From an optimization exercise on the open Yosys and OpenROAD flow, aimed at small area, a short achievable clock period and few clock cycles; shortcuts taken in it are not production practice. At most, simulation tests tie the RTL to the original design; equivalence was not proved. Not every run is shown, and edits may drop behaviour that the tests do not exercise. Function not checked in runs 3 to 6: the RTL went through the layout flow alone.

### Sequential cells grouped by signal name, run 1

Scale: 1 px per micron. Other sequential cells in the stronger grey, the rest of the logic in the fainter grey.
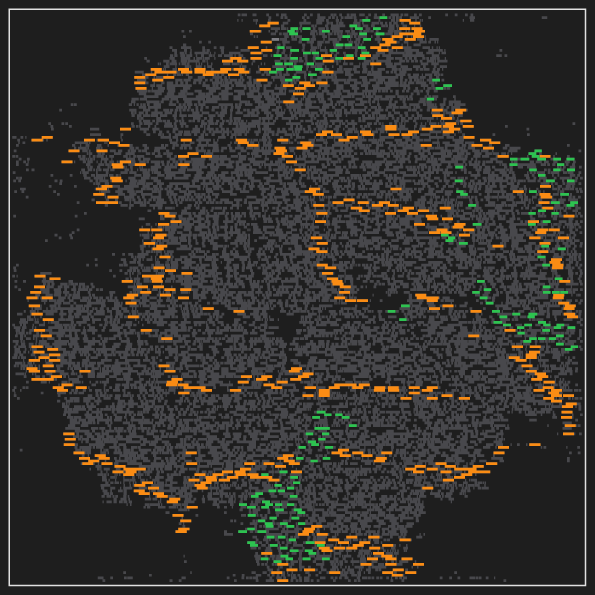
### I/O nets highlighted, run 1

Scale: 1 px per micron.
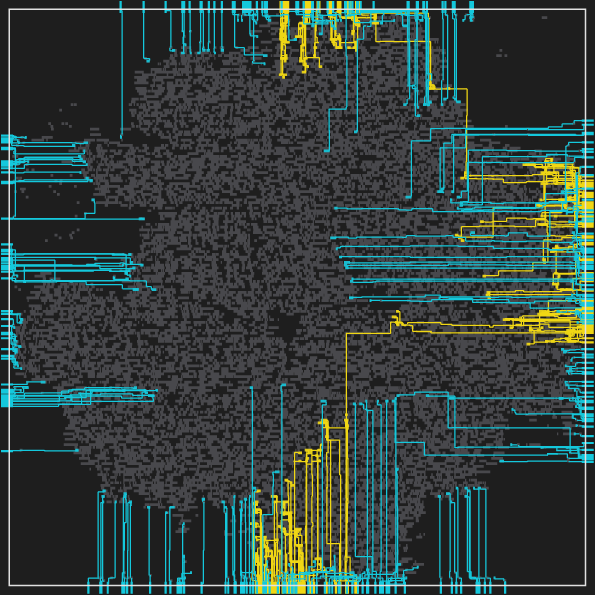
### PDN straps and rails, run 1

Pins as bars on the die edge. Tap cells in grey.
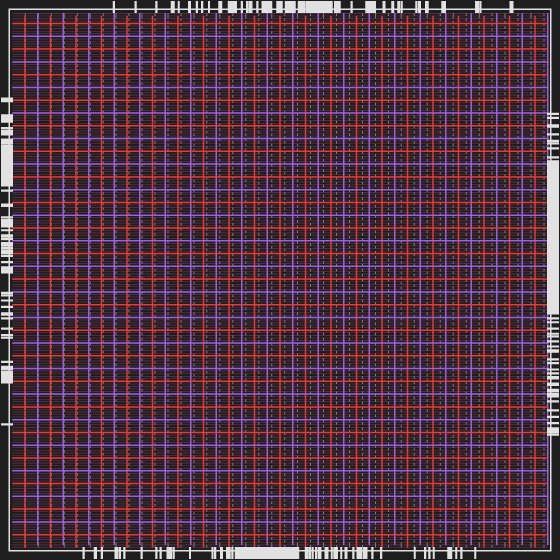
### A small window of the routed layout, run 1

Region (277, 277) to (297, 297) microns. Cells in grey, sequential cells in the stronger grey; small squares are vias.
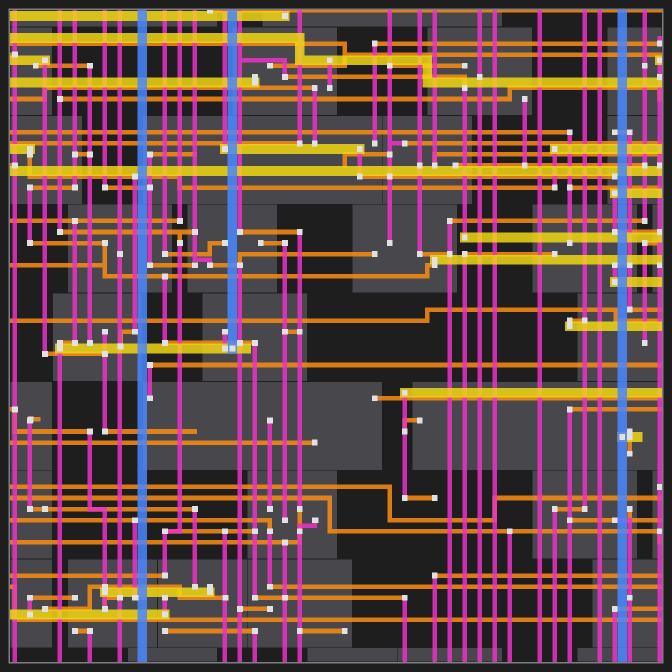
File: flow/design.v
module fa_cell (input a, input b, input c, output s, output co);
assign s = a ^ b ^ c;
assign co = (a & b) | (a & c) | (b & c);
endmodule
module ha_cell (input a, input b, output s, output co);
assign s = a ^ b;
assign co = a & b;
endmodule
module hainv_cell (input a, input b, output s, output co);
assign s = ~(a ^ b);
assign co = a | b;
endmodule
module dot4_s1 (input [31:0] a, input [47:0] sel, output [29:0] cs);
wire s1_1 = a[0] ^ sel[2];
wire s1_2 = a[1] ^ sel[2];
wire s1_3 = a[2] ^ sel[2];
wire s1_4 = a[3] ^ sel[2];
wire s1_5 = a[4] ^ sel[2];
wire s1_6 = a[5] ^ sel[2];
wire s1_7 = a[6] ^ sel[2];
wire s1_8 = a[7] ^ sel[2];
wire s1_9 = ~((sel[0] & s1_1) | (sel[1] & sel[2]));
wire s1_10 = ~((sel[0] & s1_2) | (sel[1] & s1_1));
wire s1_11 = ~((sel[0] & s1_3) | (sel[1] & s1_2));
wire s1_12 = ~((sel[0] & s1_4) | (sel[1] & s1_3));
wire s1_13 = ~((sel[0] & s1_5) | (sel[1] & s1_4));
wire s1_14 = ~((sel[0] & s1_6) | (sel[1] & s1_5));
wire s1_15 = ~((sel[0] & s1_7) | (sel[1] & s1_6));
wire s1_16 = ~((sel[0] & s1_8) | (sel[1] & s1_7));
wire s1_17 = (sel[0] | sel[1]) & s1_8;
wire s1_18 = a[0] ^ sel[5];
wire s1_19 = a[1] ^ sel[5];
wire s1_20 = a[2] ^ sel[5];
wire s1_21 = a[3] ^ sel[5];
wire s1_22 = a[4] ^ sel[5];
wire s1_23 = a[5] ^ sel[5];
wire s1_24 = a[6] ^ sel[5];
wire s1_25 = a[7] ^ sel[5];
wire s1_26 = ~((sel[3] & s1_18) | (sel[4] & sel[5]));
wire s1_27 = ~((sel[3] & s1_19) | (sel[4] & s1_18));
wire s1_28 = ~((sel[3] & s1_20) | (sel[4] & s1_19));
wire s1_29 = ~((sel[3] & s1_21) | (sel[4] & s1_20));
wire s1_30 = ~((sel[3] & s1_22) | (sel[4] & s1_21));
wire s1_31 = ~((sel[3] & s1_23) | (sel[4] & s1_22));
wire s1_32 = ~((sel[3] & s1_24) | (sel[4] & s1_23));
wire s1_33 = ~((sel[3] & s1_25) | (sel[4] & s1_24));
wire s1_34 = (sel[3] | sel[4]) & s1_25;
wire s1_35 = a[0] ^ sel[8];
wire s1_36 = a[1] ^ sel[8];
wire s1_37 = a[2] ^ sel[8];
wire s1_38 = a[3] ^ sel[8];
wire s1_39 = a[4] ^ sel[8];
wire s1_40 = a[5] ^ sel[8];
wire s1_41 = a[6] ^ sel[8];
wire s1_42 = a[7] ^ sel[8];
wire s1_43 = ~((sel[6] & s1_35) | (sel[7] & sel[8]));
wire s1_44 = ~((sel[6] & s1_36) | (sel[7] & s1_35));
wire s1_45 = ~((sel[6] & s1_37) | (sel[7] & s1_36));
wire s1_46 = ~((sel[6] & s1_38) | (sel[7] & s1_37));
wire s1_47 = ~((sel[6] & s1_39) | (sel[7] & s1_38));
wire s1_48 = ~((sel[6] & s1_40) | (sel[7] & s1_39));
wire s1_49 = ~((sel[6] & s1_41) | (sel[7] & s1_40));
wire s1_50 = ~((sel[6] & s1_42) | (sel[7] & s1_41));
wire s1_51 = (sel[6] | sel[7]) & s1_42;
wire s1_52 = a[0] ^ sel[11];
wire s1_53 = a[1] ^ sel[11];
wire s1_54 = a[2] ^ sel[11];
wire s1_55 = a[3] ^ sel[11];
wire s1_56 = a[4] ^ sel[11];
wire s1_57 = a[5] ^ sel[11];
wire s1_58 = a[6] ^ sel[11];
wire s1_59 = a[7] ^ sel[11];
wire s1_60 = ~((sel[9] & s1_52) | (sel[10] & sel[11]));
wire s1_61 = ~((sel[9] & s1_53) | (sel[10] & s1_52));
wire s1_62 = ~((sel[9] & s1_54) | (sel[10] & s1_53));
wire s1_63 = ~((sel[9] & s1_55) | (sel[10] & s1_54));
wire s1_64 = ~((sel[9] & s1_56) | (sel[10] & s1_55));
wire s1_65 = ~((sel[9] & s1_57) | (sel[10] & s1_56));
wire s1_66 = ~((sel[9] & s1_58) | (sel[10] & s1_57));
wire s1_67 = ~((sel[9] & s1_59) | (sel[10] & s1_58));
wire s1_68 = (sel[9] | sel[10]) & s1_59;
wire s1_69 = a[8] ^ sel[14];
wire s1_70 = a[9] ^ sel[14];
wire s1_71 = a[10] ^ sel[14];
wire s1_72 = a[11] ^ sel[14];
wire s1_73 = a[12] ^ sel[14];
wire s1_74 = a[13] ^ sel[14];
wire s1_75 = a[14] ^ sel[14];
wire s1_76 = a[15] ^ sel[14];
wire s1_77 = ~((sel[12] & s1_69) | (sel[13] & sel[14]));
wire s1_78 = ~((sel[12] & s1_70) | (sel[13] & s1_69));
wire s1_79 = ~((sel[12] & s1_71) | (sel[13] & s1_70));
wire s1_80 = ~((sel[12] & s1_72) | (sel[13] & s1_71));
wire s1_81 = ~((sel[12] & s1_73) | (sel[13] & s1_72));
wire s1_82 = ~((sel[12] & s1_74) | (sel[13] & s1_73));
wire s1_83 = ~((sel[12] & s1_75) | (sel[13] & s1_74));
wire s1_84 = ~((sel[12] & s1_76) | (sel[13] & s1_75));
wire s1_85 = (sel[12] | sel[13]) & s1_76;
wire s1_86 = a[8] ^ sel[17];
wire s1_87 = a[9] ^ sel[17];
wire s1_88 = a[10] ^ sel[17];
wire s1_89 = a[11] ^ sel[17];
wire s1_90 = a[12] ^ sel[17];
wire s1_91 = a[13] ^ sel[17];
wire s1_92 = a[14] ^ sel[17];
wire s1_93 = a[15] ^ sel[17];
wire s1_94 = ~((sel[15] & s1_86) | (sel[16] & sel[17]));
wire s1_95 = ~((sel[15] & s1_87) | (sel[16] & s1_86));
wire s1_96 = ~((sel[15] & s1_88) | (sel[16] & s1_87));
wire s1_97 = ~((sel[15] & s1_89) | (sel[16] & s1_88));
wire s1_98 = ~((sel[15] & s1_90) | (sel[16] & s1_89));
wire s1_99 = ~((sel[15] & s1_91) | (sel[16] & s1_90));
wire s1_100 = ~((sel[15] & s1_92) | (sel[16] & s1_91));
wire s1_101 = ~((sel[15] & s1_93) | (sel[16] & s1_92));
wire s1_102 = (sel[15] | sel[16]) & s1_93;
wire s1_103 = a[8] ^ sel[20];
wire s1_104 = a[9] ^ sel[20];
wire s1_105 = a[10] ^ sel[20];
wire s1_106 = a[11] ^ sel[20];
wire s1_107 = a[12] ^ sel[20];
wire s1_108 = a[13] ^ sel[20];
wire s1_109 = a[14] ^ sel[20];
wire s1_110 = a[15] ^ sel[20];
wire s1_111 = ~((sel[18] & s1_103) | (sel[19] & sel[20]));
wire s1_112 = ~((sel[18] & s1_104) | (sel[19] & s1_103));
wire s1_113 = ~((sel[18] & s1_105) | (sel[19] & s1_104));
wire s1_114 = ~((sel[18] & s1_106) | (sel[19] & s1_105));
wire s1_115 = ~((sel[18] & s1_107) | (sel[19] & s1_106));
wire s1_116 = ~((sel[18] & s1_108) | (sel[19] & s1_107));
wire s1_117 = ~((sel[18] & s1_109) | (sel[19] & s1_108));
wire s1_118 = ~((sel[18] & s1_110) | (sel[19] & s1_109));
wire s1_119 = (sel[18] | sel[19]) & s1_110;
wire s1_120 = a[8] ^ sel[23];
wire s1_121 = a[9] ^ sel[23];
wire s1_122 = a[10] ^ sel[23];
wire s1_123 = a[11] ^ sel[23];
wire s1_124 = a[12] ^ sel[23];
wire s1_125 = a[13] ^ sel[23];
wire s1_126 = a[14] ^ sel[23];
wire s1_127 = a[15] ^ sel[23];
wire s1_128 = ~((sel[21] & s1_120) | (sel[22] & sel[23]));
wire s1_129 = ~((sel[21] & s1_121) | (sel[22] & s1_120));
wire s1_130 = ~((sel[21] & s1_122) | (sel[22] & s1_121));
wire s1_131 = ~((sel[21] & s1_123) | (sel[22] & s1_122));
wire s1_132 = ~((sel[21] & s1_124) | (sel[22] & s1_123));
wire s1_133 = ~((sel[21] & s1_125) | (sel[22] & s1_124));
wire s1_134 = ~((sel[21] & s1_126) | (sel[22] & s1_125));
wire s1_135 = ~((sel[21] & s1_127) | (sel[22] & s1_126));
wire s1_136 = (sel[21] | sel[22]) & s1_127;
wire s1_137 = a[16] ^ sel[26];
wire s1_138 = a[17] ^ sel[26];
wire s1_139 = a[18] ^ sel[26];
wire s1_140 = a[19] ^ sel[26];
wire s1_141 = a[20] ^ sel[26];
wire s1_142 = a[21] ^ sel[26];
wire s1_143 = a[22] ^ sel[26];
wire s1_144 = a[23] ^ sel[26];
wire s1_145 = ~((sel[24] & s1_137) | (sel[25] & sel[26]));
wire s1_146 = ~((sel[24] & s1_138) | (sel[25] & s1_137));
wire s1_147 = ~((sel[24] & s1_139) | (sel[25] & s1_138));
wire s1_148 = ~((sel[24] & s1_140) | (sel[25] & s1_139));
wire s1_149 = ~((sel[24] & s1_141) | (sel[25] & s1_140));
wire s1_150 = ~((sel[24] & s1_142) | (sel[25] & s1_141));
wire s1_151 = ~((sel[24] & s1_143) | (sel[25] & s1_142));
wire s1_152 = ~((sel[24] & s1_144) | (sel[25] & s1_143));
wire s1_153 = (sel[24] | sel[25]) & s1_144;
wire s1_154 = a[16] ^ sel[29];
wire s1_155 = a[17] ^ sel[29];
wire s1_156 = a[18] ^ sel[29];
wire s1_157 = a[19] ^ sel[29];
wire s1_158 = a[20] ^ sel[29];
wire s1_159 = a[21] ^ sel[29];
wire s1_160 = a[22] ^ sel[29];
wire s1_161 = a[23] ^ sel[29];
wire s1_162 = ~((sel[27] & s1_154) | (sel[28] & sel[29]));
wire s1_163 = ~((sel[27] & s1_155) | (sel[28] & s1_154));
wire s1_164 = ~((sel[27] & s1_156) | (sel[28] & s1_155));
wire s1_165 = ~((sel[27] & s1_157) | (sel[28] & s1_156));
wire s1_166 = ~((sel[27] & s1_158) | (sel[28] & s1_157));
wire s1_167 = ~((sel[27] & s1_159) | (sel[28] & s1_158));
wire s1_168 = ~((sel[27] & s1_160) | (sel[28] & s1_159));
wire s1_169 = ~((sel[27] & s1_161) | (sel[28] & s1_160));
wire s1_170 = (sel[27] | sel[28]) & s1_161;
wire s1_171 = a[16] ^ sel[32];
wire s1_172 = a[17] ^ sel[32];
wire s1_173 = a[18] ^ sel[32];
wire s1_174 = a[19] ^ sel[32];
wire s1_175 = a[20] ^ sel[32];
wire s1_176 = a[21] ^ sel[32];
wire s1_177 = a[22] ^ sel[32];
wire s1_178 = a[23] ^ sel[32];
wire s1_179 = ~((sel[30] & s1_171) | (sel[31] & sel[32]));
wire s1_180 = ~((sel[30] & s1_172) | (sel[31] & s1_171));
wire s1_181 = ~((sel[30] & s1_173) | (sel[31] & s1_172));
wire s1_182 = ~((sel[30] & s1_174) | (sel[31] & s1_173));
wire s1_183 = ~((sel[30] & s1_175) | (sel[31] & s1_174));
wire s1_184 = ~((sel[30] & s1_176) | (sel[31] & s1_175));
wire s1_185 = ~((sel[30] & s1_177) | (sel[31] & s1_176));
wire s1_186 = ~((sel[30] & s1_178) | (sel[31] & s1_177));
wire s1_187 = (sel[30] | sel[31]) & s1_178;
wire s1_188 = a[16] ^ sel[35];
wire s1_189 = a[17] ^ sel[35];
wire s1_190 = a[18] ^ sel[35];
wire s1_191 = a[19] ^ sel[35];
wire s1_192 = a[20] ^ sel[35];
wire s1_193 = a[21] ^ sel[35];
wire s1_194 = a[22] ^ sel[35];
wire s1_195 = a[23] ^ sel[35];
wire s1_196 = ~((sel[33] & s1_188) | (sel[34] & sel[35]));
wire s1_197 = ~((sel[33] & s1_189) | (sel[34] & s1_188));
wire s1_198 = ~((sel[33] & s1_190) | (sel[34] & s1_189));
wire s1_199 = ~((sel[33] & s1_191) | (sel[34] & s1_190));
wire s1_200 = ~((sel[33] & s1_192) | (sel[34] & s1_191));
wire s1_201 = ~((sel[33] & s1_193) | (sel[34] & s1_192));
wire s1_202 = ~((sel[33] & s1_194) | (sel[34] & s1_193));
wire s1_203 = ~((sel[33] & s1_195) | (sel[34] & s1_194));
wire s1_204 = (sel[33] | sel[34]) & s1_195;
wire s1_205 = a[24] ^ sel[38];
wire s1_206 = a[25] ^ sel[38];
wire s1_207 = a[26] ^ sel[38];
wire s1_208 = a[27] ^ sel[38];
wire s1_209 = a[28] ^ sel[38];
wire s1_210 = a[29] ^ sel[38];
wire s1_211 = a[30] ^ sel[38];
wire s1_212 = a[31] ^ sel[38];
wire s1_213 = ~((sel[36] & s1_205) | (sel[37] & sel[38]));
wire s1_214 = ~((sel[36] & s1_206) | (sel[37] & s1_205));
wire s1_215 = ~((sel[36] & s1_207) | (sel[37] & s1_206));
wire s1_216 = ~((sel[36] & s1_208) | (sel[37] & s1_207));
wire s1_217 = ~((sel[36] & s1_209) | (sel[37] & s1_208));
wire s1_218 = ~((sel[36] & s1_210) | (sel[37] & s1_209));
wire s1_219 = ~((sel[36] & s1_211) | (sel[37] & s1_210));
wire s1_220 = ~((sel[36] & s1_212) | (sel[37] & s1_211));
wire s1_221 = (sel[36] | sel[37]) & s1_212;
wire s1_222 = a[24] ^ sel[41];
wire s1_223 = a[25] ^ sel[41];
wire s1_224 = a[26] ^ sel[41];
wire s1_225 = a[27] ^ sel[41];
wire s1_226 = a[28] ^ sel[41];
wire s1_227 = a[29] ^ sel[41];
wire s1_228 = a[30] ^ sel[41];
wire s1_229 = a[31] ^ sel[41];
wire s1_230 = ~((sel[39] & s1_222) | (sel[40] & sel[41]));
wire s1_231 = ~((sel[39] & s1_223) | (sel[40] & s1_222));
wire s1_232 = ~((sel[39] & s1_224) | (sel[40] & s1_223));
wire s1_233 = ~((sel[39] & s1_225) | (sel[40] & s1_224));
wire s1_234 = ~((sel[39] & s1_226) | (sel[40] & s1_225));
wire s1_235 = ~((sel[39] & s1_227) | (sel[40] & s1_226));
wire s1_236 = ~((sel[39] & s1_228) | (sel[40] & s1_227));
wire s1_237 = ~((sel[39] & s1_229) | (sel[40] & s1_228));
wire s1_238 = (sel[39] | sel[40]) & s1_229;
wire s1_239 = a[24] ^ sel[44];
wire s1_240 = a[25] ^ sel[44];
wire s1_241 = a[26] ^ sel[44];
wire s1_242 = a[27] ^ sel[44];
wire s1_243 = a[28] ^ sel[44];
wire s1_244 = a[29] ^ sel[44];
wire s1_245 = a[30] ^ sel[44];
wire s1_246 = a[31] ^ sel[44];
wire s1_247 = ~((sel[42] & s1_239) | (sel[43] & sel[44]));
wire s1_248 = ~((sel[42] & s1_240) | (sel[43] & s1_239));
wire s1_249 = ~((sel[42] & s1_241) | (sel[43] & s1_240));
wire s1_250 = ~((sel[42] & s1_242) | (sel[43] & s1_241));
wire s1_251 = ~((sel[42] & s1_243) | (sel[43] & s1_242));
wire s1_252 = ~((sel[42] & s1_244) | (sel[43] & s1_243));
wire s1_253 = ~((sel[42] & s1_245) | (sel[43] & s1_244));
wire s1_254 = ~((sel[42] & s1_246) | (sel[43] & s1_245));
wire s1_255 = (sel[42] | sel[43]) & s1_246;
wire s1_256 = a[24] ^ sel[47];
wire s1_257 = a[25] ^ sel[47];
wire s1_258 = a[26] ^ sel[47];
wire s1_259 = a[27] ^ sel[47];
wire s1_260 = a[28] ^ sel[47];
wire s1_261 = a[29] ^ sel[47];
wire s1_262 = a[30] ^ sel[47];
wire s1_263 = a[31] ^ sel[47];
wire s1_264 = ~((sel[45] & s1_256) | (sel[46] & sel[47]));
wire s1_265 = ~((sel[45] & s1_257) | (sel[46] & s1_256));
wire s1_266 = ~((sel[45] & s1_258) | (sel[46] & s1_257));
wire s1_267 = ~((sel[45] & s1_259) | (sel[46] & s1_258));
wire s1_268 = ~((sel[45] & s1_260) | (sel[46] & s1_259));
wire s1_269 = ~((sel[45] & s1_261) | (sel[46] & s1_260));
wire s1_270 = ~((sel[45] & s1_262) | (sel[46] & s1_261));
wire s1_271 = ~((sel[45] & s1_263) | (sel[46] & s1_262));
wire s1_272 = (sel[45] | sel[46]) & s1_263;
wire s1_273, s1_274;
fa_cell s1_273_u (.a(~sel[26]), .b(~sel[14]), .c(~sel[2]), .s(s1_273), .co(s1_274));
wire s1_275, s1_276;
fa_cell s1_275_u (.a(s1_77), .b(s1_9), .c(~sel[38]), .s(s1_275), .co(s1_276));
wire s1_277, s1_278;
fa_cell s1_277_u (.a(s1_273), .b(s1_213), .c(s1_145), .s(s1_277), .co(s1_278));
wire s1_279, s1_280;
hainv_cell s1_279_u (.a(s1_277), .b(s1_275), .s(s1_279), .co(s1_280));
wire s1_281, s1_282;
fa_cell s1_281_u (.a(s1_146), .b(s1_78), .c(s1_10), .s(s1_281), .co(s1_282));
wire s1_283, s1_284;
fa_cell s1_283_u (.a(s1_276), .b(s1_274), .c(s1_214), .s(s1_283), .co(s1_284));
wire s1_285, s1_286;
fa_cell s1_285_u (.a(s1_280), .b(s1_278), .c(s1_281), .s(s1_285), .co(s1_286));
wire s1_287, s1_288;
hainv_cell s1_287_u (.a(s1_285), .b(s1_283), .s(s1_287), .co(s1_288));
wire s1_289, s1_290;
fa_cell s1_289_u (.a(~sel[29]), .b(~sel[17]), .c(~sel[5]), .s(s1_289), .co(s1_290));
wire s1_291, s1_292;
fa_cell s1_291_u (.a(s1_26), .b(s1_11), .c(~sel[41]), .s(s1_291), .co(s1_292));
wire s1_293, s1_294;
fa_cell s1_293_u (.a(s1_147), .b(s1_94), .c(s1_79), .s(s1_293), .co(s1_294));
wire s1_295, s1_296;
fa_cell s1_295_u (.a(s1_230), .b(s1_215), .c(s1_162), .s(s1_295), .co(s1_296));
wire s1_297, s1_298;
fa_cell s1_297_u (.a(s1_291), .b(s1_282), .c(s1_289), .s(s1_297), .co(s1_298));
wire s1_299, s1_300;
fa_cell s1_299_u (.a(s1_284), .b(s1_295), .c(s1_293), .s(s1_299), .co(s1_300));
wire s1_301, s1_302;
fa_cell s1_301_u (.a(s1_299), .b(s1_286), .c(s1_297), .s(s1_301), .co(s1_302));
wire s1_303, s1_304;
hainv_cell s1_303_u (.a(s1_301), .b(s1_288), .s(s1_303), .co(s1_304));
wire s1_305, s1_306;
fa_cell s1_305_u (.a(s1_80), .b(s1_27), .c(s1_12), .s(s1_305), .co(s1_306));
wire s1_307, s1_308;
fa_cell s1_307_u (.a(s1_163), .b(s1_148), .c(s1_95), .s(s1_307), .co(s1_308));
wire s1_309, s1_310;
fa_cell s1_309_u (.a(s1_290), .b(s1_231), .c(s1_216), .s(s1_309), .co(s1_310));
wire s1_311, s1_312;
fa_cell s1_311_u (.a(s1_296), .b(s1_294), .c(s1_292), .s(s1_311), .co(s1_312));
wire s1_313, s1_314;
fa_cell s1_313_u (.a(s1_309), .b(s1_307), .c(s1_305), .s(s1_313), .co(s1_314));
wire s1_315, s1_316;
fa_cell s1_315_u (.a(s1_313), .b(s1_311), .c(s1_298), .s(s1_315), .co(s1_316));
wire s1_317, s1_318;
fa_cell s1_317_u (.a(s1_302), .b(s1_315), .c(s1_300), .s(s1_317), .co(s1_318));
wire s1_319, s1_320;
hainv_cell s1_319_u (.a(s1_317), .b(s1_304), .s(s1_319), .co(s1_320));
wire s1_321, s1_322;
fa_cell s1_321_u (.a(~sel[32]), .b(~sel[20]), .c(~sel[8]), .s(s1_321), .co(s1_322));
wire s1_323, s1_324;
fa_cell s1_323_u (.a(s1_28), .b(s1_13), .c(~sel[44]), .s(s1_323), .co(s1_324));
wire s1_325, s1_326;
fa_cell s1_325_u (.a(s1_96), .b(s1_81), .c(s1_43), .s(s1_325), .co(s1_326));
wire s1_327, s1_328;
fa_cell s1_327_u (.a(s1_164), .b(s1_149), .c(s1_111), .s(s1_327), .co(s1_328));
wire s1_329, s1_330;
fa_cell s1_329_u (.a(s1_232), .b(s1_217), .c(s1_179), .s(s1_329), .co(s1_330));
wire s1_331, s1_332;
fa_cell s1_331_u (.a(s1_306), .b(s1_321), .c(s1_247), .s(s1_331), .co(s1_332));
wire s1_333, s1_334;
fa_cell s1_333_u (.a(s1_325), .b(s1_323), .c(s1_308), .s(s1_333), .co(s1_334));
wire s1_335, s1_336;
fa_cell s1_335_u (.a(s1_310), .b(s1_329), .c(s1_327), .s(s1_335), .co(s1_336));
wire s1_337, s1_338;
fa_cell s1_337_u (.a(s1_333), .b(s1_331), .c(s1_312), .s(s1_337), .co(s1_338));
wire s1_339, s1_340;
fa_cell s1_339_u (.a(s1_337), .b(s1_335), .c(s1_314), .s(s1_339), .co(s1_340));
wire s1_341, s1_342;
fa_cell s1_341_u (.a(s1_318), .b(s1_339), .c(s1_316), .s(s1_341), .co(s1_342));
wire s1_343, s1_344;
fa_cell s1_343_u (.a(s1_44), .b(s1_29), .c(s1_14), .s(s1_343), .co(s1_344));
wire s1_345, s1_346;
fa_cell s1_345_u (.a(s1_112), .b(s1_97), .c(s1_82), .s(s1_345), .co(s1_346));
wire s1_347, s1_348;
fa_cell s1_347_u (.a(s1_180), .b(s1_165), .c(s1_150), .s(s1_347), .co(s1_348));
wire s1_349, s1_350;
fa_cell s1_349_u (.a(s1_248), .b(s1_233), .c(s1_218), .s(s1_349), .co(s1_350));
wire s1_351, s1_352;
fa_cell s1_351_u (.a(s1_326), .b(s1_324), .c(s1_322), .s(s1_351), .co(s1_352));
wire s1_353, s1_354;
fa_cell s1_353_u (.a(s1_343), .b(s1_330), .c(s1_328), .s(s1_353), .co(s1_354));
wire s1_355, s1_356;
fa_cell s1_355_u (.a(s1_349), .b(s1_347), .c(s1_345), .s(s1_355), .co(s1_356));
wire s1_357, s1_358;
fa_cell s1_357_u (.a(s1_351), .b(s1_334), .c(s1_332), .s(s1_357), .co(s1_358));
wire s1_359, s1_360;
fa_cell s1_359_u (.a(s1_336), .b(s1_355), .c(s1_353), .s(s1_359), .co(s1_360));
wire s1_361, s1_362;
fa_cell s1_361_u (.a(s1_359), .b(s1_338), .c(s1_357), .s(s1_361), .co(s1_362));
wire s1_363, s1_364;
hainv_cell s1_363_u (.a(s1_361), .b(s1_340), .s(s1_363), .co(s1_364));
wire s1_365, s1_366;
fa_cell s1_365_u (.a(~sel[35]), .b(~sel[23]), .c(~sel[11]), .s(s1_365), .co(s1_366));
wire s1_367, s1_368;
fa_cell s1_367_u (.a(s1_30), .b(s1_15), .c(~sel[47]), .s(s1_367), .co(s1_368));
wire s1_369, s1_370;
fa_cell s1_369_u (.a(s1_83), .b(s1_60), .c(s1_45), .s(s1_369), .co(s1_370));
wire s1_371, s1_372;
fa_cell s1_371_u (.a(s1_128), .b(s1_113), .c(s1_98), .s(s1_371), .co(s1_372));
wire s1_373, s1_374;
fa_cell s1_373_u (.a(s1_181), .b(s1_166), .c(s1_151), .s(s1_373), .co(s1_374));
wire s1_375, s1_376;
fa_cell s1_375_u (.a(s1_234), .b(s1_219), .c(s1_196), .s(s1_375), .co(s1_376));
wire s1_377, s1_378;
fa_cell s1_377_u (.a(s1_365), .b(s1_264), .c(s1_249), .s(s1_377), .co(s1_378));
wire s1_379, s1_380;
fa_cell s1_379_u (.a(s1_348), .b(s1_346), .c(s1_344), .s(s1_379), .co(s1_380));
wire s1_381, s1_382;
fa_cell s1_381_u (.a(s1_369), .b(s1_367), .c(s1_350), .s(s1_381), .co(s1_382));
wire s1_383, s1_384;
fa_cell s1_383_u (.a(s1_375), .b(s1_373), .c(s1_371), .s(s1_383), .co(s1_384));
wire s1_385, s1_386;
fa_cell s1_385_u (.a(s1_354), .b(s1_352), .c(s1_377), .s(s1_385), .co(s1_386));
wire s1_387, s1_388;
fa_cell s1_387_u (.a(s1_381), .b(s1_379), .c(s1_356), .s(s1_387), .co(s1_388));
wire s1_389, s1_390;
fa_cell s1_389_u (.a(s1_385), .b(s1_358), .c(s1_383), .s(s1_389), .co(s1_390));
wire s1_391, s1_392;
fa_cell s1_391_u (.a(s1_389), .b(s1_387), .c(s1_360), .s(s1_391), .co(s1_392));
wire s1_393, s1_394;
hainv_cell s1_393_u (.a(s1_364), .b(s1_362), .s(s1_393), .co(s1_394));
wire s1_395, s1_396;
fa_cell s1_395_u (.a(s1_46), .b(s1_31), .c(s1_16), .s(s1_395), .co(s1_396));
wire s1_397, s1_398;
fa_cell s1_397_u (.a(s1_99), .b(s1_84), .c(s1_61), .s(s1_397), .co(s1_398));
wire s1_399, s1_400;
fa_cell s1_399_u (.a(s1_152), .b(s1_129), .c(s1_114), .s(s1_399), .co(s1_400));
wire s1_401, s1_402;
fa_cell s1_401_u (.a(s1_197), .b(s1_182), .c(s1_167), .s(s1_401), .co(s1_402));
wire s1_403, s1_404;
fa_cell s1_403_u (.a(s1_250), .b(s1_235), .c(s1_220), .s(s1_403), .co(s1_404));
wire s1_405, s1_406;
fa_cell s1_405_u (.a(s1_368), .b(s1_366), .c(s1_265), .s(s1_405), .co(s1_406));
wire s1_407, s1_408;
fa_cell s1_407_u (.a(s1_374), .b(s1_372), .c(s1_370), .s(s1_407), .co(s1_408));
wire s1_409, s1_410;
fa_cell s1_409_u (.a(s1_397), .b(s1_395), .c(s1_376), .s(s1_409), .co(s1_410));
wire s1_411, s1_412;
fa_cell s1_411_u (.a(s1_403), .b(s1_401), .c(s1_399), .s(s1_411), .co(s1_412));
wire s1_413, s1_414;
fa_cell s1_413_u (.a(s1_382), .b(s1_380), .c(s1_378), .s(s1_413), .co(s1_414));
wire s1_415, s1_416;
fa_cell s1_415_u (.a(s1_407), .b(s1_405), .c(s1_384), .s(s1_415), .co(s1_416));
wire s1_417, s1_418;
fa_cell s1_417_u (.a(s1_386), .b(s1_411), .c(s1_409), .s(s1_417), .co(s1_418));
wire s1_419, s1_420;
fa_cell s1_419_u (.a(s1_388), .b(s1_415), .c(s1_413), .s(s1_419), .co(s1_420));
wire s1_421, s1_422;
fa_cell s1_421_u (.a(s1_419), .b(s1_390), .c(s1_417), .s(s1_421), .co(s1_422));
wire s1_423, s1_424;
hainv_cell s1_423_u (.a(s1_421), .b(s1_392), .s(s1_423), .co(s1_424));
wire s1_425, s1_426;
fa_cell s1_425_u (.a(s1_47), .b(s1_32), .c(s1_17), .s(s1_425), .co(s1_426));
wire s1_427, s1_428;
fa_cell s1_427_u (.a(s1_100), .b(s1_85), .c(s1_62), .s(s1_427), .co(s1_428));
wire s1_429, s1_430;
fa_cell s1_429_u (.a(s1_153), .b(s1_130), .c(s1_115), .s(s1_429), .co(s1_430));
wire s1_431, s1_432;
fa_cell s1_431_u (.a(s1_198), .b(s1_183), .c(s1_168), .s(s1_431), .co(s1_432));
wire s1_433, s1_434;
fa_cell s1_433_u (.a(s1_251), .b(s1_236), .c(s1_221), .s(s1_433), .co(s1_434));
wire s1_435, s1_436;
fa_cell s1_435_u (.a(s1_398), .b(s1_396), .c(s1_266), .s(s1_435), .co(s1_436));
wire s1_437, s1_438;
fa_cell s1_437_u (.a(s1_404), .b(s1_402), .c(s1_400), .s(s1_437), .co(s1_438));
wire s1_439, s1_440;
fa_cell s1_439_u (.a(s1_429), .b(s1_427), .c(s1_425), .s(s1_439), .co(s1_440));
wire s1_441, s1_442;
fa_cell s1_441_u (.a(s1_406), .b(s1_433), .c(s1_431), .s(s1_441), .co(s1_442));
wire s1_443, s1_444;
fa_cell s1_443_u (.a(s1_412), .b(s1_410), .c(s1_408), .s(s1_443), .co(s1_444));
wire s1_445, s1_446;
fa_cell s1_445_u (.a(s1_439), .b(s1_437), .c(s1_435), .s(s1_445), .co(s1_446));
wire s1_447, s1_448;
fa_cell s1_447_u (.a(s1_441), .b(s1_416), .c(s1_414), .s(s1_447), .co(s1_448));
wire s1_449, s1_450;
fa_cell s1_449_u (.a(s1_418), .b(s1_445), .c(s1_443), .s(s1_449), .co(s1_450));
wire s1_451, s1_452;
fa_cell s1_451_u (.a(s1_449), .b(s1_447), .c(s1_420), .s(s1_451), .co(s1_452));
wire s1_453, s1_454;
fa_cell s1_453_u (.a(s1_63), .b(s1_48), .c(s1_33), .s(s1_453), .co(s1_454));
wire s1_455, s1_456;
fa_cell s1_455_u (.a(s1_131), .b(s1_116), .c(s1_101), .s(s1_455), .co(s1_456));
wire s1_457, s1_458;
fa_cell s1_457_u (.a(s1_199), .b(s1_184), .c(s1_169), .s(s1_457), .co(s1_458));
wire s1_459, s1_460;
fa_cell s1_459_u (.a(s1_267), .b(s1_252), .c(s1_237), .s(s1_459), .co(s1_460));
wire s1_461, s1_462;
fa_cell s1_461_u (.a(s1_430), .b(s1_428), .c(s1_426), .s(s1_461), .co(s1_462));
wire s1_463, s1_464;
fa_cell s1_463_u (.a(s1_453), .b(s1_434), .c(s1_432), .s(s1_463), .co(s1_464));
wire s1_465, s1_466;
fa_cell s1_465_u (.a(s1_459), .b(s1_457), .c(s1_455), .s(s1_465), .co(s1_466));
wire s1_467, s1_468;
fa_cell s1_467_u (.a(s1_440), .b(s1_438), .c(s1_436), .s(s1_467), .co(s1_468));
wire s1_469, s1_470;
fa_cell s1_469_u (.a(s1_465), .b(s1_463), .c(s1_461), .s(s1_469), .co(s1_470));
wire s1_471, s1_472;
fa_cell s1_471_u (.a(s1_467), .b(s1_444), .c(s1_442), .s(s1_471), .co(s1_472));
wire s1_473, s1_474;
fa_cell s1_473_u (.a(s1_448), .b(s1_469), .c(s1_446), .s(s1_473), .co(s1_474));
wire s1_475, s1_476;
fa_cell s1_475_u (.a(s1_473), .b(s1_450), .c(s1_471), .s(s1_475), .co(s1_476));
wire s1_477, s1_478;
assign s1_477 = s1_49 ^ s1_34;
assign s1_478 = s1_49 & s1_34;
wire s1_479, s1_480;
fa_cell s1_479_u (.a(s1_117), .b(s1_102), .c(s1_64), .s(s1_479), .co(s1_480));
wire s1_481, s1_482;
fa_cell s1_481_u (.a(s1_185), .b(s1_170), .c(s1_132), .s(s1_481), .co(s1_482));
wire s1_483, s1_484;
fa_cell s1_483_u (.a(s1_253), .b(s1_238), .c(s1_200), .s(s1_483), .co(s1_484));
wire s1_485, s1_486;
fa_cell s1_485_u (.a(s1_456), .b(s1_454), .c(s1_268), .s(s1_485), .co(s1_486));
wire s1_487, s1_488;
fa_cell s1_487_u (.a(s1_477), .b(s1_460), .c(s1_458), .s(s1_487), .co(s1_488));
wire s1_489, s1_490;
fa_cell s1_489_u (.a(s1_483), .b(s1_481), .c(s1_479), .s(s1_489), .co(s1_490));
wire s1_491, s1_492;
fa_cell s1_491_u (.a(s1_466), .b(s1_464), .c(s1_462), .s(s1_491), .co(s1_492));
wire s1_493, s1_494;
fa_cell s1_493_u (.a(s1_489), .b(s1_487), .c(s1_485), .s(s1_493), .co(s1_494));
wire s1_495, s1_496;
fa_cell s1_495_u (.a(s1_470), .b(s1_491), .c(s1_468), .s(s1_495), .co(s1_496));
wire s1_497, s1_498;
fa_cell s1_497_u (.a(s1_495), .b(s1_472), .c(s1_493), .s(s1_497), .co(s1_498));
wire s1_499, s1_500;
hainv_cell s1_499_u (.a(s1_497), .b(s1_474), .s(s1_499), .co(s1_500));
wire s1_501, s1_502;
assign s1_501 = s1_65 ^ s1_50;
assign s1_502 = s1_65 & s1_50;
wire s1_503, s1_504;
fa_cell s1_503_u (.a(s1_186), .b(s1_133), .c(s1_118), .s(s1_503), .co(s1_504));
wire s1_505, s1_506;
fa_cell s1_505_u (.a(s1_269), .b(s1_254), .c(s1_201), .s(s1_505), .co(s1_506));
wire s1_507, s1_508;
fa_cell s1_507_u (.a(s1_482), .b(s1_480), .c(s1_478), .s(s1_507), .co(s1_508));
wire s1_509, s1_510;
fa_cell s1_509_u (.a(s1_503), .b(s1_501), .c(s1_484), .s(s1_509), .co(s1_510));
wire s1_511, s1_512;
fa_cell s1_511_u (.a(s1_488), .b(s1_486), .c(s1_505), .s(s1_511), .co(s1_512));
wire s1_513, s1_514;
fa_cell s1_513_u (.a(s1_509), .b(s1_507), .c(s1_490), .s(s1_513), .co(s1_514));
wire s1_515, s1_516;
fa_cell s1_515_u (.a(s1_494), .b(s1_511), .c(s1_492), .s(s1_515), .co(s1_516));
wire s1_517, s1_518;
fa_cell s1_517_u (.a(s1_515), .b(s1_496), .c(s1_513), .s(s1_517), .co(s1_518));
wire s1_519, s1_520;
hainv_cell s1_519_u (.a(s1_517), .b(s1_498), .s(s1_519), .co(s1_520));
wire s1_521, s1_522;
fa_cell s1_521_u (.a(s1_119), .b(s1_66), .c(s1_51), .s(s1_521), .co(s1_522));
wire s1_523, s1_524;
fa_cell s1_523_u (.a(s1_202), .b(s1_187), .c(s1_134), .s(s1_523), .co(s1_524));
wire s1_525, s1_526;
fa_cell s1_525_u (.a(s1_502), .b(s1_270), .c(s1_255), .s(s1_525), .co(s1_526));
wire s1_527, s1_528;
fa_cell s1_527_u (.a(s1_521), .b(s1_506), .c(s1_504), .s(s1_527), .co(s1_528));
wire s1_529, s1_530;
fa_cell s1_529_u (.a(s1_510), .b(s1_508), .c(s1_523), .s(s1_529), .co(s1_530));
wire s1_531, s1_532;
fa_cell s1_531_u (.a(s1_512), .b(s1_527), .c(s1_525), .s(s1_531), .co(s1_532));
wire s1_533, s1_534;
fa_cell s1_533_u (.a(s1_531), .b(s1_514), .c(s1_529), .s(s1_533), .co(s1_534));
wire s1_535, s1_536;
fa_cell s1_535_u (.a(s1_518), .b(s1_533), .c(s1_516), .s(s1_535), .co(s1_536));
wire s1_537, s1_538;
assign s1_537 = s1_135 ^ s1_67;
assign s1_538 = s1_135 & s1_67;
wire s1_539, s1_540;
fa_cell s1_539_u (.a(s1_522), .b(s1_271), .c(s1_203), .s(s1_539), .co(s1_540));
wire s1_541, s1_542;
fa_cell s1_541_u (.a(s1_526), .b(s1_537), .c(s1_524), .s(s1_541), .co(s1_542));
wire s1_543, s1_544;
fa_cell s1_543_u (.a(s1_530), .b(s1_539), .c(s1_528), .s(s1_543), .co(s1_544));
wire s1_545, s1_546;
fa_cell s1_545_u (.a(s1_543), .b(s1_532), .c(s1_541), .s(s1_545), .co(s1_546));
wire s1_547, s1_548;
hainv_cell s1_547_u (.a(s1_545), .b(s1_534), .s(s1_547), .co(s1_548));
wire s1_549, s1_550;
fa_cell s1_549_u (.a(s1_204), .b(s1_136), .c(s1_68), .s(s1_549), .co(s1_550));
wire s1_551, s1_552;
fa_cell s1_551_u (.a(s1_549), .b(s1_538), .c(s1_272), .s(s1_551), .co(s1_552));
wire s1_553, s1_554;
fa_cell s1_553_u (.a(s1_542), .b(s1_551), .c(s1_540), .s(s1_553), .co(s1_554));
wire s1_555, s1_556;
fa_cell s1_555_u (.a(s1_546), .b(s1_553), .c(s1_544), .s(s1_555), .co(s1_556));
wire s1_557 = s1_552 ^ s1_550 ^ 1'b0;
assign cs[0] = s1_279;
assign cs[1] = s1_287;
assign cs[2] = s1_303;
assign cs[3] = s1_319;
assign cs[4] = s1_320;
assign cs[5] = s1_341;
assign cs[6] = s1_363;
assign cs[7] = s1_342;
assign cs[8] = s1_391;
assign cs[9] = s1_393;
assign cs[10] = s1_394;
assign cs[11] = s1_423;
assign cs[12] = s1_422;
assign cs[13] = s1_424;
assign cs[14] = s1_451;
assign cs[15] = s1_452;
assign cs[16] = s1_475;
assign cs[17] = s1_476;
assign cs[18] = s1_499;
assign cs[19] = s1_500;
assign cs[20] = s1_519;
assign cs[21] = s1_520;
assign cs[22] = s1_535;
assign cs[23] = s1_547;
assign cs[24] = s1_536;
assign cs[25] = s1_548;
assign cs[26] = s1_555;
assign cs[27] = s1_557;
assign cs[28] = s1_554;
assign cs[29] = s1_556;
endmodule
module dot4_s2 (input [29:0] cs, output [15:0] y);
wire s2_1, s2_2;
fa_cell s2_1_u (.a(cs[14]), .b(cs[13]), .c(cs[12]), .s(s2_1), .co(s2_2));
wire s2_3, s2_4;
hainv_cell s2_3_u (.a(cs[16]), .b(cs[15]), .s(s2_3), .co(s2_4));
wire s2_5, s2_6;
hainv_cell s2_5_u (.a(cs[18]), .b(cs[17]), .s(s2_5), .co(s2_6));
wire s2_7, s2_8;
hainv_cell s2_7_u (.a(cs[20]), .b(cs[19]), .s(s2_7), .co(s2_8));
wire s2_9, s2_10;
hainv_cell s2_9_u (.a(cs[22]), .b(cs[21]), .s(s2_9), .co(s2_10));
wire s2_11, s2_12;
hainv_cell s2_11_u (.a(cs[24]), .b(cs[23]), .s(s2_11), .co(s2_12));
wire s2_13, s2_14;
hainv_cell s2_13_u (.a(cs[26]), .b(cs[25]), .s(s2_13), .co(s2_14));
wire s2_15 = cs[29] ^ cs[28] ^ cs[27];
wire [11:0] r0 = {~s2_14, ~s2_12, ~s2_10, ~s2_8, ~s2_6, ~s2_4, ~s2_3, ~s2_1, ~cs[10], ~cs[8], ~cs[6], ~cs[4]};
wire [11:0] r1 = {~s2_15, ~s2_13, ~s2_11, ~s2_9, ~s2_7, ~s2_5, ~s2_2, 1'b0, ~cs[11], ~cs[9], ~cs[7], ~cs[5]};
assign y = {r0 + r1, ~cs[3], ~cs[2], ~cs[1], ~cs[0]};
endmodule
module sys_array_fetcher
#(parameter DATA_WIDTH=8,
parameter ARRAY_W=4,
parameter ARRAY_L=4)
(input  clock,
    input  reset_n,
    input  load_params,
    input  start_comp,
    input  [DATA_WIDTH*ARRAY_W*ARRAY_L - 1:0] input_data_a,
    input  [DATA_WIDTH*ARRAY_W*ARRAY_L - 1:0] input_data_b,
    output reg ready,
    output [2*DATA_WIDTH*ARRAY_W*ARRAY_W-1:0] out_data);
localparam CSW = 30;
reg [191:0] sel;                  
wire [191:0] sel_next;
reg [16*CSW-1:0] cs;              
wire [16*CSW-1:0] cs_next;
genvar i, j;
generate
    for (i = 0; i < 64; i = i + 1) begin : booth
        wire b1 = input_data_b[2*i+1];
        wire b0 = input_data_b[2*i];
        wire bm;
        if (i % 4 == 0) begin : lsb
            assign bm = 1'b0;
        end else begin : mid
            assign bm = input_data_b[2*i-1];
        end
        assign sel_next[3*i]   = b0 ^ bm;
        assign sel_next[3*i+1] = (b1 & ~b0 & ~bm) | (~b1 & b0 & bm);
        assign sel_next[3*i+2] = b1 & ~(b0 & bm);
    end
endgenerate
generate
    for (i = 0; i < 4; i = i + 1) begin : row
        for (j = 0; j < 4; j = j + 1) begin : col
            dot4_s1 s1 (.a(input_data_a[32*j +: 32]), .sel(sel[48*i +: 48]),
                        .cs(cs_next[CSW*(4*i+j) +: CSW]));
            dot4_s2 s2 (.cs(cs[CSW*(4*i+j) +: CSW]), .y(out_data[16*(4*i+j) +: 16]));
        end
    end
endgenerate
always @(posedge clock) begin
    if (~reset_n) begin
        sel <= 192'd0;
        ready <= 1'b0;
    end else begin
        if (load_params) sel <= sel_next;
        if (start_comp) ready <= 1'b1;
    end
    if (start_comp) cs <= cs_next;
end
endmodule
File: flow/constraint.sdc
create_clock -name core_clock -period 6.5 [get_ports {clock}]
set_input_delay 1.3000 -clock core_clock [delete_from_list [all_inputs] [get_ports {clock}]]
set_output_delay 1.3000 -clock core_clock [all_outputs]
set_load 0.01 [all_outputs]
File: flow/flow/run.sh
#!/bin/bash
# The standard ORFS layout (standard.sh, standard synthesis included),
# except that the input and output ports are buffered with buf_4 cells
# instead of buffer_ports' default choice.
set -euo pipefail
export BUFFER_PORTS_ARGS="-buffer_cell sky130_fd_sc_hd__buf_4"
bash standard.sh finish > standard.log 2>&1
File: flow/standard.sh
#!/bin/bash
# synth_recipe.tcl (not shown) runs the flow's synth.tcl, then flattens the netlist and writes it again
# the make line also repeats each setting of config.mk as NAME=value (left out here)
make -C /OpenROAD-flow-scripts/flow DESIGN_CONFIG=/design/flow/config.mk WORK_HOME=/design/flow/orfs CLKGATE_MAP_FILE= SYNTH_SCRIPT=/design/flow/synth_recipe.tcl "${@:-finish}"
File: flow/config.mk
export PLATFORM = sky130hd
export DESIGN_NAME = sys_array_fetcher
export DESIGN_NICKNAME = sys_array_fetcher
export VERILOG_FILES = /design/flow/design.v
export SDC_FILE = /design/flow/constraint.sdc
export NUM_CORES = 4
export LEC_CHECK = 0
export CAP_MARGIN = 20
export CORE_MARGIN = 2
export CORE_UTILIZATION = 40
export SETUP_SLACK_MARGIN = 1.5
export SLEW_MARGIN = 20
export SYNTH_HIERARCHICAL = 1
==> impl_metrics.tcl, run 1 <==
set metrics [dict create \
    status "finished clean" \
    synthCells 12889 \
    vias 97665 \
    grt_usage_pct 28.7 \
    final_cell_mix "fa_1 (2064), xor2_1 (1744), inv_1 (1728)" \
    grt.busiest_layer "met2" \
    top_level_ports 517 \
    buf_share_pct 4.54 \
    critPathBufInv 3 \
    fmax_mhz 204 \
    grt_use_met2_pct 41.8 \
    routed_wl_mm 481 \
    antenna_found_initial 37 \
    wl_met2_mm 200 \
    p_clk_w 0.00585 \
    synthMuxAreaShare_pct 0.860 \
    dp_cells 16526 \
    die_w_microns 575 \
    hp-class "flop to flop" \
    area_dominant_class "multi-input gates" \
    rsz0062_at_grt "false" \
    p_comb_share_pct 73.1 \
    rrSetupSlack_ps 1600 \
    highest_layer "met5" \
    p_switching_w 0.0274 \
    regMostFlops "cs" \
    core-area_sq_um 324000 \
    drc 0 \
    die_area_sq_um 330000 \
    grt_max_degree 138 \
    leakage_nw 53.0 \
    nNonClkBuffers 775 \
    maxPowerGroup "combinational cells" \
    power.density_nw_per_um2 418 \
    dr_wl_met3_mm 57.7 \
    rows 209 \
    synth_top_cells_by_count "fa_1 (2096), xor2_1 (1744), inv_1 (1728)" \
    first_iter_violations 12614 \
    first_global_vias 98671 \
    synth-compound-area-share_pct 15.8 \
    multi_input_area_share_pct 70.3 \
    synth_area_leader_cell "fa_1" \
    hold_end "sel[59]" \
    endpoint_kind "flop" \
    yosysWarnings 7 \
    stdcell_count 16728 \
    finalCriticalPeriod_ps 4900 \
    slew_viol_final 0 \
    cts_root_buf "clkbuf_16" \
    ant_nets 0 \
    ir_drop_mv 0.586 \
    whs_ps 481 \
    m1WireLength_mm 191 \
    cts_htree_levels 3 \
    setup_viol 0 \
    critPathMaxFanout 18 \
    ys.flop_type "edfxtp_1" \
    utilization_pct 41.8 \
    synth_top_family_by_area "adder cells" \
    cts_tree "yes" \
    crit_end "cs[48]" \
    path_cells "buf_4 > nor2_1 > nor2_1 > fa_1 > fa_1 > fa_1 > fa_1 > fa_1 > inv_1 > ha_1 > inv_1" \
    async_reset_ff_share_pct 0 \
    post_cts_buffers 0 \
]
Testbench counts for the RTL of run 1, summed over its fixed seeds: cycles 584.
-- 'Sequential cells grouped by signal name' (at the start) --
legend:
  sel:
    colour: green
    flops: 192
  cs:
    colour: orange
    flops: 480
    where: spread over the die
sequential standard cell area: 18500 sq um
Seq/total area: 13.7%

-- 'I/O nets highlighted' (at the start) --
legend:
  out_data:
    colour: cyan
    bits: 256
    direction: output
    edge: 75 right, 74 bottom, 54 top, 53 left
    end_cells: 256
    buffers: 258
    wire: 20.0 mm
  input_data_b:
    colour: yellow
    bits: 128
    direction: input
    edge: 52 right, 46 bottom, 30 top
    end_cells: 240
    buffers: 128
    wire: 10900 microns

-- 'PDN straps and rails' (at the start) --
legend:
  VSS:
    colour: red
  VDD:
    colour: purple
rows: 209
tap cells: 4325

-- 'A small window of the routed layout' (at the start) --
legend:
  metal 2:
    colour: magenta
  metal 4:
    colour: blue
  metal 3:
    colour: yellow
  metal 1:
    colour: orange
sequential cells in the window: 0
most frequent: xor2_1 (11), a22oi_1 (7), fa_1 (2)
cells with their middle in the window: 21

### Cell outlines without signal wires, run 1

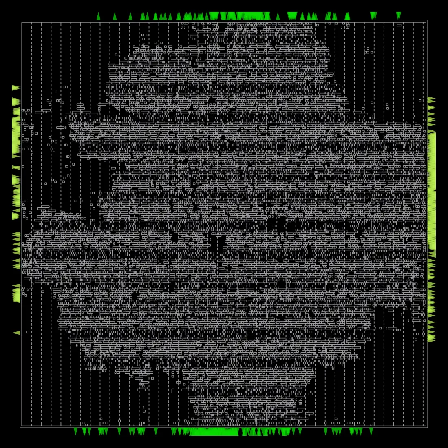

==> run 1 -> run 2 <==
--- a/flow/config.mk
+++ b/flow/config.mk
@@ -9,5 +9,5 @@
 export CORE_MARGIN = 2
 export CORE_UTILIZATION = 40
-export SETUP_SLACK_MARGIN = 1.5
+export SETUP_SLACK_MARGIN = 2.2
 export SLEW_MARGIN = 20
 export SYNTH_HIERARCHICAL = 1
### Cell outlines without signal wires, run 2

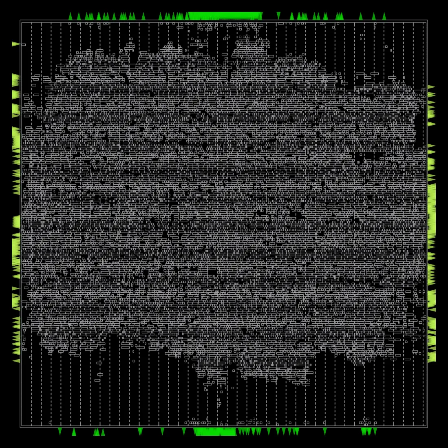
fin util: 45.8%
Fillers: 30470

### I/O nets highlighted, run 2

Scale: 1 px per micron.
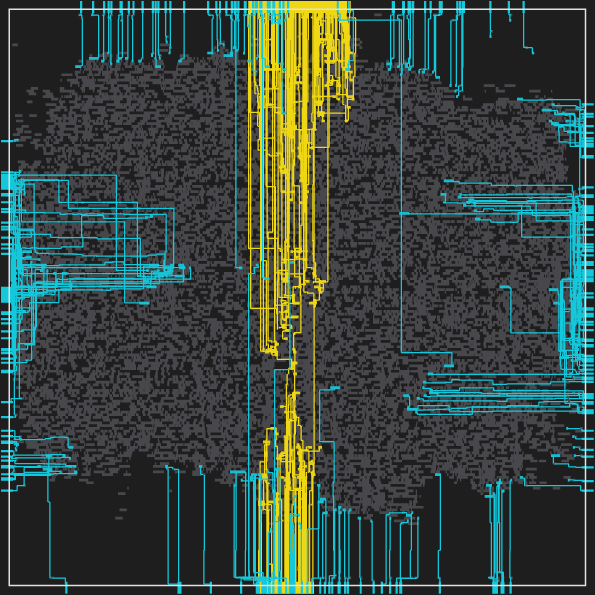
legend:
  out_data:
    colour: cyan
    bits: 256
    direction: output
    edge: 82 right, 64 left, 58 top, 52 bottom
    end_cells: 256
    buffers: 261
    wire: 23.8 mm
  input_data_b:
    colour: yellow
    bits: 128
    direction: input
    edge: 91 top, 37 bottom
    end_cells: 240
    buffers: 128
    wire: 21.6 mm
# IOs: 517
Port Buffer Count: 516

==> impl_metrics.tcl, run 2 <==
set metrics [dict create \
    status "finished clean" \
    rsz0062_at_grt "true" \
    finalCriticalPeriod_ps 4480 \
    hp-class "flop to flop" \
    ys.flop_type "edfxtp_1" \
    routed_wl_mm 536 \
    hold_end "ready" \
    ir_drop_mv 0.546 \
    use_met3_pct 9.86 \
    grt_max_degree 149 \
    synth-compound-area-share_pct 15.8 \
    regArea_sq_um 18800 \
    vias 101254 \
    crit_end "out_data[159]" \
    synth_top_cells_by_count "fa_1 (2096), xor2_1 (1744), inv_1 (1728)" \
    path_cells "inv_1 > ha_1 > inv_1 > inv_1 > ha_4 > and3b_2 > o2111ai_2 > o21ai_2 > a21oi_4 > xnor2_4 > buf_6" \
    fin_setup_tns_ps 0 \
    dp_cells 16550 \
    synthCells 12889 \
    multi_input_area_share_pct 68.9 \
    grt_use_met2_pct 46.3 \
    m1WireLength_mm 199 \
    yosysWarnings 7 \
    highest_layer "met5" \
    sw_frac_of_total_pct 48.1 \
    total_power_w 0.0641 \
    regMostFlops "cs" \
    p_switching_w 0.0308 \
    power.density_nw_per_um2 431 \
    rows 209 \
    yosys.area_share.simple_pct 5.25 \
    antenna_cells 40 \
    setup_viol 0 \
    area_dominant_class "multi-input gates" \
    fmax_mhz 223 \
    avgRoutedWirePerCell_microns 31.5 \
    synthMuxAreaShare_pct 0.860 \
    post_cts_buffers 156 \
    crit_slowest_cell "xnor2_4" \
    synth_top_area_share_pct 32.2 \
    maxPowerGroup "combinational cells" \
    clk_share_pct 2.04 \
    buf_share_pct 8.13 \
    grt.busiest_layer "met2" \
    leakage_nw 56.4 \
    synth_top_family_by_area "adder cells" \
    die_area_sq_um 330000 \
    p_comb_share_pct 77.2 \
    critPathBufInv 4 \
    yosysMostFrequentCell "fa_1" \
    nNonClkBuffers 1061 \
    use_met1_pct 39.7 \
    p_clk_w 0.00540 \
    cts_tree "yes" \
    stdcell_count 17015 \
    cts_htree_levels 3 \
    synth_area_leader_cell "fa_1" \
    async_reset_ff_share_pct 0 \
    fin_area_sq_um 149000 \
    cp.arrival_ps 3180 \
    first_iter_violations 14567 \
    die_w_microns 575 \
    layout-drive-gt1-share_pct 24.1 \
    endpoint_kind "output pin" \
    grt_usage_pct 31.2 \
    first_global_vias 101208 \
    slew_viol_final 0 \
    nClkBuffers 100 \
    rrSetupSlack_ps 2220 \
    dr_wl_met3_mm 68.6 \
    ant_nets 0 \
    critPathMaxFanout 5 \
    synthAdderAreaFrac_pct 37.1 \
    core-area_sq_um 324000 \
    antenna_found_initial 53 \
    cts_root_buf "clkbuf_16" \
    worstReg2RegEnd "cs[350]" \
    whs_ps 493 \
]
### A small window of the routed layout, run 2

Region (277, 277) to (297, 297) microns. Cells in grey, sequential cells in the stronger grey; small squares are vias.
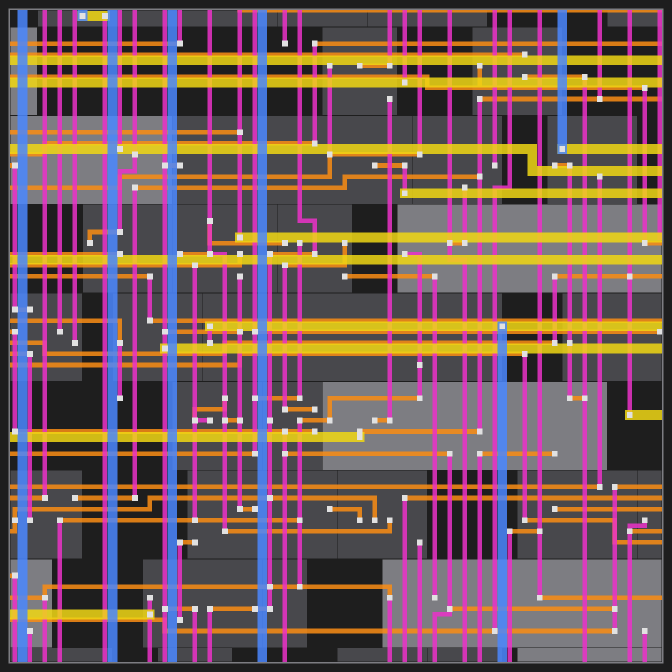

==> run 2 -> run 3 <==
--- a/flow/design.v
+++ b/flow/design.v
@@ -7,8 +7,4 @@
 assign co = a & b;
 endmodule
-module hainv_cell (input a, input b, output s, output co);
-assign s = ~(a ^ b);
-assign co = a | b;
-endmodule
 module dot4_s1 (input [31:0] a, input [47:0] sel, output [29:0] cs);
 wire s1_1 = a[0] ^ sel[2];
@@ -291,5 +287,5 @@
 fa_cell s1_277_u (.a(s1_273), .b(s1_213), .c(s1_145), .s(s1_277), .co(s1_278));
 wire s1_279, s1_280;
-hainv_cell s1_279_u (.a(s1_277), .b(s1_275), .s(s1_279), .co(s1_280));
+fa_cell s1_279_u (.a(s1_277), .b(s1_275), .c(1'b1), .s(s1_279), .co(s1_280));
 wire s1_281, s1_282;
 fa_cell s1_281_u (.a(s1_146), .b(s1_78), .c(s1_10), .s(s1_281), .co(s1_282));
@@ -299,5 +295,5 @@
 fa_cell s1_285_u (.a(s1_280), .b(s1_278), .c(s1_281), .s(s1_285), .co(s1_286));
 wire s1_287, s1_288;
-hainv_cell s1_287_u (.a(s1_285), .b(s1_283), .s(s1_287), .co(s1_288));
+fa_cell s1_287_u (.a(s1_285), .b(s1_283), .c(1'b1), .s(s1_287), .co(s1_288));
 wire s1_289, s1_290;
 fa_cell s1_289_u (.a(~sel[29]), .b(~sel[17]), .c(~sel[5]), .s(s1_289), .co(s1_290));
@@ -315,5 +311,5 @@
 fa_cell s1_301_u (.a(s1_299), .b(s1_286), .c(s1_297), .s(s1_301), .co(s1_302));
 wire s1_303, s1_304;
-hainv_cell s1_303_u (.a(s1_301), .b(s1_288), .s(s1_303), .co(s1_304));
+fa_cell s1_303_u (.a(s1_301), .b(s1_288), .c(1'b1), .s(s1_303), .co(s1_304));
 wire s1_305, s1_306;
 fa_cell s1_305_u (.a(s1_80), .b(s1_27), .c(s1_12), .s(s1_305), .co(s1_306));
@@ -331,5 +327,5 @@
 fa_cell s1_317_u (.a(s1_302), .b(s1_315), .c(s1_300), .s(s1_317), .co(s1_318));
 wire s1_319, s1_320;
-hainv_cell s1_319_u (.a(s1_317), .b(s1_304), .s(s1_319), .co(s1_320));
+fa_cell s1_319_u (.a(s1_317), .b(s1_304), .c(1'b1), .s(s1_319), .co(s1_320));
 wire s1_321, s1_322;
 fa_cell s1_321_u (.a(~sel[32]), .b(~sel[20]), .c(~sel[8]), .s(s1_321), .co(s1_322));
@@ -375,5 +371,5 @@
 fa_cell s1_361_u (.a(s1_359), .b(s1_338), .c(s1_357), .s(s1_361), .co(s1_362));
 wire s1_363, s1_364;
-hainv_cell s1_363_u (.a(s1_361), .b(s1_340), .s(s1_363), .co(s1_364));
+fa_cell s1_363_u (.a(s1_361), .b(s1_340), .c(1'b1), .s(s1_363), .co(s1_364));
 wire s1_365, s1_366;
 fa_cell s1_365_u (.a(~sel[35]), .b(~sel[23]), .c(~sel[11]), .s(s1_365), .co(s1_366));
@@ -405,5 +401,5 @@
 fa_cell s1_391_u (.a(s1_389), .b(s1_387), .c(s1_360), .s(s1_391), .co(s1_392));
 wire s1_393, s1_394;
-hainv_cell s1_393_u (.a(s1_364), .b(s1_362), .s(s1_393), .co(s1_394));
+fa_cell s1_393_u (.a(s1_364), .b(s1_362), .c(1'b1), .s(s1_393), .co(s1_394));
 wire s1_395, s1_396;
 fa_cell s1_395_u (.a(s1_46), .b(s1_31), .c(s1_16), .s(s1_395), .co(s1_396));
@@ -435,5 +431,5 @@
 fa_cell s1_421_u (.a(s1_419), .b(s1_390), .c(s1_417), .s(s1_421), .co(s1_422));
 wire s1_423, s1_424;
-hainv_cell s1_423_u (.a(s1_421), .b(s1_392), .s(s1_423), .co(s1_424));
+fa_cell s1_423_u (.a(s1_421), .b(s1_392), .c(1'b1), .s(s1_423), .co(s1_424));
 wire s1_425, s1_426;
 fa_cell s1_425_u (.a(s1_47), .b(s1_32), .c(s1_17), .s(s1_425), .co(s1_426));
@@ -512,5 +508,5 @@
 fa_cell s1_497_u (.a(s1_495), .b(s1_472), .c(s1_493), .s(s1_497), .co(s1_498));
 wire s1_499, s1_500;
-hainv_cell s1_499_u (.a(s1_497), .b(s1_474), .s(s1_499), .co(s1_500));
+fa_cell s1_499_u (.a(s1_497), .b(s1_474), .c(1'b1), .s(s1_499), .co(s1_500));
 wire s1_501, s1_502;
 assign s1_501 = s1_65 ^ s1_50;
@@ -533,5 +529,5 @@
 fa_cell s1_517_u (.a(s1_515), .b(s1_496), .c(s1_513), .s(s1_517), .co(s1_518));
 wire s1_519, s1_520;
-hainv_cell s1_519_u (.a(s1_517), .b(s1_498), .s(s1_519), .co(s1_520));
+fa_cell s1_519_u (.a(s1_517), .b(s1_498), .c(1'b1), .s(s1_519), .co(s1_520));
 wire s1_521, s1_522;
 fa_cell s1_521_u (.a(s1_119), .b(s1_66), .c(s1_51), .s(s1_521), .co(s1_522));
@@ -562,5 +558,5 @@
 fa_cell s1_545_u (.a(s1_543), .b(s1_532), .c(s1_541), .s(s1_545), .co(s1_546));
 wire s1_547, s1_548;
-hainv_cell s1_547_u (.a(s1_545), .b(s1_534), .s(s1_547), .co(s1_548));
+fa_cell s1_547_u (.a(s1_545), .b(s1_534), .c(1'b1), .s(s1_547), .co(s1_548));
 wire s1_549, s1_550;
 fa_cell s1_549_u (.a(s1_204), .b(s1_136), .c(s1_68), .s(s1_549), .co(s1_550));
@@ -607,19 +603,20 @@
 fa_cell s2_1_u (.a(cs[14]), .b(cs[13]), .c(cs[12]), .s(s2_1), .co(s2_2));
 wire s2_3, s2_4;
-hainv_cell s2_3_u (.a(cs[16]), .b(cs[15]), .s(s2_3), .co(s2_4));
+fa_cell s2_3_u (.a(cs[16]), .b(cs[15]), .c(1'b1), .s(s2_3), .co(s2_4));
 wire s2_5, s2_6;
-hainv_cell s2_5_u (.a(cs[18]), .b(cs[17]), .s(s2_5), .co(s2_6));
+fa_cell s2_5_u (.a(cs[18]), .b(cs[17]), .c(1'b1), .s(s2_5), .co(s2_6));
 wire s2_7, s2_8;
-hainv_cell s2_7_u (.a(cs[20]), .b(cs[19]), .s(s2_7), .co(s2_8));
+fa_cell s2_7_u (.a(cs[20]), .b(cs[19]), .c(1'b1), .s(s2_7), .co(s2_8));
 wire s2_9, s2_10;
-hainv_cell s2_9_u (.a(cs[22]), .b(cs[21]), .s(s2_9), .co(s2_10));
+fa_cell s2_9_u (.a(cs[22]), .b(cs[21]), .c(1'b1), .s(s2_9), .co(s2_10));
 wire s2_11, s2_12;
-hainv_cell s2_11_u (.a(cs[24]), .b(cs[23]), .s(s2_11), .co(s2_12));
+fa_cell s2_11_u (.a(cs[24]), .b(cs[23]), .c(1'b1), .s(s2_11), .co(s2_12));
 wire s2_13, s2_14;
-hainv_cell s2_13_u (.a(cs[26]), .b(cs[25]), .s(s2_13), .co(s2_14));
+fa_cell s2_13_u (.a(cs[26]), .b(cs[25]), .c(1'b1), .s(s2_13), .co(s2_14));
 wire s2_15 = cs[29] ^ cs[28] ^ cs[27];
-wire [11:0] r0 = {~s2_14, ~s2_12, ~s2_10, ~s2_8, ~s2_6, ~s2_4, ~s2_3, ~s2_1, ~cs[10], ~cs[8], ~cs[6], ~cs[4]};
-wire [11:0] r1 = {~s2_15, ~s2_13, ~s2_11, ~s2_9, ~s2_7, ~s2_5, ~s2_2, 1'b0, ~cs[11], ~cs[9], ~cs[7], ~cs[5]};
-assign y = {r0 + r1, ~cs[3], ~cs[2], ~cs[1], ~cs[0]};
+wire [11:0] r0 = {s2_14, s2_12, s2_10, s2_8, s2_6, s2_4, s2_3, s2_1, cs[10], cs[8], cs[6], cs[4]};
+wire [11:0] r1 = {s2_15, s2_13, s2_11, s2_9, s2_7, s2_5, s2_2, 1'b1, cs[11], cs[9], cs[7], cs[5]};
+wire [11:0] hi = ~(r0 + r1 + 1'b1);
+assign y = {hi, ~{cs[3], cs[2], cs[1], cs[0]}};
 endmodule
 module sys_array_fetcher
--- a/flow/config.mk
+++ b/flow/config.mk
@@ -9,5 +9,5 @@
 export CORE_MARGIN = 2
 export CORE_UTILIZATION = 40
-export SETUP_SLACK_MARGIN = 2.2
+export SETUP_SLACK_MARGIN = 1.5
 export SLEW_MARGIN = 20
 export SYNTH_HIERARCHICAL = 1
### A small window of the routed layout, run 3

Region (274, 274) to (294, 294) microns. Cells in grey, sequential cells in the stronger grey; small squares are vias.
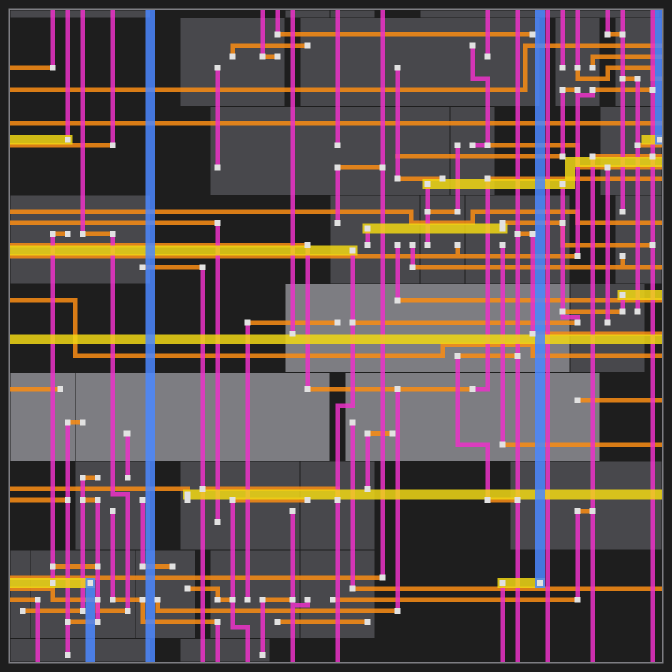
legend:
  metal 1:
    colour: orange
  metal 2:
    colour: magenta
  metal 4:
    colour: blue
  metal 3:
    colour: yellow
sequential cells in the window: 3
netlist names of flops here include: sel (3)
most frequent: nor2_1 (3)
cells with their middle in the window: 24

### Cell outlines without signal wires, run 3

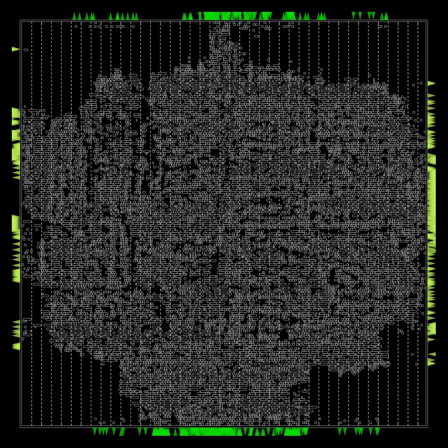
Seq/total area: 13.9%
Fillers: 30009
seq_cells: 673
Final Non-Filler Cells: 15463

==> impl_metrics.tcl, run 3 <==
set metrics [dict create \
    cp.arrival_ps 5550 \
    async_reset_ff_share_pct 0 \
    regArea_sq_um 18600 \
    p_clk_w 0.00547 \
    rows 207 \
    synth_top_cells_by_count "fa_1 (2352), xor2_1 (1840), a22oi_1 (1712)" \
    slew_headroom_pct 14.6 \
    seq_power_w 0.0100 \
    cts_root_buf "clkbuf_16" \
    p_switching_w 0.0309 \
    grt.busiest_layer "met2" \
    fin_area_sq_um 134000 \
    rsz0062_at_grt "false" \
    core-area_sq_um 317000 \
    first_global_vias 99798 \
    layout-drive-gt1-share_pct 12.6 \
    cts_htree_levels 3 \
    slew_viol_final 0 \
    grt_usage_pct 29.9 \
    p_comb_share_pct 75.6 \
    fin_setup_tns_ps 0 \
    ant_nets 0 \
    dp_cells 15258 \
    die_area_sq_um 323000 \
    grt_pass1_wl_mm 702 \
    vias 95027 \
    nNonClkBuffers 777 \
    area_dominant_class "multi-input gates" \
    use_met3_pct 8.65 \
    drc 0 \
    antenna_found_initial 50 \
    cts_tree "yes" \
    avgRoutedWirePerCell_microns 31.8 \
    crit_path_max_incr_delay_ps 1030 \
    sw_frac_of_total_pct 48.7 \
    leakage_nw 46.8 \
    ir_drop_mv 0.631 \
    highest_layer "met5" \
    synthAdderAreaFrac_pct 39.5 \
    dr_wl_met3_mm 57.2 \
    final_cell_mix "fa_1 (2208), xor2_1 (1832), a22oi_1 (1712)" \
    hold_end "ready" \
    path_cells "buf_4 > a22oi_1 > fa_1 > fa_1 > fa_1 > fa_1 > fa_1 > fa_1" \
    rrSetupSlack_ps 1490 \
    routed_wl_mm 492 \
    finalCriticalPeriod_ps 5010 \
    portBuffers 516 \
    synth-compound-area-share_pct 15.9 \
    ys.flop_type "edfxtp_1" \
    fin_skew_ps 79.1 \
    synth_top_family_by_area "adder cells" \
    die_w_microns 568 \
    grt_max_degree 144 \
    buf_share_pct 4.75 \
    powerComb_w 0.0480 \
    fmax_mhz 200 \
    maxPowerGroup "combinational cells" \
    power.density_nw_per_um2 475 \
    first_iter_violations 13332 \
    grt_use_met2_pct 44.3 \
    endpoint_kind "flop" \
    critPathMaxFanout 29 \
    clk_share_pct 2.38 \
    use_met1_pct 38.0 \
    yosysMostFrequentCell "fa_1" \
    multi_input_area_share_pct 73.8 \
    synth-edff-count 480 \
    regMostFlops "cs" \
    hp-class "flop to flop" \
    top_level_ports 517 \
    setup_viol 0 \
    m1WireLength_mm 186 \
    worstReg2RegEnd "cs[41]" \
    utilization_pct 42.1 \
    synth_top_area_share_pct 37.0 \
    wl_met2_mm 209 \
    clkSlewWorstSetupHoldPaths_ps 60 \
    crit_slowest_cell "dfxtp_2" \
    antenna_cells 24 \
    status "finished clean" \
    synthCells 11561 \
    yosysWarnings 7 \
    whs_ps 498 \
    crit_end "cs[41]" \
    critPathBufInv 1 \
    synthMuxAreaShare_pct 0.629 \
    nClkBuffers 132 \
]
### Sequential cells grouped by signal name, run 3

Scale: 1 px per micron. Other sequential cells in the stronger grey, the rest of the logic in the fainter grey.
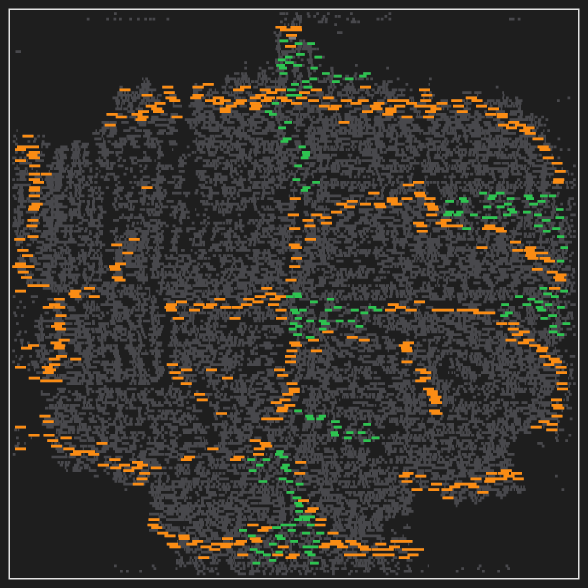

==> run 3 -> run 4 <==
--- a/flow/config.mk
+++ b/flow/config.mk
@@ -8,5 +8,5 @@
 export CAP_MARGIN = 20
 export CORE_MARGIN = 2
-export CORE_UTILIZATION = 40
+export CORE_UTILIZATION = 55
 export SETUP_SLACK_MARGIN = 1.5
 export SLEW_MARGIN = 20
### Sequential cells grouped by signal name, run 4

Scale: 1 px per micron. Other sequential cells in the stronger grey, the rest of the logic in the fainter grey.
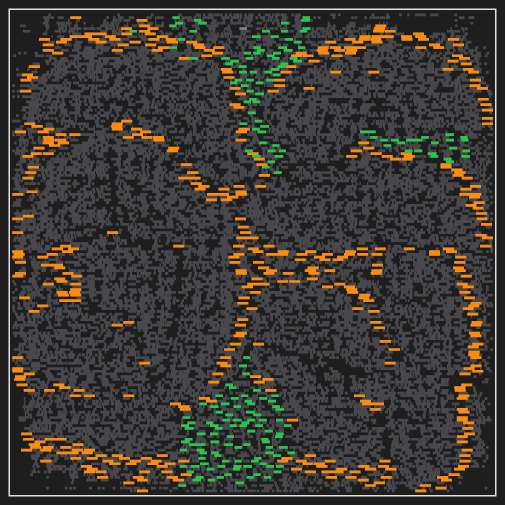
legend:
  sel:
    colour: green
    flops: 192
  cs:
    colour: orange
    flops: 480
    where: spread over the die
not coloured: 1

==> impl_metrics.tcl, run 4 <==
set metrics [dict create \
    status "finished clean" \
    regMostFlops "cs" \
    ys_types 52 \
    power.density_nw_per_um2 476 \
    grt_use_met2_pct 60.0 \
    multi_input_area_share_pct 74.7 \
    synthCells 11561 \
    hold_viol 0 \
    worstReg2RegEnd "cs[341]" \
    die_area_sq_um 235000 \
    final_cell_mix "fa_1 (2208), xor2_1 (1837), a22oi_1 (1712)" \
    top_level_ports 517 \
    largest_registers "cs x480, sel x192, ready x1" \
    antenna_cells 10 \
    yosysWarnings 7 \
    p_clk_w 0.00555 \
    num_tap_cells 3026 \
    clkSlewWorstSetupHoldPaths_ps 60 \
    multiInputGateArea_sq_um 98600 \
    hold_end "ready" \
    rrSetupSlack_ps 1530 \
    placed_cell_area_sq_um 129000 \
    crit_path_max_incr_delay_ps 760 \
    antenna_found_initial 19 \
    cts_hold_repair.buffers 0 \
    fin_area_sq_um 132000 \
    wl_met2_mm 205 \
    viasPerCell 6.65 \
    first_global_vias 99814 \
    synth_top_cells_by_count "fa_1 (2352), xor2_1 (1840), a22oi_1 (1712)" \
    use_met3_pct 10.4 \
    max_cap_violations 0 \
    synth_top_area_share_pct 37.0 \
    leakage_nw 46.7 \
    finalCriticalPeriod_ps 4980 \
    crit_required_ps 5200 \
    endpoint_kind "output pin" \
    critPathLaunch "cs[196]" \
    grt_pass1_wl_mm 682 \
    path_depth 7 \
    seqPwrFrac_pct 16.0 \
    ant_nets 0 \
    n_fill_cell 19655 \
    dpl.hpwl_mm 348 \
    layout-drive-gt1-share_pct 12.3 \
    largest_reg_flops 480 \
    p_switching_w 0.0303 \
    initial_core_util_pct 55.3 \
    fmax_mhz 201 \
    die_w_microns 485 \
    crit_type "flop to output pin" \
    stdcell_count 14280 \
    sw_frac_of_total_pct 48.3 \
    path_delay_family "compound AO/OA/AOI/OAI gates" \
    ys_ff_latch 673 \
    internal_power_w 0.0325 \
    p_comb_share_pct 75.2 \
    core-area_sq_um 230000 \
    cp-start-kind "flop" \
    maxPowerGroup "combinational cells" \
    synth-edff-count 480 \
    regArea_sq_um 18500 \
    dp_cells 14096 \
    critPathBufInv 1 \
    vias 94909 \
    crit_end "out_data[111]" \
    area_dominant_class "multi-input gates" \
    die_y_microns 485 \
    portBuffers 516 \
    sh_seq_area_pct 14.0 \
    synth_xor_area_share_pct 14.5 \
    critPathMaxFanout 6 \
    grt_max_degree 140 \
    seq_cells 673 \
    first_pass_iters 8 \
    setup_viol 0 \
    seq_power_w 0.0100 \
    overflow 0 \
    finalNetCount 14033 \
    synth_area_leader_cell "fa_1" \
    synth_top_family_by_area "adder cells" \
    nClkBuffers 118 \
    use_met1_pct 50.9 \
    slew_headroom_pct 14.0 \
    r2r_start "sel[128]" \
    synth-compound-area-share_pct 15.9 \
    hold_depth 1 \
    inv_count 432 \
    async_reset_ff_share_pct 0 \
    routed_wl_mm 472 \
    powerComb_w 0.0472 \
    total_power_w 0.0628 \
    yosys.area_share.simple_pct 5.57 \
    synthMuxAreaShare_pct 0.629 \
    cts_htree_levels 3 \
    synthAdderAreaFrac_pct 39.5 \
    dr_wl_met3_mm 54.1 \
    fin_setup_tns_ps 0 \
    slew_viol_final 0 \
    clock_sinks 673 \
    cts_root_buf "clkbuf_16" \
    fin_skew_ps 56.4 \
    hp-class "flop to flop" \
    syn_area_sq_um 127000 \
    tritoncts.num_buffers 93 \
    ctsResizeCount 7 \
    r2r_cells 9 \
    whs_ps 470 \
    path_cells "fa_1 > ha_1 > nand4_1 > a21oi_2 > nor3_4 > o211ai_1 > buf_4" \
    rows 176 \
    ir_drop_mv 0.765 \
    yosysMostFrequentCell "fa_1" \
    avgRoutedWirePerCell_microns 33.1 \
    avgSynthCellArea_sq_um 11.0 \
    num-multi-input-gates 9201 \
    grt_usage_pct 40.0 \
    finalCritPeriodShare_pct 76.7 \
    rsz0062_at_grt "true" \
    clock_latency_ps 820 \
    yosysSeqAreaShare_pct 14.4 \
    syn_to_final_growth_pct 3.74 \
    utilization_pct 57.4 \
    clockBufferDepth 3 \
    synth_area_leaders "fa_1 (37%), xor2_1 (13%), edfxtp_1 (11%)" \
    first_iter_violations 12073 \
    cts_tree "yes" \
    post_cts_buffers 0 \
    setup_slack_ps 1520 \
    m1WireLength_mm 173 \
    drc 0 \
    clockPowerShare_pct 8.8 \
    cp.arrival_ps 3680 \
    crit_slowest_cell "o211ai_1" \
    gp_congestion 1.00 \
    nNonClkBuffers 764 \
    highest_layer "met5" \
    ys.flop_type "edfxtp_1" \
    grt.busiest_layer "met2" \
    place_ws_ps 890 \
    buf_share_pct 4.78 \
    worst_pin_slew_ps 1290 \
    clk_share_pct 2.42 \
    mostFrequentLayoutCell "fa_1" \
    min-delay-start "ready" \
]
### PDN straps and rails, run 4

Scale: 1 px per micron. Pins as bars on the die edge. Tap cells in grey.
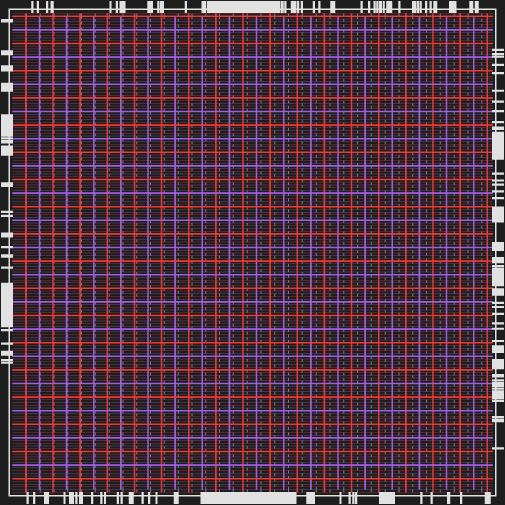
legend:
  VSS:
    colour: red
  VDD:
    colour: purple
rows: 176
met1 rails: 177
met5 straps: 35

### A small window of the routed layout, run 4

Region (233, 233) to (253, 253) microns. Cells in grey, sequential cells in the stronger grey; small squares are vias.
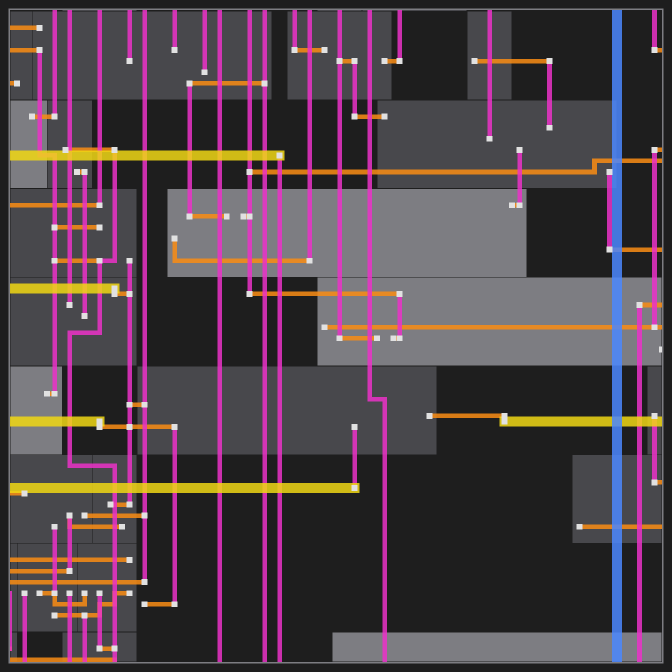

## Run 5: large edit since run 4, in outline
flow/design.v: 674 -> 674 lines; modules unchanged: 3
  dot4_s1: edited, 592 -> 592 lines
  sys_array_fetcher: edited, 53 -> 53 lines
==> module sys_array_fetcher as of run 5 <==
module sys_array_fetcher
#(parameter DATA_WIDTH=8,
parameter ARRAY_W=4,
parameter ARRAY_L=4)
(input  clock,
    input  reset_n,
    input  load_params,
    input  start_comp,
    input  [DATA_WIDTH*ARRAY_W*ARRAY_L - 1:0] input_data_a,
    input  [DATA_WIDTH*ARRAY_W*ARRAY_L - 1:0] input_data_b,
    output reg ready,
    output [2*DATA_WIDTH*ARRAY_W*ARRAY_W-1:0] out_data);
localparam CSW = 30;
reg [191:0] sel;                  
wire [191:0] sel_next;
reg [16*CSW-1:0] cs;              
wire [16*CSW-1:0] cs_next;
genvar i, j;
generate
    for (i = 0; i < 64; i = i + 1) begin : booth
        wire b1 = input_data_b[2*i+1];
        wire b0 = input_data_b[2*i];
        wire bm;
        if (i % 4 == 0) begin : lsb
            assign bm = 1'b0;
        end else begin : mid
            assign bm = input_data_b[2*i-1];
        end
        assign sel_next[3*i]   = b0 ^ bm;
        assign sel_next[3*i+1] = (b1 & ~b0 & ~bm) | (~b1 & b0 & bm);
        assign sel_next[3*i+2] = ~b1 | (b0 & bm);
    end
endgenerate
generate
    for (i = 0; i < 4; i = i + 1) begin : row
        for (j = 0; j < 4; j = j + 1) begin : col
            dot4_s1 s1 (.a(input_data_a[32*j +: 32]), .sel(sel[48*i +: 48]),
                        .cs(cs_next[CSW*(4*i+j) +: CSW]));
            dot4_s2 s2 (.cs(cs[CSW*(4*i+j) +: CSW]), .y(out_data[16*(4*i+j) +: 16]));
        end
    end
endgenerate
always @(posedge clock) begin
    if (~reset_n) begin
        sel <= {64{3'b100}};      
        ready <= 1'b0;
    end else begin
        if (load_params) sel <= sel_next;
        if (start_comp) ready <= 1'b1;
    end
    if (start_comp) cs <= cs_next;
end
endmodule
--- a/flow/config.mk
+++ b/flow/config.mk
@@ -9,5 +9,5 @@
 export CORE_MARGIN = 2
 export CORE_UTILIZATION = 55
-export SETUP_SLACK_MARGIN = 1.5
+export SETUP_SLACK_MARGIN = 2.0
 export SLEW_MARGIN = 20
 export SYNTH_HIERARCHICAL = 1
### A small window of the routed layout, run 5

Region (233, 233) to (253, 253) microns. Cells in grey, sequential cells in the stronger grey; small squares are vias.
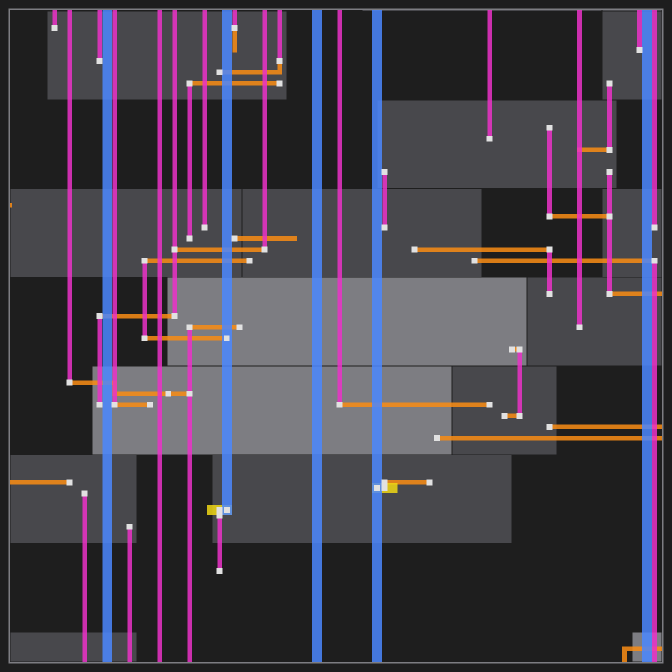
legend:
  metal 4:
    colour: blue
  metal 2:
    colour: magenta
  metal 1:
    colour: orange
  metal 3:
    colour: yellow
netlist names of flops here include: cs (2)
cells with their middle in the window: 9
sequential cells in the window: 2
most frequent: fa_1 (5), edfxtp_1 (2)

==> impl_metrics.tcl, run 5 <==
set metrics [dict create \
    fin_area_sq_um 149000 \
    ant_nets 0 \
    placed_cell_area_sq_um 139000 \
    fin_setup_tns_ps 0 \
    synth_area_leader_cell "fa_1" \
    min-delay-start "sel[68]" \
    status "finished clean" \
    synth_top_area_share_pct 36.9 \
    use_met1_pct 54.9 \
    setup_viol 0 \
    utilization_pct 65.0 \
    cts_hold_repair.buffers 0 \
    syn_area_sq_um 127000 \
    r2r_cells 9 \
    crit_slowest_cell "o211ai_1" \
    m1WireLength_mm 191 \
    finalCriticalPeriod_ps 4670 \
    ctsResizeCount 432 \
    path_depth 7 \
    synthCells 12202 \
    drc 0 \
    crit_path_max_incr_delay_ps 600 \
    cp-start-kind "flop" \
    n_fill_cell 17800 \
    layout-drive-gt1-share_pct 31.9 \
    portBuffers 516 \
    core-area_sq_um 230000 \
    final_cell_mix "fa_1 (1421), a22oi_1 (1257), xnor2_1 (1083)" \
    place_ws_ps 806 \
    dp_cells 14490 \
    synth_xor_area_share_pct 14.6 \
    endpoint_kind "output pin" \
    p_comb_share_pct 77.3 \
    synth_area_leaders "fa_1 (37%), xnor2_1 (12%), edfxtp_1 (11%)" \
    die_w_microns 485 \
    slew_viol_final 0 \
    crit_type "flop to output pin" \
    multi_input_area_share_pct 73.6 \
    buf_share_pct 8.17 \
    sh_seq_area_pct 12.6 \
    grt_usage_pct 43.0 \
    path_cells "fa_1 > ha_4 > nand4_1 > a21oi_2 > nor3_4 > o211ai_1 > buf_4" \
    routed_wl_mm 516 \
    hold_viol 0 \
    rrSetupSlack_ps 2020 \
    antenna_found_initial 13 \
    yosysWarnings 7 \
    seq_power_w 0.00981 \
    yosys.area_share.simple_pct 6.65 \
    post_cts_buffers 109 \
    synth-edff-count 480 \
    antenna_cells 11 \
    grt_max_degree 141 \
    cts_root_buf "clkbuf_16" \
    regMostFlops "cs" \
    slew_headroom_pct 26.9 \
    ys_types 49 \
    critPathBufInv 1 \
    rsz0062_at_grt "true" \
    clockPowerShare_pct 8.1 \
    num-multi-input-gates 9569 \
    clockBufferDepth 3 \
    clk_share_pct 2.10 \
    internal_power_w 0.0358 \
    wl_met2_mm 218 \
    cts_tree "yes" \
    grt_use_met2_pct 62.5 \
    clkSlewWorstSetupHoldPaths_ps 60 \
]
### PDN straps and rails, run 5

Scale: 1 px per micron. Pins as bars on the die edge. Tap cells in grey.
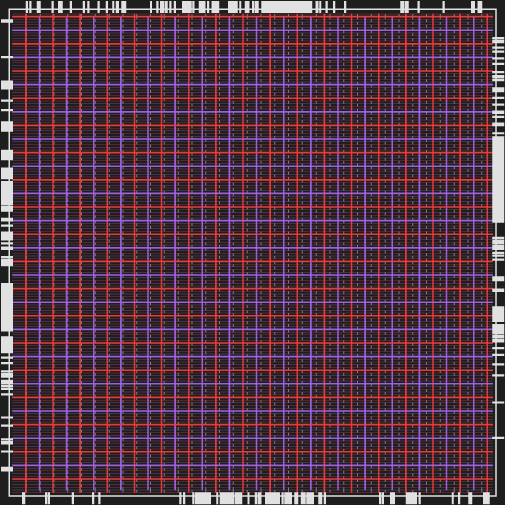
legend:
  VSS:
    colour: red
  VDD:
    colour: purple
met4 straps: 35
met1 rails: 177
signal pins: 517

### Cell outlines without signal wires, run 5

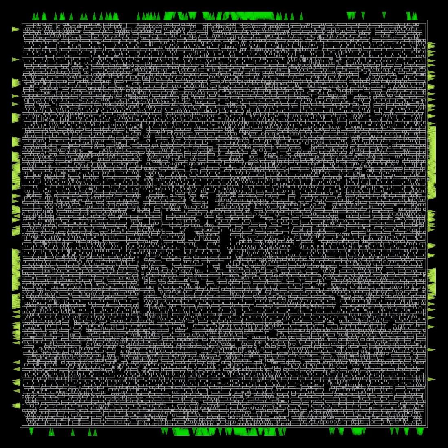

==> run 5 -> run 6 <==
--- a/flow/config.mk
+++ b/flow/config.mk
@@ -8,6 +8,6 @@
 export CAP_MARGIN = 20
 export CORE_MARGIN = 2
-export CORE_UTILIZATION = 55
-export SETUP_SLACK_MARGIN = 2.0
+export CORE_UTILIZATION = 40
+export SETUP_SLACK_MARGIN = 1.8
 export SLEW_MARGIN = 20
 export SYNTH_HIERARCHICAL = 1
### Cell outlines without signal wires, run 6

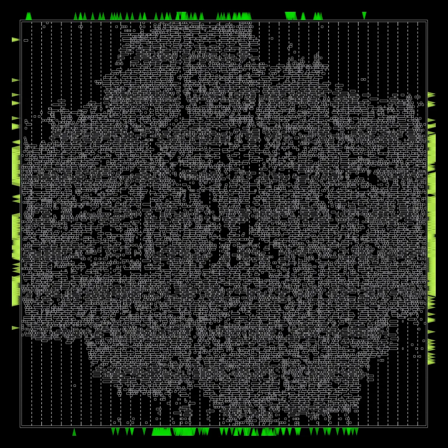
fin util: 44.9%
row cnt: 207
Core Footprint: 318000 sq um
Seq/total area: 13.1%
Final Non-Filler Cells: 15896

==> impl_metrics.tcl, run 6 <==
set metrics [dict create \
    p_switching_w 0.0319 \
    synth_area_leaders "fa_1 (37%), xnor2_1 (12%), edfxtp_1 (11%)" \
    synth_top_area_share_pct 36.9 \
    min-delay-start "sel[97]" \
    critPathLaunch "cs[198]" \
    avgSynthCellArea_sq_um 10.4 \
    avgRoutedWirePerCell_microns 32.3 \
    largest_reg_flops 480 \
    setup_viol 0 \
    nNonClkBuffers 905 \
    antenna_cells 13 \
    critPathBufInv 1 \
    internal_power_w 0.0346 \
    leakage_nw 46.2 \
    rrSetupSlack_ps 1790 \
    gp_congestion 0.960 \
    hp-class "flop to flop" \
    portBuffers 516 \
    synthAdderAreaFrac_pct 39.5 \
    sw_frac_of_total_pct 47.9 \
    post_cts_buffers 20 \
    nClkBuffers 128 \
    ys_ff_latch 673 \
    slew_headroom_pct 19.5 \
    finalCriticalPeriod_ps 4780 \
    seq_power_w 0.00988 \
    grt_max_degree 140 \
    routed_wl_mm 514 \
    async_reset_ff_share_pct 0 \
    multi_input_area_share_pct 74.3 \
    tritoncts.num_buffers 96 \
    final_cell_mix "fa_1 (1628), a22oi_1 (1394), xnor2_1 (1274)" \
    hold_depth 2 \
    num-multi-input-gates 9569 \
    slew_viol_final 0 \
    area_dominant_class "multi-input gates" \
    seqPwrFrac_pct 14.8 \
    die_area_sq_um 323000 \
    inv_count 384 \
    synthCells 12202 \
    fmax_mhz 209 \
    status "finished clean" \
    n_fill_cell 29430 \
    top_level_ports 517 \
    cts_tree "yes" \
    crit_path_max_incr_delay_ps 550 \
    fin_setup_tns_ps 0 \
    largest_registers "cs x480, sel x192, ready x1" \
    powerComb_w 0.0510 \
    ctsResizeCount 102 \
    placed_cell_area_sq_um 137000 \
    cts_root_buf "clkbuf_16" \
    drc 0 \
    use_met1_pct 39.7 \
    cp.arrival_ps 3480 \
    path_depth 8 \
    ys.flop_type "edfxtp_1" \
    finalNetCount 14497 \
    regMostFlops "cs" \
    dpl.hpwl_mm 393 \
    clk_share_pct 2.27 \
    synth-compound-area-share_pct 15.1 \
    ys_types 49 \
    clock_latency_ps 910 \
    cp-start-kind "flop" \
    num_tap_cells 4180 \
    layout-drive-gt1-share_pct 25.0 \
    yosys.area_share.simple_pct 6.65 \
    max_cap_violations 0 \
    maxPowerGroup "combinational cells" \
    synth-edff-count 480 \
    seq_cells 673 \
    critPathMaxFanout 7 \
    rsz0062_at_grt "true" \
    r2r_start "sel[40]" \
    worst_pin_slew_ps 1210 \
    r2r_cells 7 \
    grt_usage_pct 31.3 \
    highest_layer "met5" \
    overflow 0 \
    yosysMostFrequentCell "fa_1" \
    place_ws_ps 913 \
    fin_skew_ps 133 \
    hold_end "sel[97]" \
    initial_core_util_pct 40.1 \
    synth_area_leader_cell "fa_1" \
    grt_pass1_wl_mm 732 \
    buf_share_pct 5.66 \
]
### I/O nets highlighted, run 6

Scale: 1 px per micron.
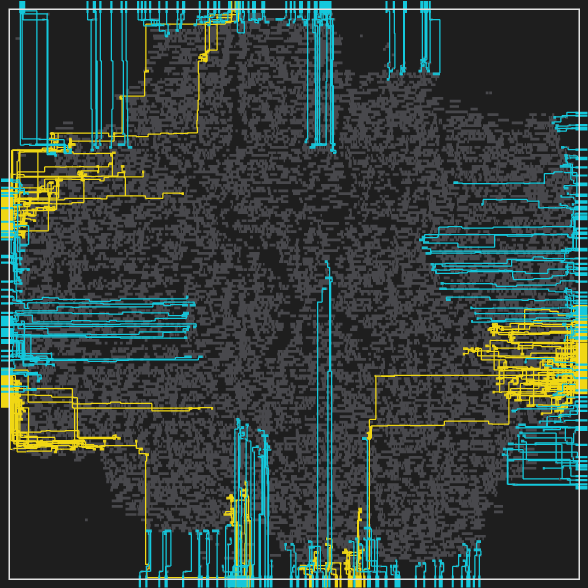
legend:
  out_data:
    colour: cyan
    bits: 256
    direction: output
    edge: 77 right, 68 top, 67 bottom, 44 left
    end_cells: 256
    buffers: 257
    wire: 17500 microns
  input_data_b:
    colour: yellow
    bits: 128
    direction: input
    edge: 51 left, 47 right, 26 bottom, 4 top
    end_cells: 240
    buffers: 128
    wire: 12900 microns


==> notes/layouts.md <==
Pictures saved along the way, in no particular order.

PDN straps and rails.
Pins as bars on the die edge. Tap cells in grey.
panel A
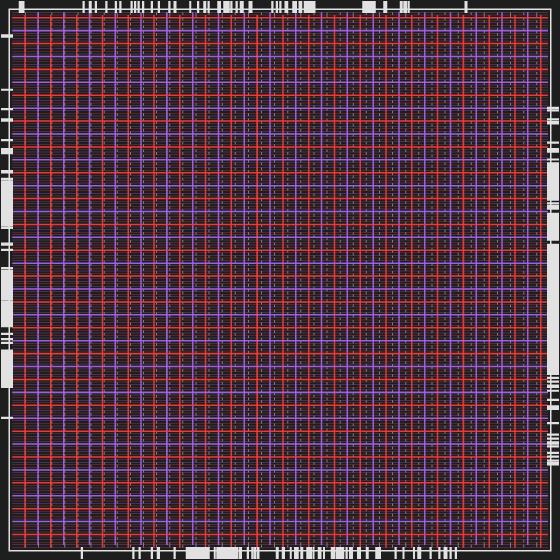
panel B
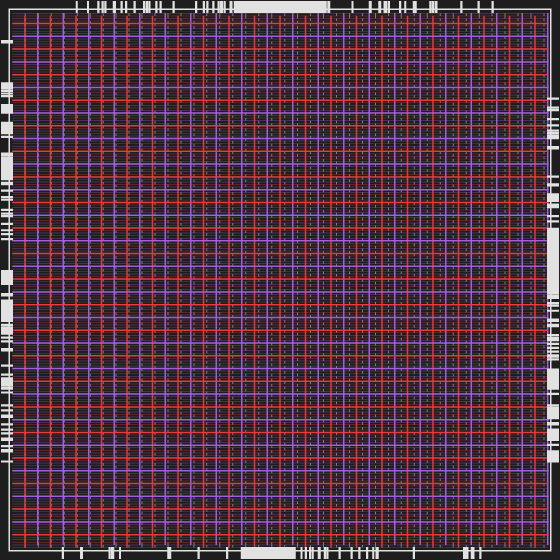
panel C
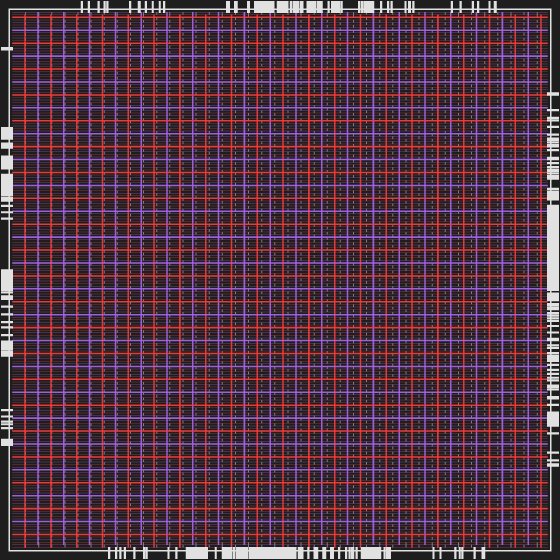
panel C: run 3
panel A: run 6
panel B: run 2

Key to panel C:
legend:
  VDD:
    colour: purple
  VSS:
    colour: red
rows: 207
met5 straps: 41
met4 straps: 41
tap cells: 4180
met1 rails: 208


==> layout pictures side by side <==
Sequential cells grouped by signal name.
Scale: 1 px per micron. Other sequential cells in the stronger grey, the rest of the logic in the fainter grey.
(a)
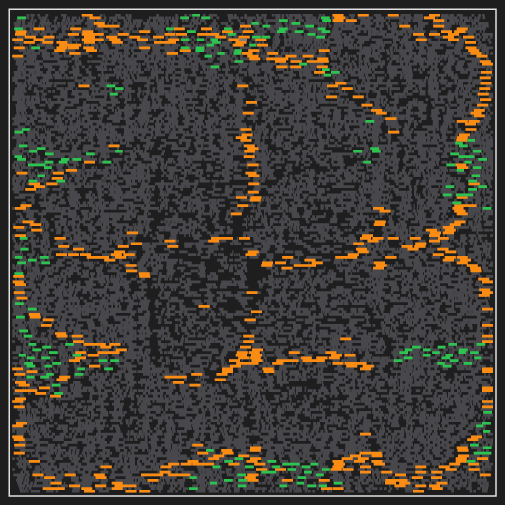
(b)
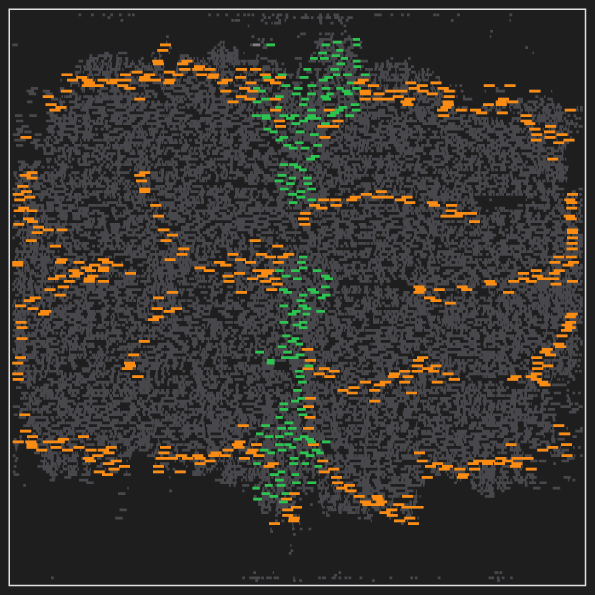
(c)
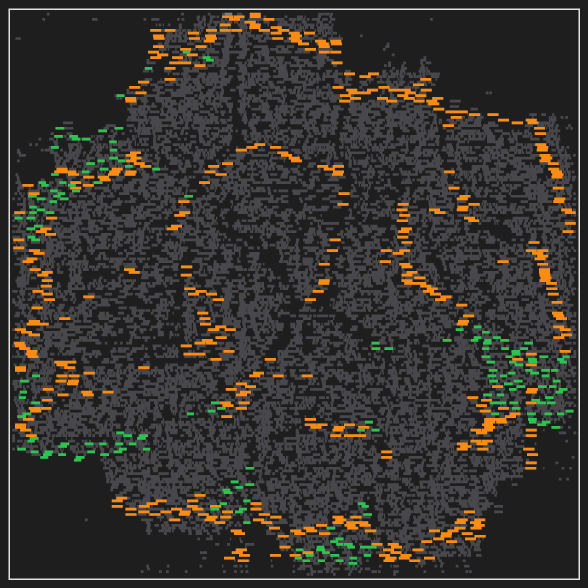
Run 5 is (a).
Run 2 is (b).
Run 6 is (c).

Key to (a):
legend:
  cs:
    colour: orange
    flops: 480
    where: spread over the die
  sel:
    colour: green
    flops: 192
    where: spread over the die
not coloured: 1

==> afterwards: timing with drivers on the ports <==
Ports are ideal in the flow. The routed layouts listed here were re-timed in OpenROAD.
Step 1: set_driving_cell puts a clkbuf_16 on clock and a buf_2 on each other input, an assumption about the parent block.
Step 2 adds t to the input delays and takes it off the output delays; t is the mean of the earliest and latest rising clock arrival at the registers after step 1. Input paths then give back, and output paths get back, about the clock's delay inside the block.
Slacks: ideal ports / drivers / drivers and shift; pairs: ideal ports / drivers.
| run | t (ns) | slack for setup (ns) | worst hold slack (ns) | worst slew at a driven data input, ns | cell pins on the clock port's net |
|---|---|---|---|---|---|
| run 1 | 0.957 | 1.599 / 1.509 / 0.784 | 0.481 / 0.481 / 0.481 | 0.20 | 1 |
| run 2 | 0.883 | 2.021 / 1.915 / 1.318 | 0.493 / 0.493 / 0.493 | 0.33 | 1 |
| run 3 | 0.943 | 1.493 / 1.452 / 0.620 | 0.498 / 0.498 / 0.498 | 0.28 | 1 |
| run 4 | 0.885 | 1.516 / 1.421 / 0.741 | 0.470 / 0.470 / 0.470 | 0.14 | 1 |
| run 5 | 0.870 | 1.831 / 1.725 / 0.954 | 0.521 / 0.521 / 0.521 | 0.37 | 1 |
| run 6 | 0.954 | 1.716 / 1.608 / 0.779 | 0.483 / 0.483 / 0.483 | 0.22 | 1 |
After both steps setup and hold are still met in every run listed. For run 6, which loses most, drivers alone change the setup slack by -0.108 ns; drivers and shift together by -0.937 ns.
